What follows belongs to an exercise in optimizing a design on an open flow for small area, a short achievable clock period and few clock cycles per item; a production flow would make more cautious choices.
Where RTL was checked, it was by simulation tests only, not by an equivalence proof against the original.
Not every run is shown, and edits may drop behaviour that the tests do not exercise.
No functional check of the RTL was part of run 6.
Power is estimated from default activity; no workload was simulated.

===== config.mk =====
export PLATFORM = sky130hd
export DESIGN_NAME = SelectionSort_custom_SIMD_instruction
export DESIGN_NICKNAME = SelectionSort_custom_SIMD_instruction
export VERILOG_FILES = /design/flow/design.v
export SDC_FILE = /design/flow/constraint.sdc
export NUM_CORES = 4
export LEC_CHECK = 0
export CAP_MARGIN = 20
export CORE_MARGIN = 2
export CORE_UTILIZATION = 45
export SLEW_MARGIN = 20

===== design.v =====
module SelectionSort_custom_SIMD_instruction (clk, reset,
	in_v, rd, vrd1, vrd2,
		in_data, in_vdata1, in_vdata2,
	out_v, out_rd, out_vrd1, out_vrd2,
		out_data, out_vdata1, out_vdata2);
	input clk, reset;
	input in_v;
	input [4:0] rd;
	input [2:0] vrd1, vrd2;
	input [32-1:0] in_data;
	input [256-1:0] in_vdata1, in_vdata2;
	output out_v;
	output [4:0] out_rd;
	output [2:0] out_vrd1, out_vrd2;
	output [32-1:0] out_data;
	output [256-1:0] out_vdata1, out_vdata2;
	reg v1, v2, v3;
	reg [10:0] t1, t2, t3;
	always @(posedge clk) begin
		if (reset) begin
			v1 <= 1'b0; v2 <= 1'b0; v3 <= 1'b0;
		end else begin
			v1 <= in_v; v2 <= v1; v3 <= v2;
		end
		t1 <= {rd, vrd1, vrd2};
		t2 <= t1;
		t3 <= t2;
	end
	assign out_v = v3;
	assign {out_rd, out_vrd1, out_vrd2} = t3;
	assign out_data = 32'd0;
	assign out_vdata2 = {256{1'b0}};
	reg [255:0] d1;
	always @(posedge clk) d1 <= in_vdata1;
	reg [255:0] d2;
	reg [7:0] g2 [0:7];
	integer i, j;
	always @(posedge clk) begin
		d2 <= d1;
		for (i = 0; i < 8; i = i + 1)
			for (j = 0; j < 8; j = j + 1)
				g2[i][j] <= (i < j) ? (d1[32*i +: 32] > d1[32*j +: 32]) : 1'b0;
	end
	reg [7:0] prec [0:7];    
	reg [3:0] rank [0:7];
	reg [255:0] sel_out;
	integer p;
	always @* begin
		for (i = 0; i < 8; i = i + 1) begin
			rank[i] = 4'd0;
			for (j = 0; j < 8; j = j + 1) begin
				if (j < i)      prec[i][j] = ~g2[j][i];
				else if (j > i) prec[i][j] = g2[i][j];
				else            prec[i][j] = 1'b0;
				rank[i] = rank[i] + prec[i][j];
			end
		end
		sel_out = 256'd0;
		for (p = 0; p < 8; p = p + 1)
			for (i = 0; i < 8; i = i + 1)
				if (rank[i] == p)
					sel_out[32*p +: 32] = sel_out[32*p +: 32] | d2[32*i +: 32];
	end
	reg [255:0] d3;
	always @(posedge clk) d3 <= sel_out;
	assign out_vdata1 = d3;
endmodule

===== run.sh =====
#!/bin/bash
# synth_recipe.tcl (not shown) runs the flow's synth.tcl, then flattens the netlist and writes it again
# the make line also repeats each setting of config.mk as NAME=value (left out here)
make -C /OpenROAD-flow-scripts/flow DESIGN_CONFIG=/design/flow/config.mk WORK_HOME=/design/flow/orfs CLKGATE_MAP_FILE= SYNTH_SCRIPT=/design/flow/synth_recipe.tcl finish

===== constraint.sdc =====
create_clock -name core_clock -period 4.5 [get_ports {clk}]
set_input_delay 0.9000 -clock core_clock [delete_from_list [all_inputs] [get_ports {clk}]]
set_output_delay 0.9000 -clock core_clock [all_outputs]
set_load 0.01 [all_outputs]

### Met3 routing, run 1

Scale bar: 100 um.
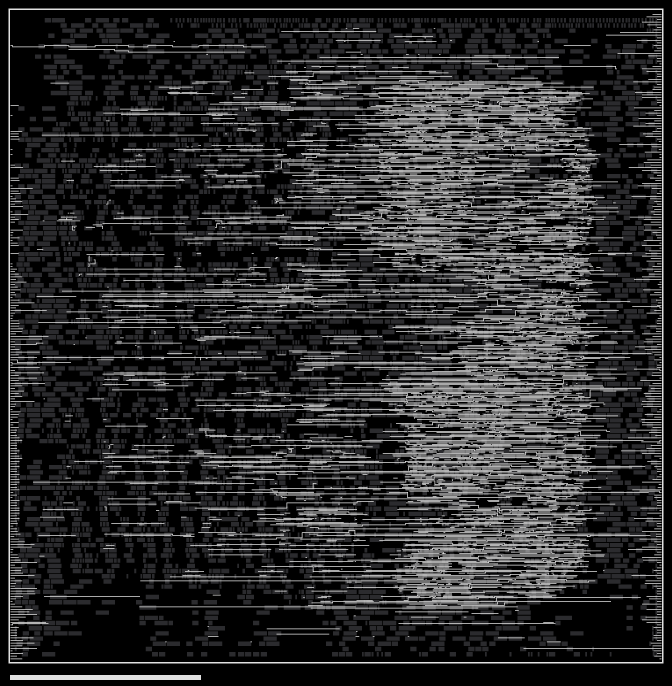
share of all routed wire: 16%
nets with wire on the layer: 1312
wire length on this layer: 41.0 mm
main direction: horizontal
final wirelength: 249.2 mm
routing usage on met3: 20.65%
via count: 51080

### Wire density map, run 1

Scale bar: 100 um. 34 x 34 tiles, from black (low) to pale yellow (high), scaled to the fullest tile. Values are wire area over tile area, all layers added.
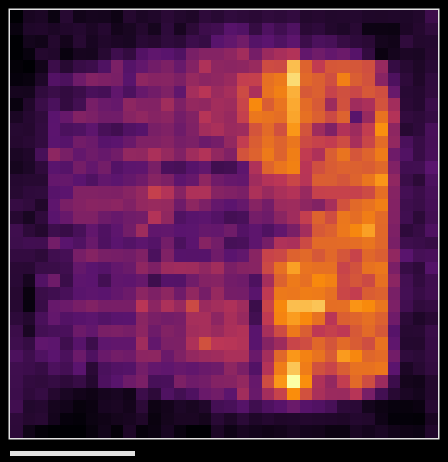
nearly empty tiles: 1.6%
fullest tile: 1.3
mean over tiles: 0.40
densest ninth of the die: middle right
tiles over half the peak: 20%
DR WL/cell: 33.82 um
total track usage: 40.71%

==> summary.txt, run 1 <==
Power
  • Internal power: 0.02125 W
  • Seq pwr: 0.0106 W
  • Combinational power: 0.0232 W
  • Pwr dens: 684.0 nW/um2
  • Clock group total power: 0.00735 W
  • Switching power share of the total: 48.31%
  • Total power: 0.04110 W

Finish
  • Dominant kind of cell by area: multi-input gates
  • Multi-input logic area: 30800 um2
  • Seq area share: 27.72%
  • Share of cells above drive strength 1: 5.505%
  • Register area: 16660 um2
  • Commonest non-fill, non-tap cell in the layout: a22oi_1
  • Cell area after layout: 60090 um2
  • Clock network contribution to total cell area: 4.791%
  • NonClk Buf Share: 11.25%
  • Multi-input combinational area share: 51.25%
  • Layout area overhead: 17.39%
  • Commonest non-fill, non-tap cells in the layout: 1032 x a22oi_1, 896 x ha_1, 832 x dfxtp_1

Setup path
  • Worst Setup End Kind: flop
  • CP max FO: 9
  • Crit start category: flop
  • Crit path launch: g2[0][1]
  • Worst setup path end: d3[227]
  • WP buf/inv: 3
  • Reg2reg path depth: 11
  • Crit path cell chain: fa_1 > inv_1 > fa_1 > fa_1 > inv_1 > fa_1 > nand2_1 > nor2_2 > buf_4 > a22oi_1 > nand4_1
  • CP arrival: 4760 ps
  • Most frequent CP cell: fa_1
  • Critical-path top delay cell: fa_1
  • R2r endpoint: d3[227]
  • Max incr delay on CP: 770 ps
  • Crit Reg-Reg Startpoint: g2[0][1]

Floorplan
  • Total core area: 112700 um2
  • Die Wd: 341.3 um
  • TAP cells: 1500
  • Initial core utilization: 45.44%
  • Cell row count: 123
  • DIE AREA: 116500 um2

Synthesis
  • Synth Area in Simple Gates: 11.29%
  • Compound-Gate Fraction of Synth Area: 23.17%
  • Flops & latches, synth: 832
  • Synth Area per Inst: 9.311 um2
  • Netlist cell types: 46
  • Synthesized area: 51190 um2
  • Adder-Cell Fraction of Synth Area: 23.15%
  • Main synth FF type: dfxtp_1
  • Post-synthesis async set-or-reset flop share: 0%
  • Combinational family with the most area after synthesis: compound AO/OA/AOI/OAI gates
  • YS warnings: 4

Timing
  • Max-slew headroom: 13.25%
  • Actual slew at the worst max-slew pin: 1268 ps
  • Clock Skews: 45.01 ps
  • Final-report setup violation count: 0
  • Maximum clock rate: 239.0 MHz
  • Final Hold Slack: 325.9 ps
  • RSZ-0062 raised after global routing: no

Worst hold path
  • Hold Crit Start: t2[2]
  • Worst hold path type: reg -> reg
  • Worst hold path cell count: 0

Global route
  • Busiest grt layer: met2
  • Initial antenna violation count: 30
  • Met1 Usage GRT: 50.79%
  • Pin count of the biggest net entering global routing: 33
  • Vias in the first global route: 47520

Flow run
  • Max cap viols: 0

Clock network
  • Clk root buf: clkbuf_16
  • Hold-fix buffer count after cts: 0
  • CTS resizes: 0
  • H-tree depth: 3
  • CTS tree: built

Outcome
  • Status: timing/DRC/antenna clean

Detailed routing
  • DRT Pass-1 Iters: 11
  • Drt first-iter violations: 10570
  • Drt via density: 6.931

Placement
  • Placed cell count: 7196
Testbench counts for the RTL of run 1, summed over its fixed seeds: cycles 32,016, vectors 32,000.
### Worst path highlighted, run 1

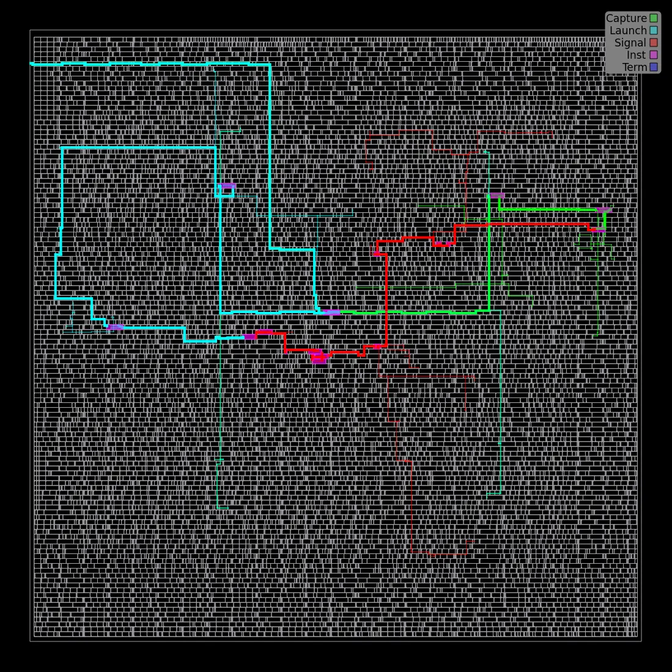
Final Non-Filler Cells: 7370
setup_tns: 0 ps
post-route setup slack: 315.5 ps
crit path time final: 4185 ps
Util after Layout: 53.34%

==> run 1: state kept, by name (all words and copies together), names as in the netlist <==
| name | count |
|---|---|
| t1 | 11 |
| d1 | 256 |
| g2 | 28 |
| v3 | 1 |
| d2 | 256 |
| t3 | 11 |
| v2 | 1 |
| t2 | 11 |
| d3 | 256 |
| v1 | 1 |
==> run 1: synth_stat cells, types with 32 or more instances <==
cell	instances	area share [%]
nand4_1	417	5.1
nand3_1	128	1.3
ha_1	896	22
fa_1	32	1.3
clkbuf_2	32	0.31
nor2_1	74	0.54
nor4_1	38	0.46
dfxtp_1	832	33
a21boi_0	34	0.50
a21oi_1	355	3.5
clkbuf_1	263	1.9
nand2_1	182	1.3
o21ai_0	69	0.67
a21o_1	49	0.72
inv_1	285	2.1
and4_1	37	0.63
buf_4	288	4.2
buf_1	172	1.3
a22oi_1	1032	15
a221o_1	47	0.92
==> run 1: layer usage <==
layer | vias to the layer above | routed length (um)
met1 | 24010 | 93660
met4 | 22 | 18110
li1 | 21050 | -
met3 | 1347 | 41010
met2 | 4645 | 96250
met5 | - | 218
## Run 2: files that changed since run 1, shown whole
removed: run.sh
==> design.v <==
module SelectionSort_custom_SIMD_instruction (clk, reset,
	in_v, rd, vrd1, vrd2,
		in_data, in_vdata1, in_vdata2,
	out_v, out_rd, out_vrd1, out_vrd2,
		out_data, out_vdata1, out_vdata2);
	input clk, reset;
	input in_v;
	input [4:0] rd;
	input [2:0] vrd1, vrd2;
	input [32-1:0] in_data;
	input [256-1:0] in_vdata1, in_vdata2;
	output out_v;
	output [4:0] out_rd;
	output [2:0] out_vrd1, out_vrd2;
	output [32-1:0] out_data;
	output [256-1:0] out_vdata1, out_vdata2;
	function [1:0] gp_tree;   
		input [31:0] a, b;
		input integer w;
		reg [31:0] g, p;
		integer n, k;
		begin
			g = a & ~b;
			p = a | ~b;
			for (n = 32; n > 1; n = n / 2)
				if (n <= w)
					for (k = 0; k < n / 2; k = k + 1) begin
						g[k] = g[2*k+1] | (p[2*k+1] & g[2*k]);
						p[k] = p[2*k+1] & p[2*k];
					end
			gp_tree = {g[0], p[0]};
		end
	endfunction
	function [7:0] onehot_count7;
		input [6:0] b;
		reg [3:0] ea; reg [4:0] eb; integer i, j;
		begin
			ea[0] = ~b[0] & ~b[1] & ~b[2];
			ea[1] = (b[0] & ~b[1] & ~b[2]) | (~b[0] & b[1] & ~b[2]) | (~b[0] & ~b[1] & b[2]);
			ea[2] = (b[0] & b[1] & ~b[2]) | (b[0] & ~b[1] & b[2]) | (~b[0] & b[1] & b[2]);
			ea[3] = b[0] & b[1] & b[2];
			eb[0] = ~b[3] & ~b[4] & ~b[5] & ~b[6];
			eb[4] = b[3] & b[4] & b[5] & b[6];
			eb[1] = (b[3] ^ b[4]) & ~b[5] & ~b[6] | ~b[3] & ~b[4] & (b[5] ^ b[6]);
			eb[3] = (b[3] ^ b[4]) & b[5] & b[6] | b[3] & b[4] & (b[5] ^ b[6]);
			eb[2] = (b[3] & b[4] & ~b[5] & ~b[6]) | (~b[3] & ~b[4] & b[5] & b[6]) | ((b[3] ^ b[4]) & (b[5] ^ b[6]));
			onehot_count7 = 8'd0;
			for (i = 0; i < 4; i = i + 1)
				for (j = 0; j < 5; j = j + 1)
					onehot_count7[i+j] = onehot_count7[i+j] | (ea[i] & eb[j]);
		end
	endfunction
	reg v1, v2;
	reg [10:0] t1, t2;
	always @(posedge clk) begin
		if (reset) begin
			v1 <= 1'b0; v2 <= 1'b0;
		end else begin
			v1 <= in_v; v2 <= v1;
		end
		t1 <= {rd, vrd1, vrd2};
		t2 <= t1;
	end
	assign out_v = v2;
	assign {out_rd, out_vrd1, out_vrd2} = t2;
	assign out_data = 32'd0;
	assign out_vdata2 = {256{1'b0}};
	integer i, j, k;
	reg [7:0] g [0:7];
	reg [1:0] gp;
	always @(posedge clk) begin
		for (i = 0; i < 8; i = i + 1)
			for (j = 0; j < 8; j = j + 1)
				if (i < j) begin
					gp = gp_tree(in_vdata1[32*i +: 32], in_vdata1[32*j +: 32], 32);
					g[i][j] <= gp[1];
				end else
					g[i][j] <= 1'b0;
	end
	reg [255:0] d1;
	always @(posedge clk) d1 <= in_vdata1;
	reg [6:0] prec [0:7];
	reg [7:0] rank1h [0:7];
	always @* begin
		for (i = 0; i < 8; i = i + 1)
			for (j = 0; j < 8; j = j + 1)
				if (j < i)
					prec[i][j] = ~g[j][i];
				else if (j > i)
					prec[i][j-1] = g[i][j];
	end
	always @* begin
		for (i = 0; i < 8; i = i + 1)
			rank1h[i] = onehot_count7(prec[i]);
	end
	reg [255:0] sel_out, dout;
	integer p;
	always @* begin
		sel_out = 256'd0;
		for (p = 0; p < 8; p = p + 1)
			for (i = 0; i < 8; i = i + 1)
				sel_out[32*p +: 32] = sel_out[32*p +: 32] | (d1[32*i +: 32] & {32{rank1h[i][p]}});
	end
	always @(posedge clk) dout <= sel_out;
	assign out_vdata1 = dout;
endmodule
==> flow/run.sh <==
#!/bin/bash
# Layout flow: the standard layout (standard.sh), with two changes:
#  - synthesis maps with ABC's plain "map" (flow/abc_area.script) instead of "map -B 0.9";
#    the rest of ORFS's scripts are used as they are (copied to scripts_abc/);
#  - the ports are buffered by sky130_fd_sc_hd__buf_2 cells.
set -euo pipefail
rm -rf scripts_abc
mkdir scripts_abc
cp -r "$FLOW_HOME/scripts/." scripts_abc/
cp flow/abc_area.script scripts_abc/abc_area.script
SCRIPTS_DIR="$PWD/scripts_abc" bash standard.sh synth > standard_synth.log 2>&1
export BUFFER_PORTS_ARGS="-buffer_cell sky130_fd_sc_hd__buf_2"
bash standard.sh > standard_finish.log 2>&1
==> flow/abc_area.script <==
strash
dch
map
topo
stime -c
buffer -c
upsize -c
dnsize -c
==> standard.sh <==
#!/bin/bash
# synth_recipe.tcl (not shown) runs the flow's synth.tcl, then flattens the netlist and writes it again
# the make line also repeats each setting of config.mk as NAME=value (left out here)
make -C /OpenROAD-flow-scripts/flow DESIGN_CONFIG=/design/flow/config.mk WORK_HOME=/design/flow/orfs CLKGATE_MAP_FILE= SYNTH_SCRIPT=/design/flow/synth_recipe.tcl "${@:-finish}"
==> config.mk <==
export PLATFORM = sky130hd
export DESIGN_NAME = SelectionSort_custom_SIMD_instruction
export DESIGN_NICKNAME = SelectionSort_custom_SIMD_instruction
export VERILOG_FILES = /design/flow/design.v
export SDC_FILE = /design/flow/constraint.sdc
export NUM_CORES = 4
export LEC_CHECK = 0
export ABC_AREA = 1
export CAP_MARGIN = 20
export CORE_MARGIN = 2
export CORE_UTILIZATION = 45
export CTS_CLUSTER_DIAMETER = 100
export CTS_CLUSTER_SIZE = 30
export SETUP_SLACK_MARGIN = 2.5
export SLEW_MARGIN = 20
==> run 2 against run 1 <==
Against the previous run:
- synthesized cell count is 6.3% higher
- synthesized area fell by 19%
- the run now fails in I/O pin placement
==> summary.txt, run 2 <==
Synthesis
  • Synthesized area: 41500 um2 (-19%)
  • Dominant cell type by area after synthesis: dfxtp_1
  • Post-synth top cells: 1071 x a22oi_1, 783 x nand2_1, 564 x dfxtp_1
  • YS warnings: 4 (unchanged)
  • Netlist cell types: 52 (+13%)
  • Syn Inst Count: 5847
  • Post-synth EDFFs: 0
  • Main synth FF type: dfxtp_1
  • Synth Area per Inst: 7.098 um2 (-24%)
  • Synth top area share: 27.21% (-5.3 points)
  • Cells taking the most area after synthesis: dfxtp_1 27%, a22oi_1 19%, nand2_1 7.1%, nand4_1 5.8%, buf_4 5.2%
  • Post-synthesis sequential area ratio: 27.21%
  • Most common cell in the netlist: a22oi_1
  • Post-synthesis async set-or-reset flop share: 0% (unchanged)
  • Flops & latches, synth: 564 (-32%)

Outcome
  • Error Message: [ERROR PPL-0024] Number of IO pins (1114) exceeds maximum number of available positions (1110). Increase the die perimeter from 1230.74um to 1515.04um.
  • Status: did not finish
  • Stopped at: I/O pin placement

Floorplan
  • Cell row count: 111 (-9.8%)
  • Initial core utilization: 45.34% (-0.096 points)
  • DIE HEIGHT: 307.7 um
  • Die Wd: 307.7 um (-9.8%)
Testbench counts for the RTL of run 2, summed over its fixed seeds: cycles 32,008, vectors 32,000.
## run 2: cell families after synthesis
family,count (synthesis),synth area share (%)
AOI/OAI and AO/OA,2247,38.21
and+or+nand+nor,1733,19.52
buffers and inverters,1286,14.57
DFF,564,27.21
adders and majority gates,16,0.4824
other,1,0.009036
## Run 3: what changed since run 2
--- a/design.v
+++ b/design.v
@@ -50,19 +50,20 @@
 					onehot_count7[i+j] = onehot_count7[i+j] | (ea[i] & eb[j]);
 		end
 	endfunction
-	reg v1, v2;
-	reg [10:0] t1, t2;
+	reg v1, v2, v3;
+	reg [10:0] t1, t2, t3;
 	always @(posedge clk) begin
 		if (reset) begin
-			v1 <= 1'b0; v2 <= 1'b0;
+			v1 <= 1'b0; v2 <= 1'b0; v3 <= 1'b0;
 		end else begin
-			v1 <= in_v; v2 <= v1;
+			v1 <= in_v; v2 <= v1; v3 <= v2;
 		end
 		t1 <= {rd, vrd1, vrd2};
 		t2 <= t1;
+		t3 <= t2;
 	end
-	assign out_v = v2;
-	assign {out_rd, out_vrd1, out_vrd2} = t2;
+	assign out_v = v3;
+	assign {out_rd, out_vrd1, out_vrd2} = t3;
 	assign out_data = 32'd0;
 	assign out_vdata2 = {256{1'b0}};
 	integer i, j, k;
@@ -89,17 +90,19 @@
 				else if (j > i)
 					prec[i][j-1] = g[i][j];
 	end
-	always @* begin
+	always @(posedge clk) begin
 		for (i = 0; i < 8; i = i + 1)
-			rank1h[i] = onehot_count7(prec[i]);
+			rank1h[i] <= onehot_count7(prec[i]);
 	end
+	reg [255:0] d2;
+	always @(posedge clk) d2 <= d1;
 	reg [255:0] sel_out, dout;
 	integer p;
 	always @* begin
 		sel_out = 256'd0;
 		for (p = 0; p < 8; p = p + 1)
 			for (i = 0; i < 8; i = i + 1)
-				sel_out[32*p +: 32] = sel_out[32*p +: 32] | (d1[32*i +: 32] & {32{rank1h[i][p]}});
+				sel_out[32*p +: 32] = sel_out[32*p +: 32] | (d2[32*i +: 32] & {32{rank1h[i][p]}});
 	end
 	always @(posedge clk) dout <= sel_out;
 	assign out_vdata1 = dout;
==> flow/run.sh (replaced) <==
#!/bin/bash
# Layout flow: the standard layout (standard.sh), with these changes:
#  - the ports are buffered by sky130_fd_sc_hd__buf_2 cells instead of the
#    default port buffer cell.
set -euo pipefail
rm -rf scripts_abc
mkdir scripts_abc
cp -r "$FLOW_HOME/scripts/." scripts_abc/
cp flow/abc_mux.script scripts_abc/abc_mux.script
cp flow/abc_area.script scripts_abc/abc_area.script
python3 flow/split_abc.py scripts_abc/synth.tcl > split_abc.log 2>&1
SCRIPTS_DIR="$PWD/scripts_abc" ABC_SPLIT_REGS="dout rank1h" bash standard.sh synth > standard_synth.log 2>&1
export BUFFER_PORTS_ARGS="-buffer_cell sky130_fd_sc_hd__buf_2"
bash standard.sh > standard_finish.log 2>&1
==> flow/abc_area.script (replaced) <==
strash
dch
map -D 1000
topo
stime -c
buffer -c
upsize -c
dnsize -c
==> flow/abc_mux.script (new file) <==
strash
&get -n
&fraig -x
&put
dc2
strash
&get -n
&dch -f
&nf
&put
buffer
upsize
dnsize
stime -p
==> flow/split_abc.py (new file) <==
#!/usr/bin/env python3
"""Edit ORFS's synth.tcl (path given) so that, when ABC_SPLIT_REGS names register
prefixes, the combinational logic feeding those registers is mapped with
$SCRIPTS_DIR/abc_mux.script and the rest of the design with the usual script."""
import sys
p = sys.argv[1]
s = open(p).read()
old = """  log_cmd abc {*}$abc_args
} else {"""
new = """  if { [env_var_exists_and_non_empty ABC_SPLIT_REGS] } {
    set split_sel {}
    foreach r $::env(ABC_SPLIT_REGS) { lappend split_sel "c:${r}*" }
    select -set split_regs {*}$split_sel
    select -set split_cone @split_regs %ci1:+\\[D\\] @split_regs %d %ci*:-\\$_DFF_P_\\[D\\]:-sky130_fd_sc_hd__dfxtp_1\\[D\\] @split_regs %d
    set mux_args [lreplace $abc_args 1 1 $::env(SCRIPTS_DIR)/abc_mux.script]
    log_cmd abc {*}$mux_args @split_cone
    select -clear
    log_cmd abc {*}$abc_args
  } else {
    log_cmd abc {*}$abc_args
  }
} else {"""
assert s.count(old) == 1, "synth.tcl does not have the expected abc call"
s = s.replace(old, new)
open(p, 'w').write(s)
print("split_abc: edited", p)
--- a/config.mk
+++ b/config.mk
@@ -8,8 +8,9 @@
 export ABC_AREA = 1
 export CAP_MARGIN = 20
 export CORE_MARGIN = 2
-export CORE_UTILIZATION = 45
+export CORE_UTILIZATION = 31
 export CTS_CLUSTER_DIAMETER = 100
 export CTS_CLUSTER_SIZE = 30
-export SETUP_SLACK_MARGIN = 2.5
+export PLACE_DENSITY = 0.45
+export SETUP_SLACK_MARGIN = 2.3
 export SLEW_MARGIN = 20
### Met3 routing, run 3

Scale bar: 100 um.
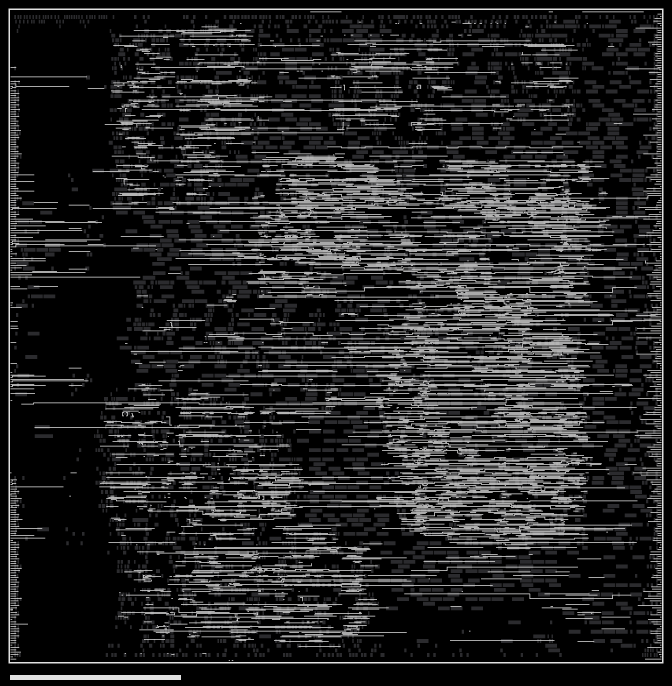
main direction: horizontal
nets with wire on the layer: 1627

### Worst path highlighted, run 3

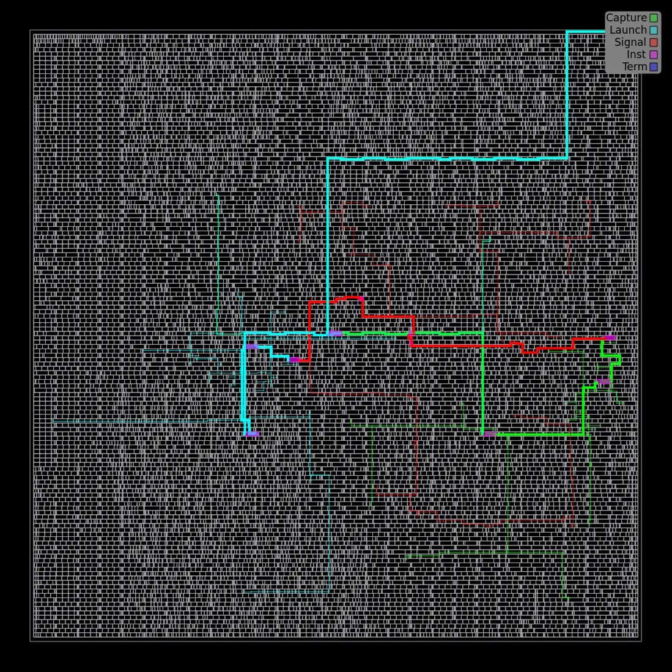
Util after Layout: 35.21%
crit path time final: 2411 ps
Final Non-Filler Cells: 7337
post-route setup slack: 2089 ps

### Wire density map, run 3

Scale bar: 100 um. 38 x 38 tiles, from black (low) to pale yellow (high), scaled to the fullest tile. Values are wire area over tile area, all layers added.
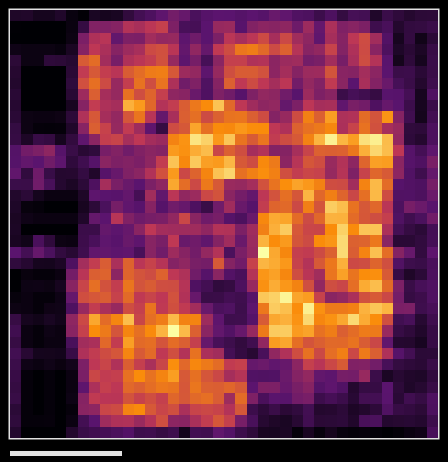
tiles over half the peak: 35%
nearly empty tiles: 5.5%
mean over tiles: 0.36
fullest tile: 0.94
emptiest ninth of the die: middle left

### Clock routing, run 3

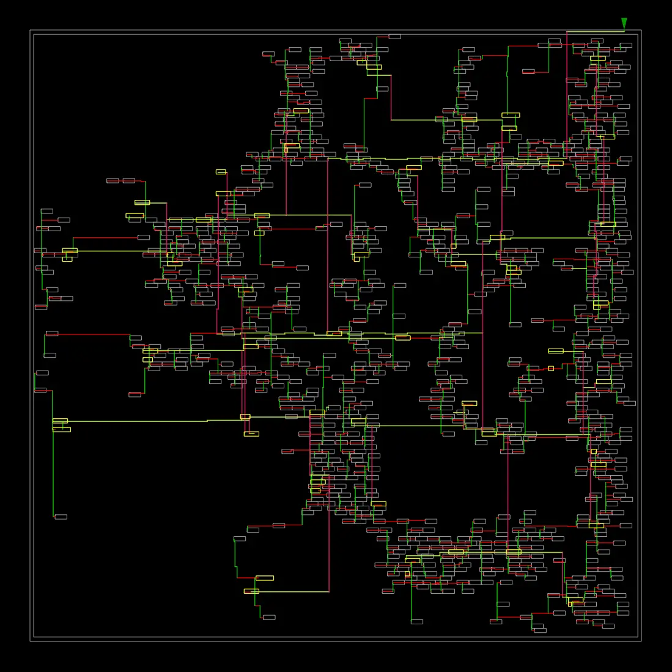
clkbuf count: 43
Clock Latency Late Sink: 710 ps
CTS buffer count: 43

==> run 3 against run 2 <==
Against the previous run:
- synthesized area is 6.1% higher
- synthesized cell count is 13% lower
- the run now finishes clean
==> summary.txt, run 3 <==
Outcome
  • Status: timing/DRC/antenna clean

Placement
  • Port bufs: 537
  • Placed cell count: 7204
  • GP Congestion: 1.014
  • Pre-CTS WS: 1006 ps

Synthesis
  • Synth top area share: 40.75% (+14 points)
  • Main synth FF type: dfxtp_1
  • Post-synth top cells: 896 x dfxtp_1, 490 x a22oi_1, 456 x a222oi_1
  • Flops & latches, synth: 896 (+59%)
  • Syn Inst Count: 5077 (-13%)
  • YS warnings: 4 (unchanged)
  • Cells taking the most area after synthesis: dfxtp_1 41%, a222oi_1 10%, a22oi_1 8.4%, buf_4 5.1%, nand3_1 3.8%
  • Post-synth EDFFs: 0 (unchanged)
  • Dominant cell type by area after synthesis: dfxtp_1
  • Post-synthesis async set-or-reset flop share: 0% (unchanged)
  • Post-synthesis sequential area ratio: 40.75% (+14 points)
  • Synth Area per Inst: 8.670 um2 (+22%)
  • Netlist cell types: 71 (+37%)
  • Most common cell in the netlist: dfxtp_1
  • Synthesized area: 44020 um2 (+6.1%)

Floorplan
  • Initial core utilization: 31.16% (-14 points)
  • Cell row count: 138 (+24%)
  • Total core area: 141200 um2
  • DIE HEIGHT: 380.8 um (+24%)
  • Die Wd: 380.8 um (+24%)
  • DIE AREA: 145000 um2

Clock network
  • H-tree depth: 2
  • Worst-case clock buffer depth: 3
  • Clock sinks: 896
  • CTS tree: built

Worst hold path
  • Hold Crit Start: rd[2]
  • Worst hold path type: in -> reg
  • Hold EP: t1[8]

Global route
  • Met2 usage: 49.06%
  • Routing usage on met3: 13.28%
  • Grt ovf: 0
  • Pin count of the biggest net entering global routing: 33
  • Busiest grt layer: met2
  • Total track usage: 36.14%

Detailed routing
  • Final wirelength: 279.4 mm
  • DRT Pass-1 Iters: 17
  • DR WL met2: 106.1 mm
  • M1 WL: 108.6 mm

Timing
  • Maximum clock rate: 414.7 MHz
  • Max-slew headroom: 12.10%
  • RSZ-0062 raised after global routing: yes
  • Slew Limit Fails: 0
  • Final Hold Fails: 0

Finish
  • Commonest non-fill, non-tap cells in the layout: 817 x dfxtp_1, 522 x buf_2, 489 x a22oi_1
  • Layout area overhead: 12.97%
  • # fillers: 14650

Setup path
  • Crit Reg-Reg Startpoint: rank1h[3][0]
  • Worst Setup End Kind: flop
  • Crit Path Category: reg -> reg
  • Crit path launch: rank1h[3][0]
  • CP arrival: 2970 ps
  • Critical-path top delay cell: dfxtp_1
  • Max incr delay on CP: 1150 ps
  • FF-to-FF setup slack: 2090 ps

Power
  • Total power: 0.02554 W
  • Pwr dens: 513.6 nW/um2
  • Max IR drop VDD: 0.3210 mV
Testbench counts for the RTL of run 3, summed over its fixed seeds: cycles 32,016, vectors 32,000.
==> run 3: cell families after synthesis <==
logic type	after synthesis	synth area share [%]
adders and majority gates	21	0.5742
AOI/OAI and AO/OA	2089	35.75
xor gates and xnor gates	8	0.1592
and+or+nand+nor	1133	11.79
DFF	896	40.75
buffers and inverters	929	10.98
other	1	0.008520
==> run 3: final cells by class <==
type / count / area (um2) / share of cell area (%)
Antenna cell: 52 / 130.1 / 0.2617
Clock buffer: 43 / 1076 / 2.164
Clock inverter: 21 / 325.3 / 0.6542
Inverter: 257 / 1025 / 2.061
Multi-Input combinational cell: 3539 / 23260 / 46.77
Sequential cell: 896 / 18040 / 36.27
Tap cell: 1890 / 2365 / 4.756
Timing Repair Buffer: 639 / 3510 / 7.058
==> run 3: repair_timing <==
| action | 4_1_cts | 5_1_grt |
|---|---|---|
| resized for setup | 115 | 115 |
| endpoints found under the setup margin | 53 | 30 |
| setup buffers | 5 | 12 |
| pin swaps | 8 | 29 |
==> run 3: report_power, final <==
group | switching, W | internal, W | total, W | leakage, nW
Clock | 0.00293 | 0.00188 | 0.00481 | 0.670
Sequential | 0.00204 | 0.00928 | 0.0113 | 7.54
Combinational | 0.00655 | 0.00286 | 0.00941 | 11.3
### Gate families picked out, run 3

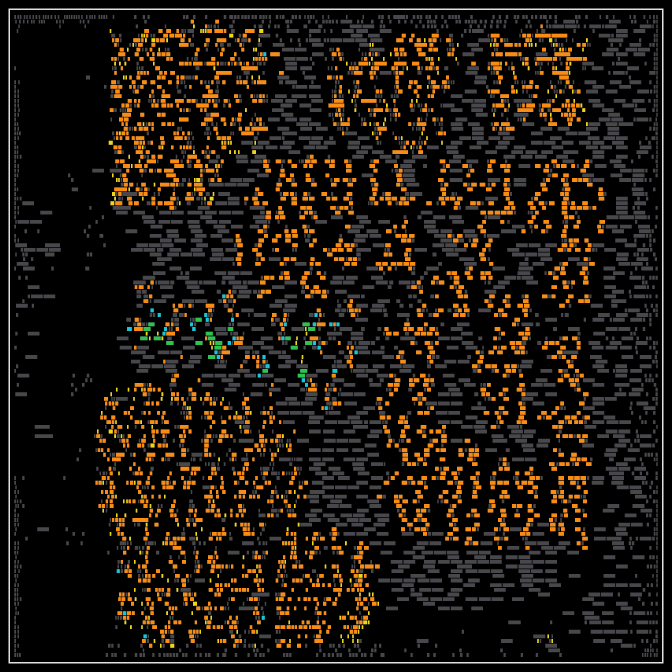

## Run 4: what changed since run 3
--- a/flow/run.sh
+++ b/flow/run.sh
@@ -7,7 +7,6 @@
 mkdir scripts_abc
 cp -r "$FLOW_HOME/scripts/." scripts_abc/
 cp flow/abc_mux.script scripts_abc/abc_mux.script
-cp flow/abc_area.script scripts_abc/abc_area.script
 python3 flow/split_abc.py scripts_abc/synth.tcl > split_abc.log 2>&1
 SCRIPTS_DIR="$PWD/scripts_abc" ABC_SPLIT_REGS="dout rank1h" bash standard.sh synth > standard_synth.log 2>&1
 export BUFFER_PORTS_ARGS="-buffer_cell sky130_fd_sc_hd__buf_2"
--- a/config.mk
+++ b/config.mk
@@ -12,5 +12,5 @@
 export CTS_CLUSTER_DIAMETER = 100
 export CTS_CLUSTER_SIZE = 30
 export PLACE_DENSITY = 0.45
-export SETUP_SLACK_MARGIN = 2.3
+export SETUP_SLACK_MARGIN = 2.45
 export SLEW_MARGIN = 20
removed: flow/abc_area.script
### Gate families picked out, run 4

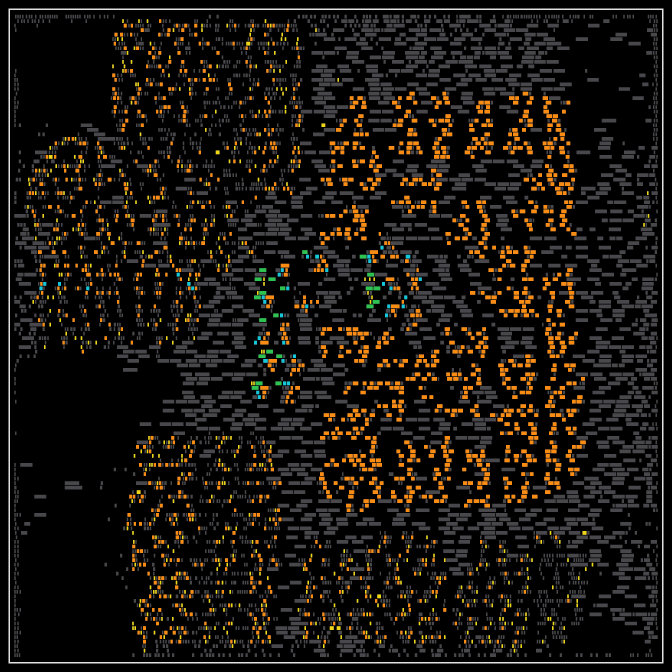
legend:
  inv cells:
    color: yellow
    cells: 421
    most_used: inv_1
    where: widely spread
  fa/ha/maj cells:
    color: green
    cells: 21
    most_used: ha_1
    where: center
  and/or cells:
    color: cyan
    cells: 38
    most_used: and3_1
  aoi and oai cells:
    color: orange
    cells: 1531
    most_used: a222oi_1
    where: widely spread

### Clock routing, run 4

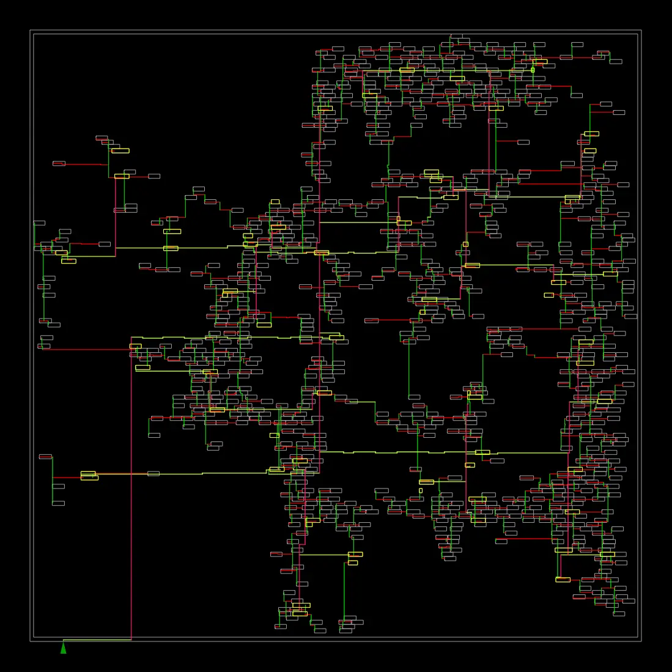
seq_cells: 896
Clock Skews: 57.37 ps
CTS buffer count: 44

==> run 4 against run 3 <==
Against the previous run:
- still clean
- cell count grew 18%
- die area grew 5.7%
- setup slack gained 190 ps
- non-clock buffer count shrank 29
- sequential power is essentially flat
- first-iteration DRC count shrank 7.4%
- clock-buffer cell count grew 2
==> summary.txt, run 4 <==
Synthesis
  • Post-synth top cells: 1563 x nand2_1, 896 x dfxtp_1, 625 x nor2_1
  • Syn Inst Count: 6354 (+25%)
  • Synth top area share: 38.53% (-2.2 points)
  • YS warnings: 4 (unchanged)
  • Main synth FF type: dfxtp_1
  • Synth Area in Simple Gates: 24.28% (+12 points)
  • Adder-Cell Fraction of Synth Area: 0.5429% (-0.031 points)
  • Dominant cell type by area after synthesis: dfxtp_1
  • Netlist cell types: 56 (-21%)
  • Post-synthesis sequential area ratio: 38.53% (-2.2 points)
  • Compound-Gate Fraction of Synth Area: 24.56% (-11 points)
  • Post-synthesis async set-or-reset flop share: 0% (unchanged)
  • Combinational family with the most area after synthesis: compound AO/OA/AOI/OAI gates
  • Post-synth EDFFs: 0 (unchanged)
  • Synthesized area: 46550 um2 (+5.8%)
  • Most common cell in the netlist: nand2_1

Clock network
  • Clock Latency Late Sink: 710 ps (about the same)
  • CTS resizes: 331 (+190%)
  • CTS tree: built
  • Post-CTS setup buffer count: 0 (-5)
  • Clock sinks: 896 (unchanged)

Detailed routing
  • Final wirelength: 283.5 mm (+1.5%)
  • DR WL met2: 109.9 mm (+3.6%)
  • M1 WL: 116.7 mm (+7.4%)
  • DRT Pass-1 Iters: 17 (unchanged)

Floorplan
  • DIE AREA: 153300 um2 (+5.7%)
  • DIE HEIGHT: 391.5 um (+2.8%)
  • Die Wd: 391.5 um (+2.8%)
  • Total core area: 149400 um2 (+5.8%)
  • TAP cells: 2016 (+6.7%)

Global route
  • Grt ovf: 0 (unchanged)
  • Pin count of the biggest net entering global routing: 33 (unchanged)
  • Met2 usage: 47.90% (-1.2 points)
  • Total track usage: 34.84% (-1.3 points)
  • Routing usage on met3: 12.49% (-0.80 points)
  • Busiest grt layer: met1

Finish
  • Register area: 18330 um2 (+1.6%)
  • Final Non-Filler Cells: 8692 (+18%)
  • Non-Clock Buffer Count: 610 (-4.5%)
  • Clock network contribution to total cell area: 2.942% (+0.12 points)
  • Commonest non-fill, non-tap cells in the layout: 1561 x nand2_1, 637 x dfxtp_1, 622 x nor2_1
  • Multi-input logic area: 24180 um2 (+4.0%)
  • Clkbuf count: 45 (+4.7%)
  • # fillers: 15940 (+8.8%)
  • Ant. Diodes: 27 (-48%)
  • Seq area share: 34.72% (-1.5 points)
  • Dominant kind of cell by area: multi-input gates
  • Non-CTS inverters: 421 (+64%)
  • Multi-input combinational area share: 45.82% (-0.96 points)
  • NonClk Buf Share: 8.555% (+1.5 points)

Timing
  • Slew Limit Fails: 0 (unchanged)
  • RSZ-0062 raised after global routing: yes
  • Max-slew headroom: 6.178% (-5.9 points)
  • Final Hold Fails: 0 (unchanged)

Outcome
  • Status: timing/DRC/antenna clean

Placement
  • GP Congestion: 0.9944 (-1.9%)
  • Placed cell count: 8589 (+19%)
  • Pre-CTS WS: 1740 ps (+734.3 ps)

Setup path
  • Max incr delay on CP: 630 ps (-520 ps)
  • CP arrival: 2610 ps (-360 ps)
  • Critical-path top delay cell: dfxtp_1
  • Worst Setup End Kind: flop
  • Crit Path Category: reg -> reg

Power
  • Total power: 0.02646 W (+3.6%)
  • Pwr dens: 501.2 nW/um2 (-2.4%)
  • Max IR drop VDD: 0.2977 mV (-7.2%)

Worst hold path
  • Worst hold path type: in -> reg
### Worst path highlighted, run 4

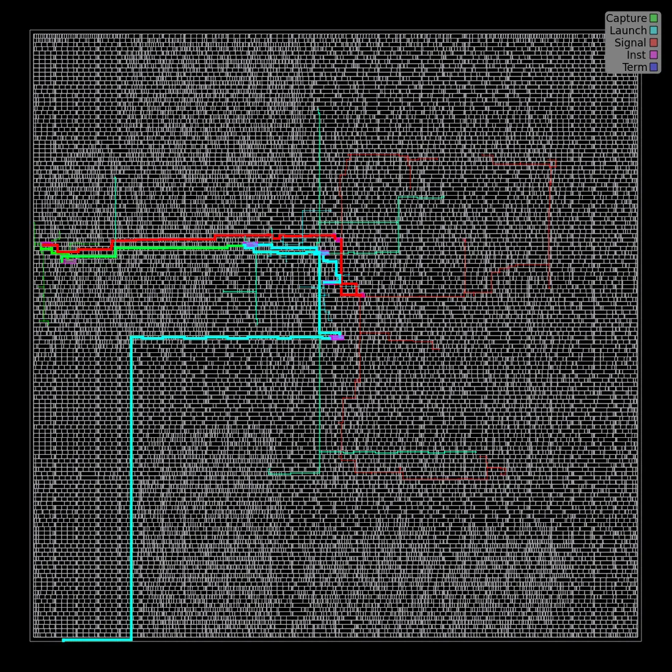
crit path time final: 2224 ps
Util after Layout: 35.33%

### Wire density map, run 4

Scale bar: 100 um. 39 x 39 tiles, from black (low) to pale yellow (high), scaled to the fullest tile. Values are wire area over tile area, all layers added.
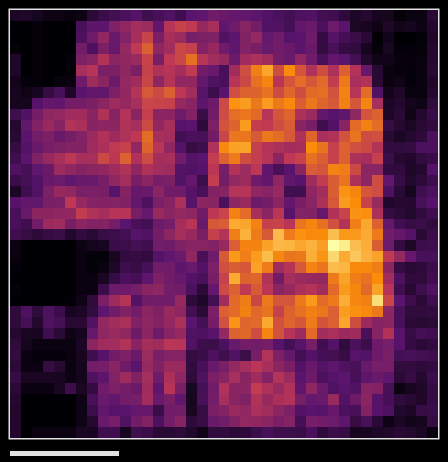
nearly empty tiles: 6.6%
tiles over half the peak: 19%
mean over tiles: 0.33
fullest tile: 1.0
emptiest ninth of the die: lower left

[run 4: changes by cell type after synthesis, moves of 56 or more]
| cell | before | now |
|---|---|---|
| nand3_1 | 331 | 464 |
| o21ai_0 | 239 | 300 |
| nand2_1 | 415 | 1563 |
| o22ai_1 | 205 | 141 |
| nor3_1 | 76 | 17 |
| nor2_1 | 171 | 625 |
| o211ai_1 | 74 | 18 |
| o221ai_1 | 104 | 13 |
| inv_1 | 156 | 372 |
| a22oi_1 | 490 | 317 |
| a21oi_1 | 269 | 183 |
[run 4: power by group]
| part | total (W) | switching (W) | internal (W) | leakage (nW) |
|---|---|---|---|---|
| Combinational | 0.00979 | 0.00641 | 0.00339 | 15.2 |
| Sequential | 0.0115 | 0.00212 | 0.00941 | 7.57 |
| Clock | 0.00514 | 0.00305 | 0.00209 | 0.748 |
[run 4: final timing paths]
| path | startpoint | slack, ps | endpoint |
|---|---|---|---|
| worst max register to register | rank1h[3][6] | 2280 | dout[210] |
| worst min-delay path | vrd1[1] | 290 | t1[4] |
| worst max-delay path | rank1h[3][6] | 2280 | dout[210] |
| worst min register to register | d1[87] | 310 | d2[87] |
### Sizing map, run 4

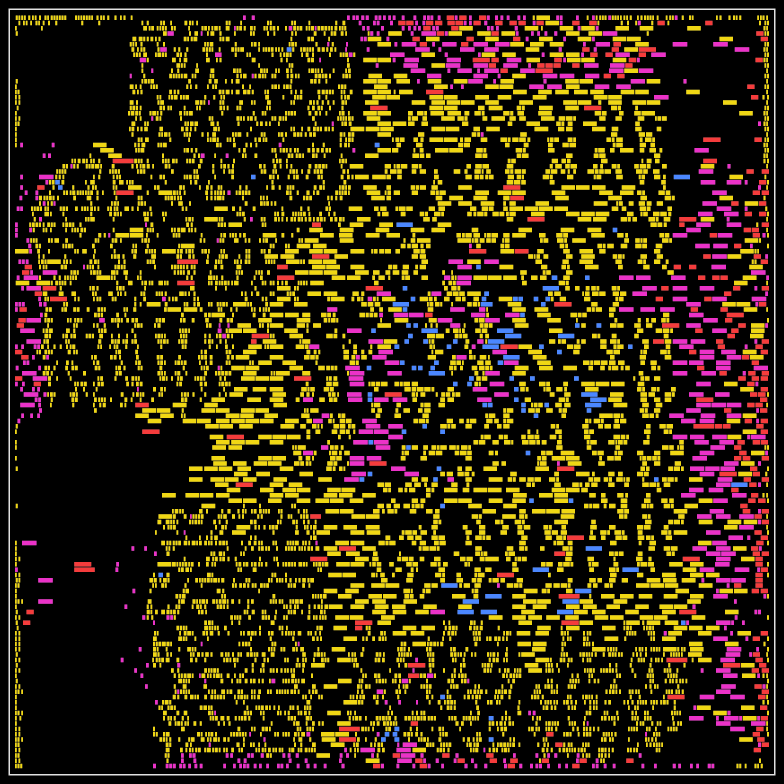

--- run 5 (changed files replaced; the others as in run 4) ---
removed: flow/abc_mux.script
removed: flow/split_abc.py
==> design.v <==
module SelectionSort_custom_SIMD_instruction (clk, reset,
	in_v, rd, vrd1, vrd2,
		in_data, in_vdata1, in_vdata2,
	out_v, out_rd, out_vrd1, out_vrd2,
		out_data, out_vdata1, out_vdata2);
	input clk, reset;
	input in_v;
	input [4:0] rd;
	input [2:0] vrd1, vrd2;
	input [32-1:0] in_data;
	input [256-1:0] in_vdata1, in_vdata2;
	output out_v;
	output [4:0] out_rd;
	output [2:0] out_vrd1, out_vrd2;
	output [32-1:0] out_data;
	output [256-1:0] out_vdata1, out_vdata2;
	function [1:0] gp_tree;   
		input [31:0] a, b;
		input integer w;
		reg [31:0] g, p;
		integer n, k;
		begin
			g = a & ~b;
			p = a | ~b;
			for (n = 32; n > 1; n = n / 2)
				if (n <= w)
					for (k = 0; k < n / 2; k = k + 1) begin
						g[k] = g[2*k+1] | (p[2*k+1] & g[2*k]);
						p[k] = p[2*k+1] & p[2*k];
					end
			gp_tree = {g[0], p[0]};
		end
	endfunction
	reg v1, v2;
	reg [10:0] t1, t2;
	always @(posedge clk) begin
		if (reset) begin
			v1 <= 1'b0; v2 <= 1'b0;
		end else begin
			v1 <= in_v; v2 <= v1;
		end
		t1 <= {rd, vrd1, vrd2};
		t2 <= t1;
	end
	assign out_v = v2;
	assign {out_rd, out_vrd1, out_vrd2} = t2;
	assign out_data = 32'd0;
	assign out_vdata2 = {256{1'b0}};
	integer i, j, k;
	reg [7:0] g [0:7];
	reg [1:0] gp;
	always @* begin
		for (i = 0; i < 8; i = i + 1)
			for (j = 0; j < 8; j = j + 1)
				if (i < j) begin
					gp = gp_tree(in_vdata1[32*i +: 32], in_vdata1[32*j +: 32], 32);
					g[i][j] = gp[1];
				end else
					g[i][j] = 1'b0;
	end
	reg [6:0] prec [0:7];
	always @* begin
		for (i = 0; i < 8; i = i + 1)
			for (j = 0; j < 8; j = j + 1)
				if (j < i)
					prec[i][j] = ~g[j][i];
				else if (j > i)
					prec[i][j-1] = g[i][j];
	end
	reg [3:0] ea [0:7];
	reg [4:0] eb [0:7];
	reg [2:0] ba;
	reg [3:0] bb;
	always @(posedge clk) begin
		for (i = 0; i < 8; i = i + 1) begin
			ba = prec[i][2:0];
			bb = prec[i][6:3];
			ea[i] <= {ba[0] & ba[1] & ba[2],
			          (ba[0] & ba[1] & ~ba[2]) | (ba[0] & ~ba[1] & ba[2]) | (~ba[0] & ba[1] & ba[2]),
			          (ba[0] & ~ba[1] & ~ba[2]) | (~ba[0] & ba[1] & ~ba[2]) | (~ba[0] & ~ba[1] & ba[2]),
			          ~ba[0] & ~ba[1] & ~ba[2]};
			eb[i] <= {bb[0] & bb[1] & bb[2] & bb[3],
			          ((bb[0] ^ bb[1]) & bb[2] & bb[3]) | (bb[0] & bb[1] & (bb[2] ^ bb[3])),
			          (bb[0] & bb[1] & ~bb[2] & ~bb[3]) | (~bb[0] & ~bb[1] & bb[2] & bb[3]) | ((bb[0] ^ bb[1]) & (bb[2] ^ bb[3])),
			          ((bb[0] ^ bb[1]) & ~bb[2] & ~bb[3]) | (~bb[0] & ~bb[1] & (bb[2] ^ bb[3])),
			          ~bb[0] & ~bb[1] & ~bb[2] & ~bb[3]};
		end
	end
	reg [255:0] d1;
	always @(posedge clk) d1 <= in_vdata1;
	reg [7:0] rank1h [0:7];
	integer a, b;
	always @* begin
		for (i = 0; i < 8; i = i + 1) begin
			rank1h[i] = 8'd0;
			for (a = 0; a < 4; a = a + 1)
				for (b = 0; b < 5; b = b + 1)
					rank1h[i][a+b] = rank1h[i][a+b] | (ea[i][a] & eb[i][b]);
		end
	end
	reg [255:0] sel_out, dout;
	integer p;
	always @* begin
		sel_out = 256'd0;
		for (p = 0; p < 8; p = p + 1)
			for (i = 0; i < 8; i = i + 1)
				sel_out[32*p +: 32] = sel_out[32*p +: 32] | (d1[32*i +: 32] & {32{rank1h[i][p]}});
	end
	always @(posedge clk) dout <= sel_out;
	assign out_vdata1 = dout;
endmodule
==> flow/run.sh <==
#!/bin/bash
# Layout flow: the standard layout (standard.sh), with these changes:
#  - the ports are buffered by sky130_fd_sc_hd__buf_2 cells instead of the
#    default port buffer cell;
#  - the pin placer may put pins on neighbouring tracks (1114 pins need more than
#    the default 2-track spacing leaves on this die).
set -euo pipefail
export BUFFER_PORTS_ARGS="-buffer_cell sky130_fd_sc_hd__buf_2"
export PLACE_PINS_ARGS="-min_distance 1 -min_distance_in_tracks"
bash standard.sh > standard_finish.log 2>&1
==> config.mk <==
export PLATFORM = sky130hd
export DESIGN_NAME = SelectionSort_custom_SIMD_instruction
export DESIGN_NICKNAME = SelectionSort_custom_SIMD_instruction
export VERILOG_FILES = /design/flow/design.v
export SDC_FILE = /design/flow/constraint.sdc
export NUM_CORES = 4
export LEC_CHECK = 0
export ABC_AREA = 1
export CAP_MARGIN = 20
export CORE_MARGIN = 2
export CORE_UTILIZATION = 35
export CTS_CLUSTER_DIAMETER = 100
export CTS_CLUSTER_SIZE = 30
export PLACE_DENSITY = 0.45
export SETUP_SLACK_MARGIN = 2.4
export SLEW_MARGIN = 20
### Sizing map, run 5

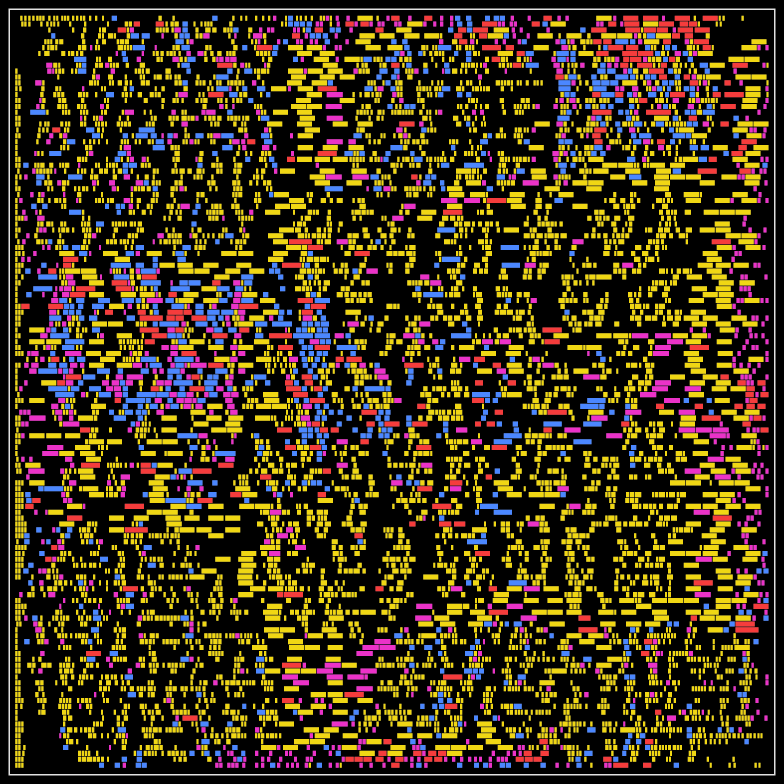
legend:
  x6 and larger:
    color: red
    cells: 272
    most_used: buf_6
  x2:
    color: magenta
    cells: 893
    most_used: buf_2
  x3 and x4:
    color: blue
    cells: 778
    most_used: buf_4
  x1 and smaller:
    color: yellow
    cells: 5393
    most_used: nand2_1

### Clock routing, run 5

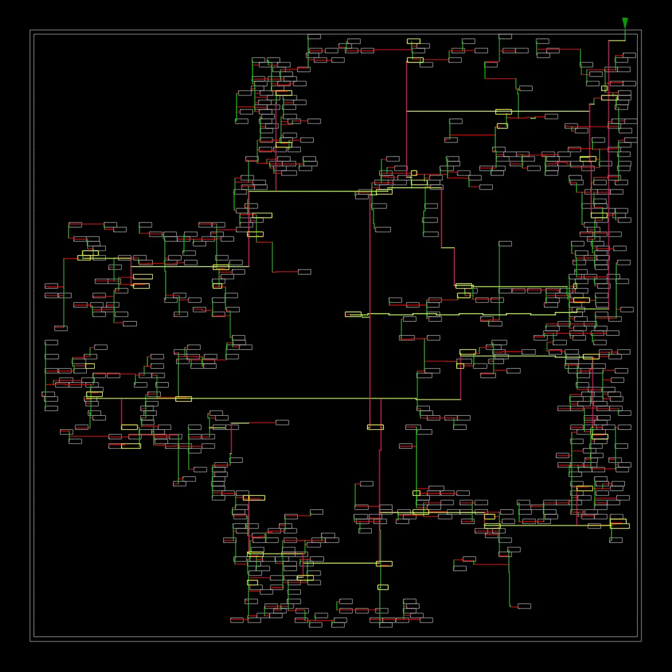
clkbuf count: 33
seq_cells: 608
Clock Latency Late Sink: 700 ps

### Met3 routing, run 5

Scale bar: 100 um.
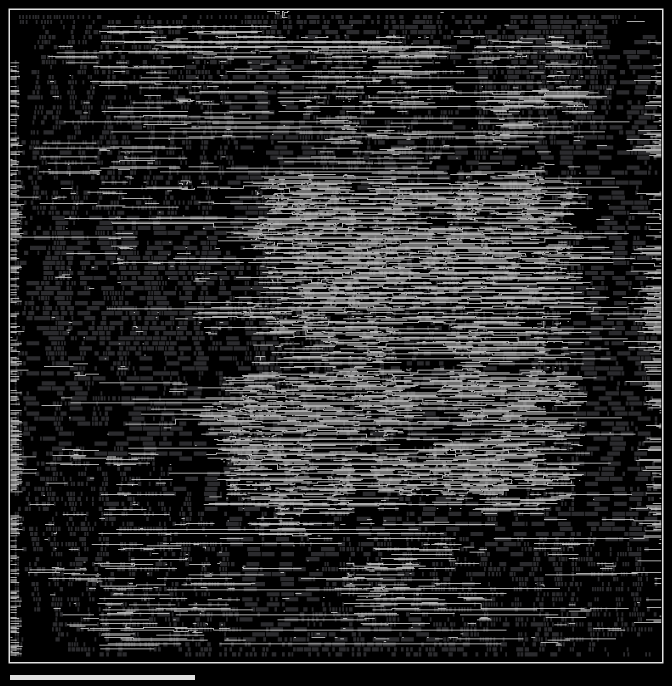
routing usage on met3: 19.62%
via count: 56980

### Wire density map, run 5

Scale bar: 100 um. 35 x 35 tiles, from black (low) to pale yellow (high), scaled to the fullest tile. Values are wire area over tile area, all layers added.
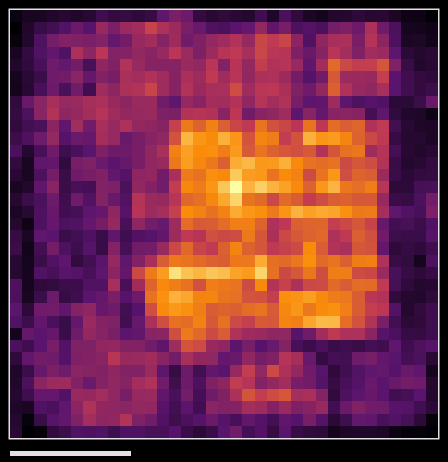
emptiest ninth of the die: middle left
fullest tile: 1.2
tiles over half the peak: 26%
nearly empty tiles: 0.70%
total track usage: 44.29%
DR WL/cell: 32.96 um
final wirelength: 296.2 mm

==> run 5 against run 4 <==
Against the previous run:
- critical path type is now in -> reg
- register-to-register slack got worse by 60 ps
- largest cell class unchanged
- non-clock buffer count is 330 higher
- still clean on timing, DRC and antenna
- combinational power increased by 32%
==> summary.txt, run 5 <==
Power
  • Clock power frac: 15.1% (-4.3 points)
  • Internal power: 0.01200 W (-19%)
  • Logic pwr share: 54.1% (+17 points)
  • Pwr dens: 437.7 nW/um2 (-13%)
  • Psw: 0.01194 W (+3.2%)
  • Seq pwr: 0.00738 W (-36%)
  • Clock group total power: 0.00362 W (-30%)
  • Seq pwr share: 30.8% (-13 points)
  • Max IR drop VDD: 0.3646 mV (+22%)
  • Total power: 0.02394 W (-9.5%)
  • Combinational power: 0.0129 W (+32%)
  • Top pwr grp: combinational logic
  • Switching power share of the total: 49.88% (+6.1 points)

Setup path
  • Crit path launch: in_vdata1[55]
  • Worst setup path end: ea[2][1]
  • Crit Path Category: in -> reg
  • Crit Reg-Reg Startpoint: ea[1][0]
  • Reg2reg path depth: 8
  • Max incr delay on CP: 500 ps (-130 ps)
  • CP arrival: 3000 ps (+390 ps)
  • Worst Setup End Kind: flop
  • FF-to-FF setup slack: 2220 ps (-60 ps)
  • R2r endpoint: dout[38]
  • Critical-path top delay cell: nand4_1

Finish
  • Util after Layout: 45.05% (+9.7 points)
  • Final Non-Filler Cells: 8986 (+3.4%)
  • Layout area overhead: 28.07%
  • Cell area after layout: 54690 um2
  • Commonest non-fill, non-tap cells in the layout: 1315 x nand2_1, 630 x o22ai_1, 538 x inv_1
  • Largest registers: d1 (256), dout (256), eb (40)
  • Layout Nets: 7891

Timing
  • Slew Limit Fails: 0 (unchanged)
  • Setup_tns: 0 ps
  • Clock Skews: 38.47 ps (-18.91 ps)
  • Crit path time final: 2348 ps (+124.6 ps)
  • Max-slew headroom: 34.24% (+28 points)
  • RSZ-0062 raised after global routing: yes
  • Final Hold Fails: 0 (unchanged)

Global route
  • Pin count of the biggest net entering global routing: 33 (unchanged)
  • Met2 usage: 60.30% (+12 points)
  • Grt ovf: 0 (unchanged)
  • Busiest grt layer: met2
  • Vias in the first global route: 49000
  • Global-route wire length before repair: 394.6 mm
  • Initial antenna violation count: 25

Floorplan
  • Cell row count: 128
  • Total core area: 121400 um2 (-19%)
  • DIE HEIGHT: 353.3 um (-9.8%)
  • DIE AREA: 124800 um2 (-19%)
  • Boundary pin count: 1114
  • Die Wd: 353.3 um (-9.8%)
  • Initial core utilization: 35.18%

Placement
  • Placed cell area: 46330 um2
  • GP Congestion: 1.044 (+4.9%)
  • Placed cell count: 8608 (+0.22%)
  • Pre-CTS WS: 976.0 ps (-764.0 ps)

Clock network
  • CTS buffer count: 31 (-30%)
  • CTS resizes: 688 (+110%)
  • Clk root buf: clkbuf_16
  • Hold-fix buffer count after cts: 0
  • Post-CTS setup buffer count: 159 (+159)
  • CTS tree: built
  • Clock sinks: 608 (-32%)

Detailed routing
  • Drt via density: 6.341
  • DR WL met2: 111.7 mm (+1.7%)
  • Final ANT Viol Nets: 0
  • DRT Pass-1 Iters: 13 (-4)
  • M1 WL: 115.4 mm (-1.1%)
  • Drt first-iter violations: 9720

Synthesis
  • Dominant cell type by area after synthesis: dfxtp_1
  • Main synth FF type: dfxtp_1
  • Netlist cell types: 51 (-8.9%)
  • Post-synthesis async set-or-reset flop share: 0% (unchanged)
  • Synth top area share: 28.50% (-10 points)
  • Post-synthesis sequential area ratio: 28.50% (-10 points)
  • Synthesized area: 42710 um2 (-8.3%)
  • Post-synth top cells: 1554 x nand2_1, 699 x inv_1, 641 x o22ai_1
  • Post-synth EDFFs: 0 (unchanged)
  • YS warnings: 6 (+2)
  • Syn Inst Count: 6695 (+5.4%)
  • Most common cell in the netlist: nand2_1

Outcome
  • Status: timing/DRC/antenna clean

Worst hold path
  • Hold EP: t1[3]
  • Hold Crit Start: vrd1[0]
  • Worst hold path type: in -> reg
Testbench counts for the RTL of run 5, summed over its fixed seeds: cycles 32,008, vectors 32,000.
-- run 5: cell count changes after synthesis, sizes merged, moves of 87 or more --
| cell | change |
|---|---|
| a21oi | +175 |
| a221oi | +176 |
| a222oi | -456 |
| a22oi | -263 |
| dfxtp | -288 |
| inv | +379 |
| nand3 | -87 |
| o2111ai | +92 |
| o22ai | +506 |
-- run 5: cells by family (layout without fill, tap and decap cells) --
family	Yosys count	after routing	share of synthesized area, %
DFF	608	608	28.50
AOI/OAI and AO/OA	1998	2000	30.09
adders and majority gates	14	14	0.4102
other	1	313	0.008781
and+or+nand+nor	2622	2623	25.03
buffers and inverters	1452	1803	15.95
-- run 5: area by class of cell --
type | count | area [um2]
fillers | 12780 | 66700
multi-input cells | 4925 | 28020
flip-flops and latches | 608 | 12310
repair buffers | 940 | 7457
inverters | 810 | 3681
well taps | 1625 | 2033
clock buffers | 33 | 803.3
clock inverters | 17 | 299.0
diodes | 25 | 62.56
repair inverters | 3 | 25.02
-- run 5: worst max-delay path, delay by kind of cell --
kind | cells | cell delay, ps
simple gates | 7 | 1290
buf+inv | 3 | 430
compound gates | 2 | 360
### Worst path highlighted, run 5

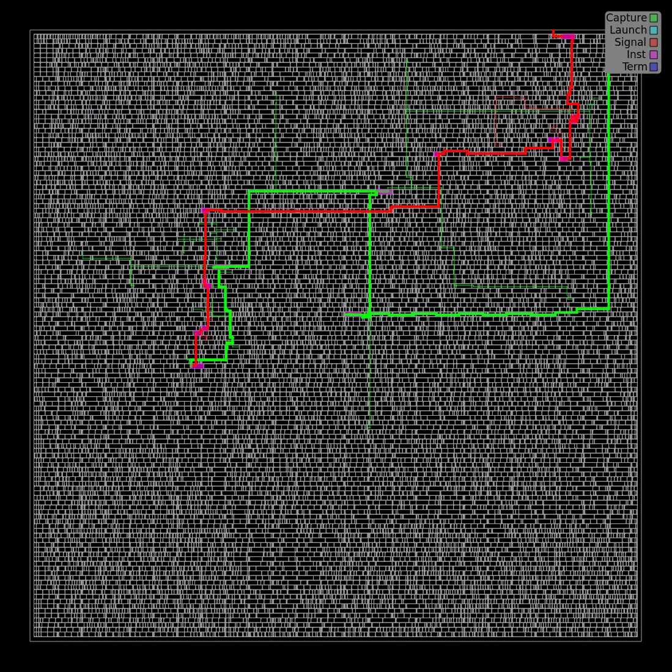

--- run 6 (changed files replaced; the others as in run 5) ---
removed: flow/run.sh
removed: standard.sh
==> design.v <==
module SelectionSort_custom_SIMD_instruction (clk, reset, 
	in_v, rd, vrd1, vrd2, 
		in_data, in_vdata1, in_vdata2, 
	out_v, out_rd, out_vrd1, out_vrd2, 
		out_data, out_vdata1, out_vdata2);
	input clk, reset;
	input in_v;
	input [4:0] rd;
	input [2:0] vrd1, vrd2;			
	input [32-1:0] in_data;
	input [256-1:0] in_vdata1, in_vdata2;	
	output out_v;
	output [4:0] out_rd;
	output [2:0] out_vrd1, out_vrd2;	
	output  [32-1:0] out_data;
	output [256-1:0] out_vdata1, out_vdata2;
	reg [13-1:0] valid_sr;
	reg [5*13-1:0] rd_sr; 
	reg [3*13-1:0] vrd1_sr, vrd2_sr;
	always @(posedge clk) begin
		if (reset) begin
			valid_sr<=0; rd_sr<=0; vrd1_sr<=0; vrd2_sr<=0;
		end else begin
			valid_sr<= (valid_sr<<1)|in_v;			
			  rd_sr <= (   rd_sr<<5)| rd;
			vrd1_sr <= ( vrd1_sr<<3)|vrd1; 
			vrd2_sr <= ( vrd2_sr<<3)|vrd2;
		end
	end
	assign out_v   =valid_sr[  13-1];
	assign out_rd  =   rd_sr[5*13-1-:5];
	assign out_vrd1= vrd1_sr[3*13-1-:3]; 
	assign out_vrd2= vrd2_sr[3*13-1-:3];
	wire [255:0] in_valid, out_valid;
	assign in_valid = in_v ? in_vdata1 : 0;
	assign out_vdata1 = out_v ? out_valid : 0;
	SelectionSort selection_sort(.clock(clk), .in(in_valid), .out(out_valid));
	assign out_data = 0;
	assign out_vdata2 = 0;
endmodule  
module SelectionSort
(
  input wire clock,
  input wire [255:0] in,
  output wire [255:0] out
);
  wire [31:0] in_array [7:0];
  wire [31:0] out_array [7:0];
  wire [31:0] intermediate [95:0];
  genvar i;
  for (i=0; i<8; i=i+1) begin
    assign in_array[i] = in[((i+1)*32)-1 -: 32];
  end
  genvar j;
  for (j=0; j<8; j=j+1) begin
    assign out[((j+1)*32)-1 -: 32] = out_array[j];
  end
  CAS_unit cas0_1(clock, in_array[0], in_array[1], intermediate[0], intermediate[1]);
  SR_module nopx_1(clock, in_array[2], intermediate[2]);
  SR_module nopx_2(clock, in_array[3], intermediate[3]);
  SR_module nopx_3(clock, in_array[4], intermediate[4]);
  SR_module nopx_4(clock, in_array[5], intermediate[5]);
  SR_module nopx_5(clock, in_array[6], intermediate[6]);
  SR_module nopx_6(clock, in_array[7], intermediate[7]);
  CAS_unit cas0_2(clock, intermediate[0], intermediate[2], intermediate[8], intermediate[10]);
  SR_module nopx_7(clock, intermediate[1], intermediate[9]);
  SR_module nopx_8(clock, intermediate[3], intermediate[11]);
  SR_module nopx_9(clock, intermediate[4], intermediate[12]);
  SR_module nopx_10(clock, intermediate[5], intermediate[13]);
  SR_module nopx_11(clock, intermediate[6], intermediate[14]);
  SR_module nopx_12(clock, intermediate[7], intermediate[15]);
  CAS_unit cas0_3(clock, intermediate[8], intermediate[11], intermediate[16], intermediate[19]);
  CAS_unit cas4(clock, intermediate[9], intermediate[10], intermediate[17], intermediate[18]);
  SR_module nopx_13(clock, intermediate[12], intermediate[20]);
  SR_module nopx_14(clock, intermediate[13], intermediate[21]);
  SR_module nopx_15(clock, intermediate[14], intermediate[22]);
  SR_module nopx_16(clock, intermediate[15], intermediate[23]);
  CAS_unit cas0_4(clock, intermediate[16], intermediate[20], intermediate[24], intermediate[28]);
  CAS_unit cas6(clock, intermediate[17], intermediate[19], intermediate[25], intermediate[27]);
  SR_module nop17(clock, intermediate[18], intermediate[26]);
  SR_module nop18(clock, intermediate[21], intermediate[29]);
  SR_module nop19(clock, intermediate[22], intermediate[30]);
  SR_module nop20(clock, intermediate[23], intermediate[31]);
  CAS_unit cas0_5(clock, intermediate[24], intermediate[29], intermediate[32], intermediate[37]);
  CAS_unit cas8(clock, intermediate[25], intermediate[28], intermediate[33], intermediate[36]);
  CAS_unit cas9(clock, intermediate[26], intermediate[27], intermediate[34], intermediate[35]);
  SR_module nop21(clock, intermediate[30], intermediate[38]);
  SR_module nop22(clock, intermediate[31], intermediate[39]);
  CAS_unit cas0_6(clock, intermediate[32], intermediate[38], intermediate[40], intermediate[46]);
  CAS_unit cas11(clock, intermediate[33], intermediate[37], intermediate[41], intermediate[45]);
  CAS_unit cas12(clock, intermediate[34], intermediate[36], intermediate[42], intermediate[44]);
  SR_module nop23(clock, intermediate[35], intermediate[43]);
  SR_module nop24(clock, intermediate[39], intermediate[47]);
  CAS_unit cas0_7(clock, intermediate[40], intermediate[47], intermediate[48], intermediate[55]);
  CAS_unit cas14(clock, intermediate[41], intermediate[46], intermediate[49], intermediate[54]);
  CAS_unit cas15(clock, intermediate[42], intermediate[45], intermediate[50], intermediate[53]);
  CAS_unit cas16(clock, intermediate[43], intermediate[44], intermediate[51], intermediate[52]);
  SR_module nop0_1(clock, intermediate[48], intermediate[56]);
  CAS_unit cas17(clock, intermediate[49], intermediate[55], intermediate[57], intermediate[63]);
  CAS_unit cas18(clock, intermediate[50], intermediate[54], intermediate[58], intermediate[62]);
  CAS_unit cas19(clock, intermediate[51], intermediate[53], intermediate[59], intermediate[61]);
  SR_module nop26(clock, intermediate[52], intermediate[60]);
  SR_module nop0_2(clock, intermediate[56], intermediate[64]);
  SR_module nop28(clock, intermediate[57], intermediate[65]);
  CAS_unit cas20(clock, intermediate[58], intermediate[63], intermediate[66], intermediate[71]);
  CAS_unit cas21(clock, intermediate[59], intermediate[62], intermediate[67], intermediate[70]);
  CAS_unit cas22(clock, intermediate[60], intermediate[61], intermediate[68], intermediate[69]);
  SR_module nop0_3(clock, intermediate[64], intermediate[72]);
  SR_module nop30(clock, intermediate[65], intermediate[73]);
  SR_module nop31(clock, intermediate[66], intermediate[74]);
  CAS_unit cas23(clock, intermediate[67], intermediate[71], intermediate[75], intermediate[79]);
  CAS_unit cas24(clock, intermediate[68], intermediate[70], intermediate[76], intermediate[78]);
  SR_module nop32(clock, intermediate[69], intermediate[77]);
  SR_module nop0_4(clock, intermediate[72], intermediate[80]);
  SR_module nop34(clock, intermediate[73], intermediate[81]);
  SR_module nop35(clock, intermediate[74], intermediate[82]);
  SR_module nop36(clock, intermediate[75], intermediate[83]);
  CAS_unit cas25(clock, intermediate[76], intermediate[79], intermediate[84], intermediate[87]);
  CAS_unit cas26(clock, intermediate[77], intermediate[78], intermediate[85], intermediate[86]);
  SR_module nop0_5(clock, intermediate[80], intermediate[88]);
  SR_module nop38(clock, intermediate[81], intermediate[89]);
  SR_module nop39(clock, intermediate[82], intermediate[90]);
  SR_module nop40(clock, intermediate[83], intermediate[91]);
  SR_module nop41(clock, intermediate[84], intermediate[92]);
  CAS_unit cas27(clock, intermediate[85], intermediate[87], intermediate[93], intermediate[95]);
  SR_module nop42(clock, intermediate[86], intermediate[94]);
  SR_module nop0_6(clock, intermediate[88], out_array[0]);
  SR_module nop44(clock, intermediate[89], out_array[1]);
  SR_module nop45(clock, intermediate[90], out_array[2]);
  SR_module nop46(clock, intermediate[91], out_array[3]);
  SR_module nop47(clock, intermediate[92], out_array[4]);
  SR_module nop48(clock, intermediate[93], out_array[5]);
  CAS_unit cas28(clock, intermediate[94], intermediate[95], out_array[6], out_array[7]);
endmodule
module CAS_unit(clk, inA, inB, outA, outB);
	input clk;
	input [31:0] inA;
	input [31:0] inB;
	output reg [31:0] outA;
	output reg [31:0] outB;
	always @(posedge clk) begin
		if (inA<inB) begin
			outA<=inA; outB<=inB;
		end else begin
			outB<=inA; outA<=inB;
		end
	end
endmodule  
module SR_module(clk, din, dout);
	input clk;
	input      [31:0] din;
	output reg [31:0] dout;
	always @(posedge clk) dout<=din;
endmodule  
==> run.sh <==
#!/bin/bash
# synth_recipe.tcl (not shown) runs the flow's synth.tcl, then flattens the netlist and writes it again
# the make line also repeats each setting of config.mk as NAME=value (left out here)
make -C /OpenROAD-flow-scripts/flow DESIGN_CONFIG=/design/flow/config.mk WORK_HOME=/design/flow/orfs CLKGATE_MAP_FILE= SYNTH_SCRIPT=/design/flow/synth_recipe.tcl finish
==> config.mk <==
export PLATFORM = sky130hd
export DESIGN_NAME = SelectionSort_custom_SIMD_instruction
export DESIGN_NICKNAME = SelectionSort_custom_SIMD_instruction
export VERILOG_FILES = /design/flow/design.v
export SDC_FILE = /design/flow/constraint.sdc
export NUM_CORES = 4
export LEC_CHECK = 0
export CAP_MARGIN = 20
export CORE_MARGIN = 2
export CORE_UTILIZATION = 45
export SLEW_MARGIN = 20
### Worst path highlighted, run 6

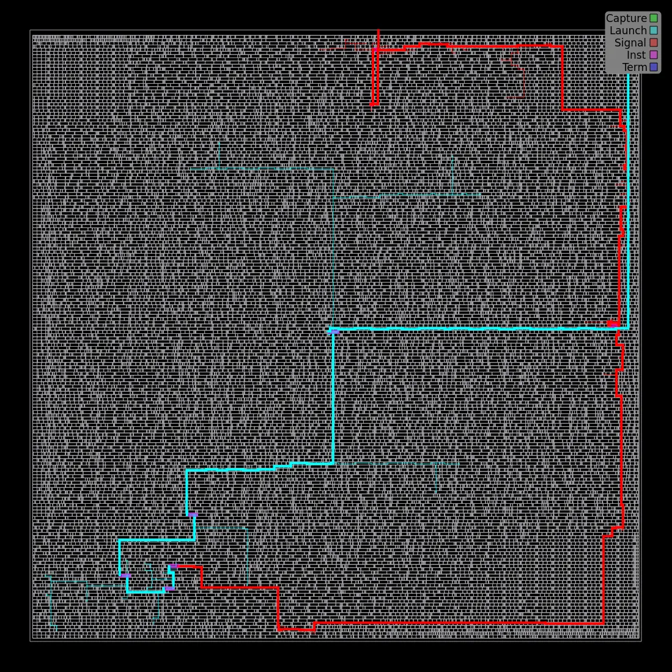
Util after Layout: 52.98%
crit path time final: 3739 ps
post-route setup slack: 760.9 ps

### Met3 routing, run 6

Scale bar: 200 um.
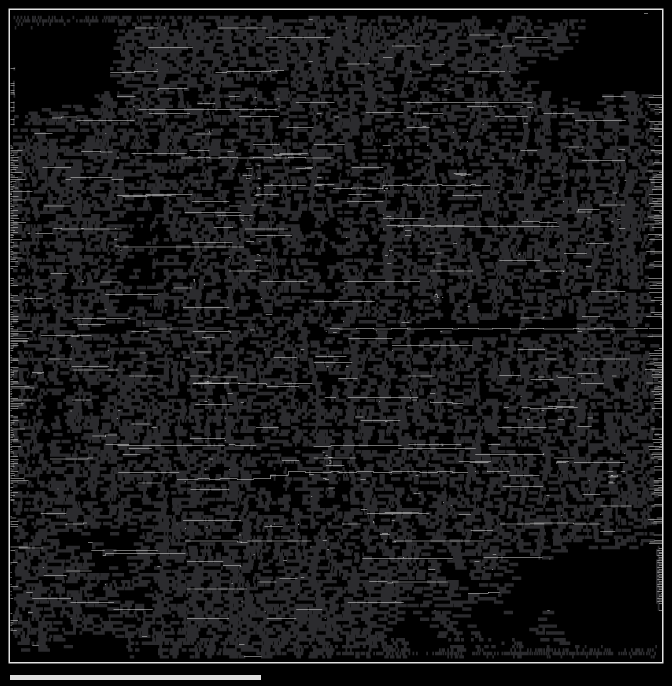
routing usage on met3: 2.824%
final wirelength: 261.1 mm

### Clock routing, run 6

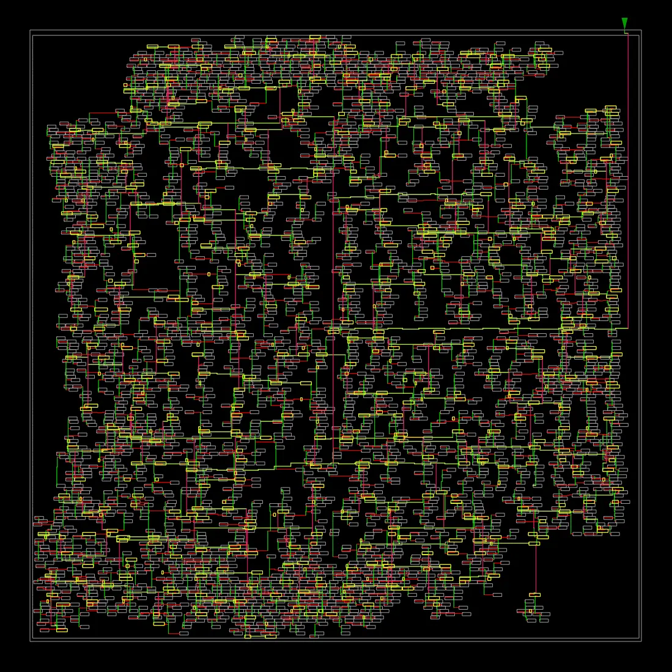
clock sinks: 3484
clock group total power: 0.0302 W
Clock Skews: 73.13 ps

### Sizing map, run 6

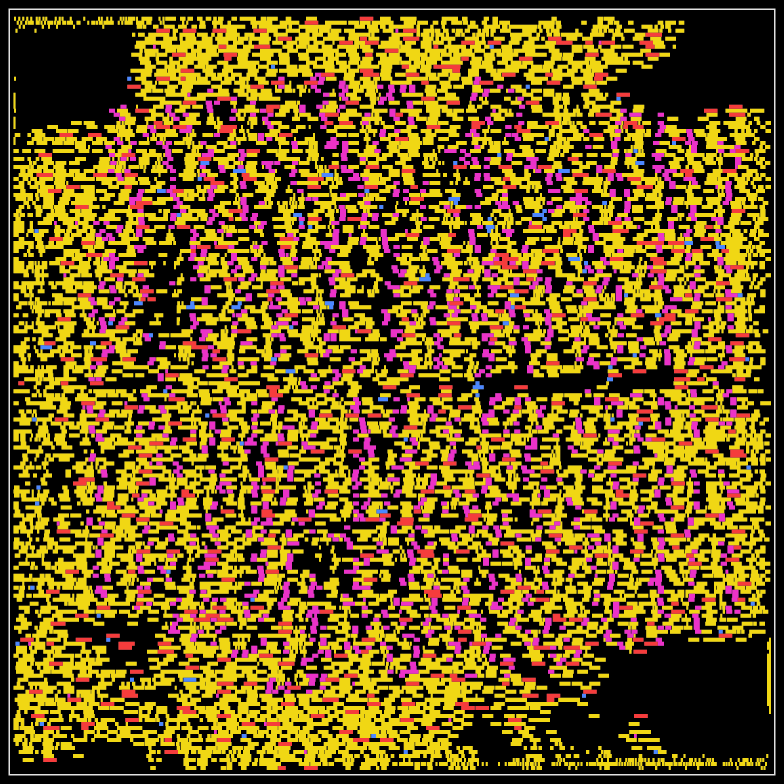
legend:
  x3 and x4:
    color: blue
    cells: 100
    most_used: buf_4
  x1 and smaller:
    color: yellow
    cells: 8225
    most_used: dfxtp_1
  x6 and larger:
    color: red
    cells: 503
    most_used: clkbuf_16
  x2:
    color: magenta
    cells: 1686
    most_used: mux2_2

==> run 6 against run 5 <==
Against the previous run:
- clock power grew to 8.3 times the previous value
- sequential power grew to 6.4 times the previous value
- critical path depth is 9 lower
- total power grew to 4.8 times the previous value
- first-iteration DRC count is 76% lower
- non-clock buffer count is 350 lower
- register-to-register slack worse by 1400 ps
- wire length is 12% lower
- synthesized cell count is 43% higher
- highest routed layer is now met4
==> summary.txt, run 6 <==
Global route
  • Global-route wire length before repair: 395.1 mm (+0.12%)
  • Vias in the first global route: 66170 (+35%)
  • Met2 usage: 30.14% (-30 points)
  • Total track usage: 19.01% (-25 points)
  • Busiest grt layer: met2
  • Pin count of the biggest net entering global routing: 113 (+240%)

Setup path
  • Crit path launch: valid_sr[12]
  • Crit Reg-Reg Startpoint: selection_sort.cas0_5.outB[29]
  • Critical path's top delay family: buffers and inverters
  • CP arrival: 2840 ps (-160 ps)
  • WP buf/inv: 2 (-1)
  • Critical-path top delay cell: dfxtp_4
  • Crit Path Category: reg -> out
  • Worst Setup End Kind: output port
  • Reg2reg path depth: 9 (+1)
  • Max incr delay on CP: 620 ps (+120 ps)
  • R2r endpoint: selection_sort.cas11.outB[28]
  • FF-to-FF setup slack: 850 ps (-1370 ps)

Detailed routing
  • DR WL/cell: 18.59 um (-44%)
  • Drt via density: 4.628 (-27%)
  • DR WL met2: 115.8 mm (+3.7%)
  • Final ANT Viol Nets: 0 (unchanged)
  • Via count: 64990 (+14%)
  • M1 WL: 128.9 mm (+12%)
  • Drt first-iter violations: 2317 (-76%)

Clock network
  • Hold-fix buffer count after cts: 0 (unchanged)
  • CTS buffer count: 351 (+1000%)
  • Post-CTS setup buffer count: 0 (-100%)
  • Clock Latency Late Sink: 910 ps (+210 ps)
  • CTS tree: built
  • CTS resizes: 0 (-100%)

Synthesis
  • Netlist cell types: 56 (+9.8%)
  • Post-synth top cells: 3484 x dfxtp_1, 1611 x mux2_2, 873 x inv_1
  • Synth top area share: 58.52% (+30 points)
  • Post-synth EDFFs: 0 (unchanged)
  • Post-synthesis async set-or-reset flop share: 0% (unchanged)
  • Main synth FF type: dfxtp_1
  • Most common cell in the netlist: dfxtp_1
  • Post-synthesis sequential area ratio: 58.52% (+30 points)
  • Syn Inst Count: 9544 (+43%)
  • Synthesized area: 119200 um2 (+180%)
  • YS warnings: 4 (-2)
  • Dominant cell type by area after synthesis: dfxtp_1

Finish
  • Register area: 69750 um2 (+470%)
  • Multi-input combinational area share: 31.31% (-20 points)
  • Clkbuf count: 470 (+1300%)
  • Largest registers: rd_sr (65), vrd1_sr (39), vrd2_sr (39)
  • Layout area overhead: 16.91%
  • Non-CTS inverters: 873 (+7.4%)
  • Commonest non-fill, non-tap cells in the layout: 3483 x dfxtp_1, 1611 x mux2_2, 873 x inv_1
  • Seq_cells: 3484 (+470%)
  • Seq area share: 50.06% (+28 points)
  • Ant. Diodes: 16 (-36%)
  • Layout Nets: 11660 (+48%)
  • NonClk Buf Share: 4.270% (-9.4 points)
  • # fillers: 22550 (+76%)
  • Dominant kind of cell by area: sequential cells
  • Multi-input gates: 4931 (+0.12%)
  • Multi-input logic area: 43630 um2 (+56%)
  • Clock network contribution to total cell area: 8.818% (+6.8 points)

Power
  • Pwr dens: 820.3 nW/um2 (+87%)
  • Max IR drop VDD: 0.6467 mV (+77%)

Timing
  • Final Hold Fails: 0 (unchanged)
  • Actual slew at the worst max-slew pin: 1091 ps
  • Max-slew headroom: 27.02% (-7.2 points)
  • Setup_tns: 0 ps (unchanged)
  • Slew Limit Fails: 0 (unchanged)
  • RSZ-0062 raised after global routing: no

Placement
  • Pre-CTS WS: 323.2 ps (-652.8 ps)

Floorplan
  • Die Wd: 518.6 um (+47%)
  • Total core area: 263000 um2 (+120%)
  • TAP cells: 3515 (+120%)
  • DIE AREA: 269000 um2 (+120%)
  • DIE HEIGHT: 518.6 um (+47%)
  • Initial core utilization: 45.32% (+10 points)
  • Boundary pin count: 1114 (unchanged)

Worst hold path
  • Hold Crit Start: selection_sort.cas16.outB[5]
  • Worst hold path type: reg -> reg
  • Worst hold path cell count: 0
  • Hold EP: selection_sort.nop26.dout[5]

Outcome
  • Status: timing/DRC/antenna clean
-- run 6: through the flow --
step | instances | total power [W] | cell area [um2] | hold slack [ps]
3_5_place_dp | 13390 | 0.08472 | 127000 | 312.1
6_report | 14050 | 0.1143 | 139300 | 289.5
4_1_cts | 14030 | 0.1156 | 139200 | 280.8
5_1_grt | 14040 | 0.1212 | 139300 | 299.3
3_3_place_gp | 13390 | 0.08400 | 127000 | 309.6
2_1_floorplan | 9831 | 0.07384 | 120300 | 309.6
-- run 6: cells by family (layout without fill, tap and decap cells) --
logic type      after synthesis  in the layout  share of synthesized area, %
compound gates              699            699                         3.553
fa+ha+maj                   868            868                         9.113
other cells                   1            304                      0.003147
mux                        1792           1792                         16.86
buf+inv                    1416           2099                         5.838
flops                      3484           3484                         58.52
simple gates               1284           1284                         6.106
-- run 6: report_power, final --
| part | internal [W] | switching [W] | leakage [nW] |
|---|---|---|---|
| Combinational | 0.0188 | 0.0179 | 25.9 |
| Sequential | 0.0410 | 0.00643 | 29.0 |
| Clock | 0.0182 | 0.0120 | 6.00 |

## afterwards: timing with drivers on the ports
The flow's constraints put no driver on any port. The routed layouts listed below were extracted and timed again, unchanged, in two steps.
Step 1: set_driving_cell puts a clkbuf_16 on clk and a buf_2 on each other input, an assumption about the parent block.
Step 2 adds t to the input delays and takes it off the output delays; t is the mean of the earliest and latest rising clock arrival at the registers after step 1. Input paths then give back, and output paths get back, about the clock's delay inside the block.
Slacks: ideal ports / drivers / drivers and shift; pairs: ideal ports / drivers.
| run | t, ns | setup slack, ns | worst slew at a driven data input, ns |
|---|---|---|---|
| run 1 | 0.743 | 0.315 / 0.315 / 0.315 | 0.17 |
| run 3 | 0.759 | 2.089 / 2.089 / 1.461 | 0.35 |
| run 4 | 0.761 | 2.276 / 2.264 / 1.661 | 0.12 |
| run 5 | 0.760 | 2.152 / 2.165 / 1.405 | 0.12 |
| run 6 | 0.964 | 0.761 / 0.661 / 0.417 | 0.09 |
After both steps every run listed still meets setup and hold. For run 5, which loses most, drivers alone change the setup slack by +0.013 ns; drivers and shift together by -0.747 ns.
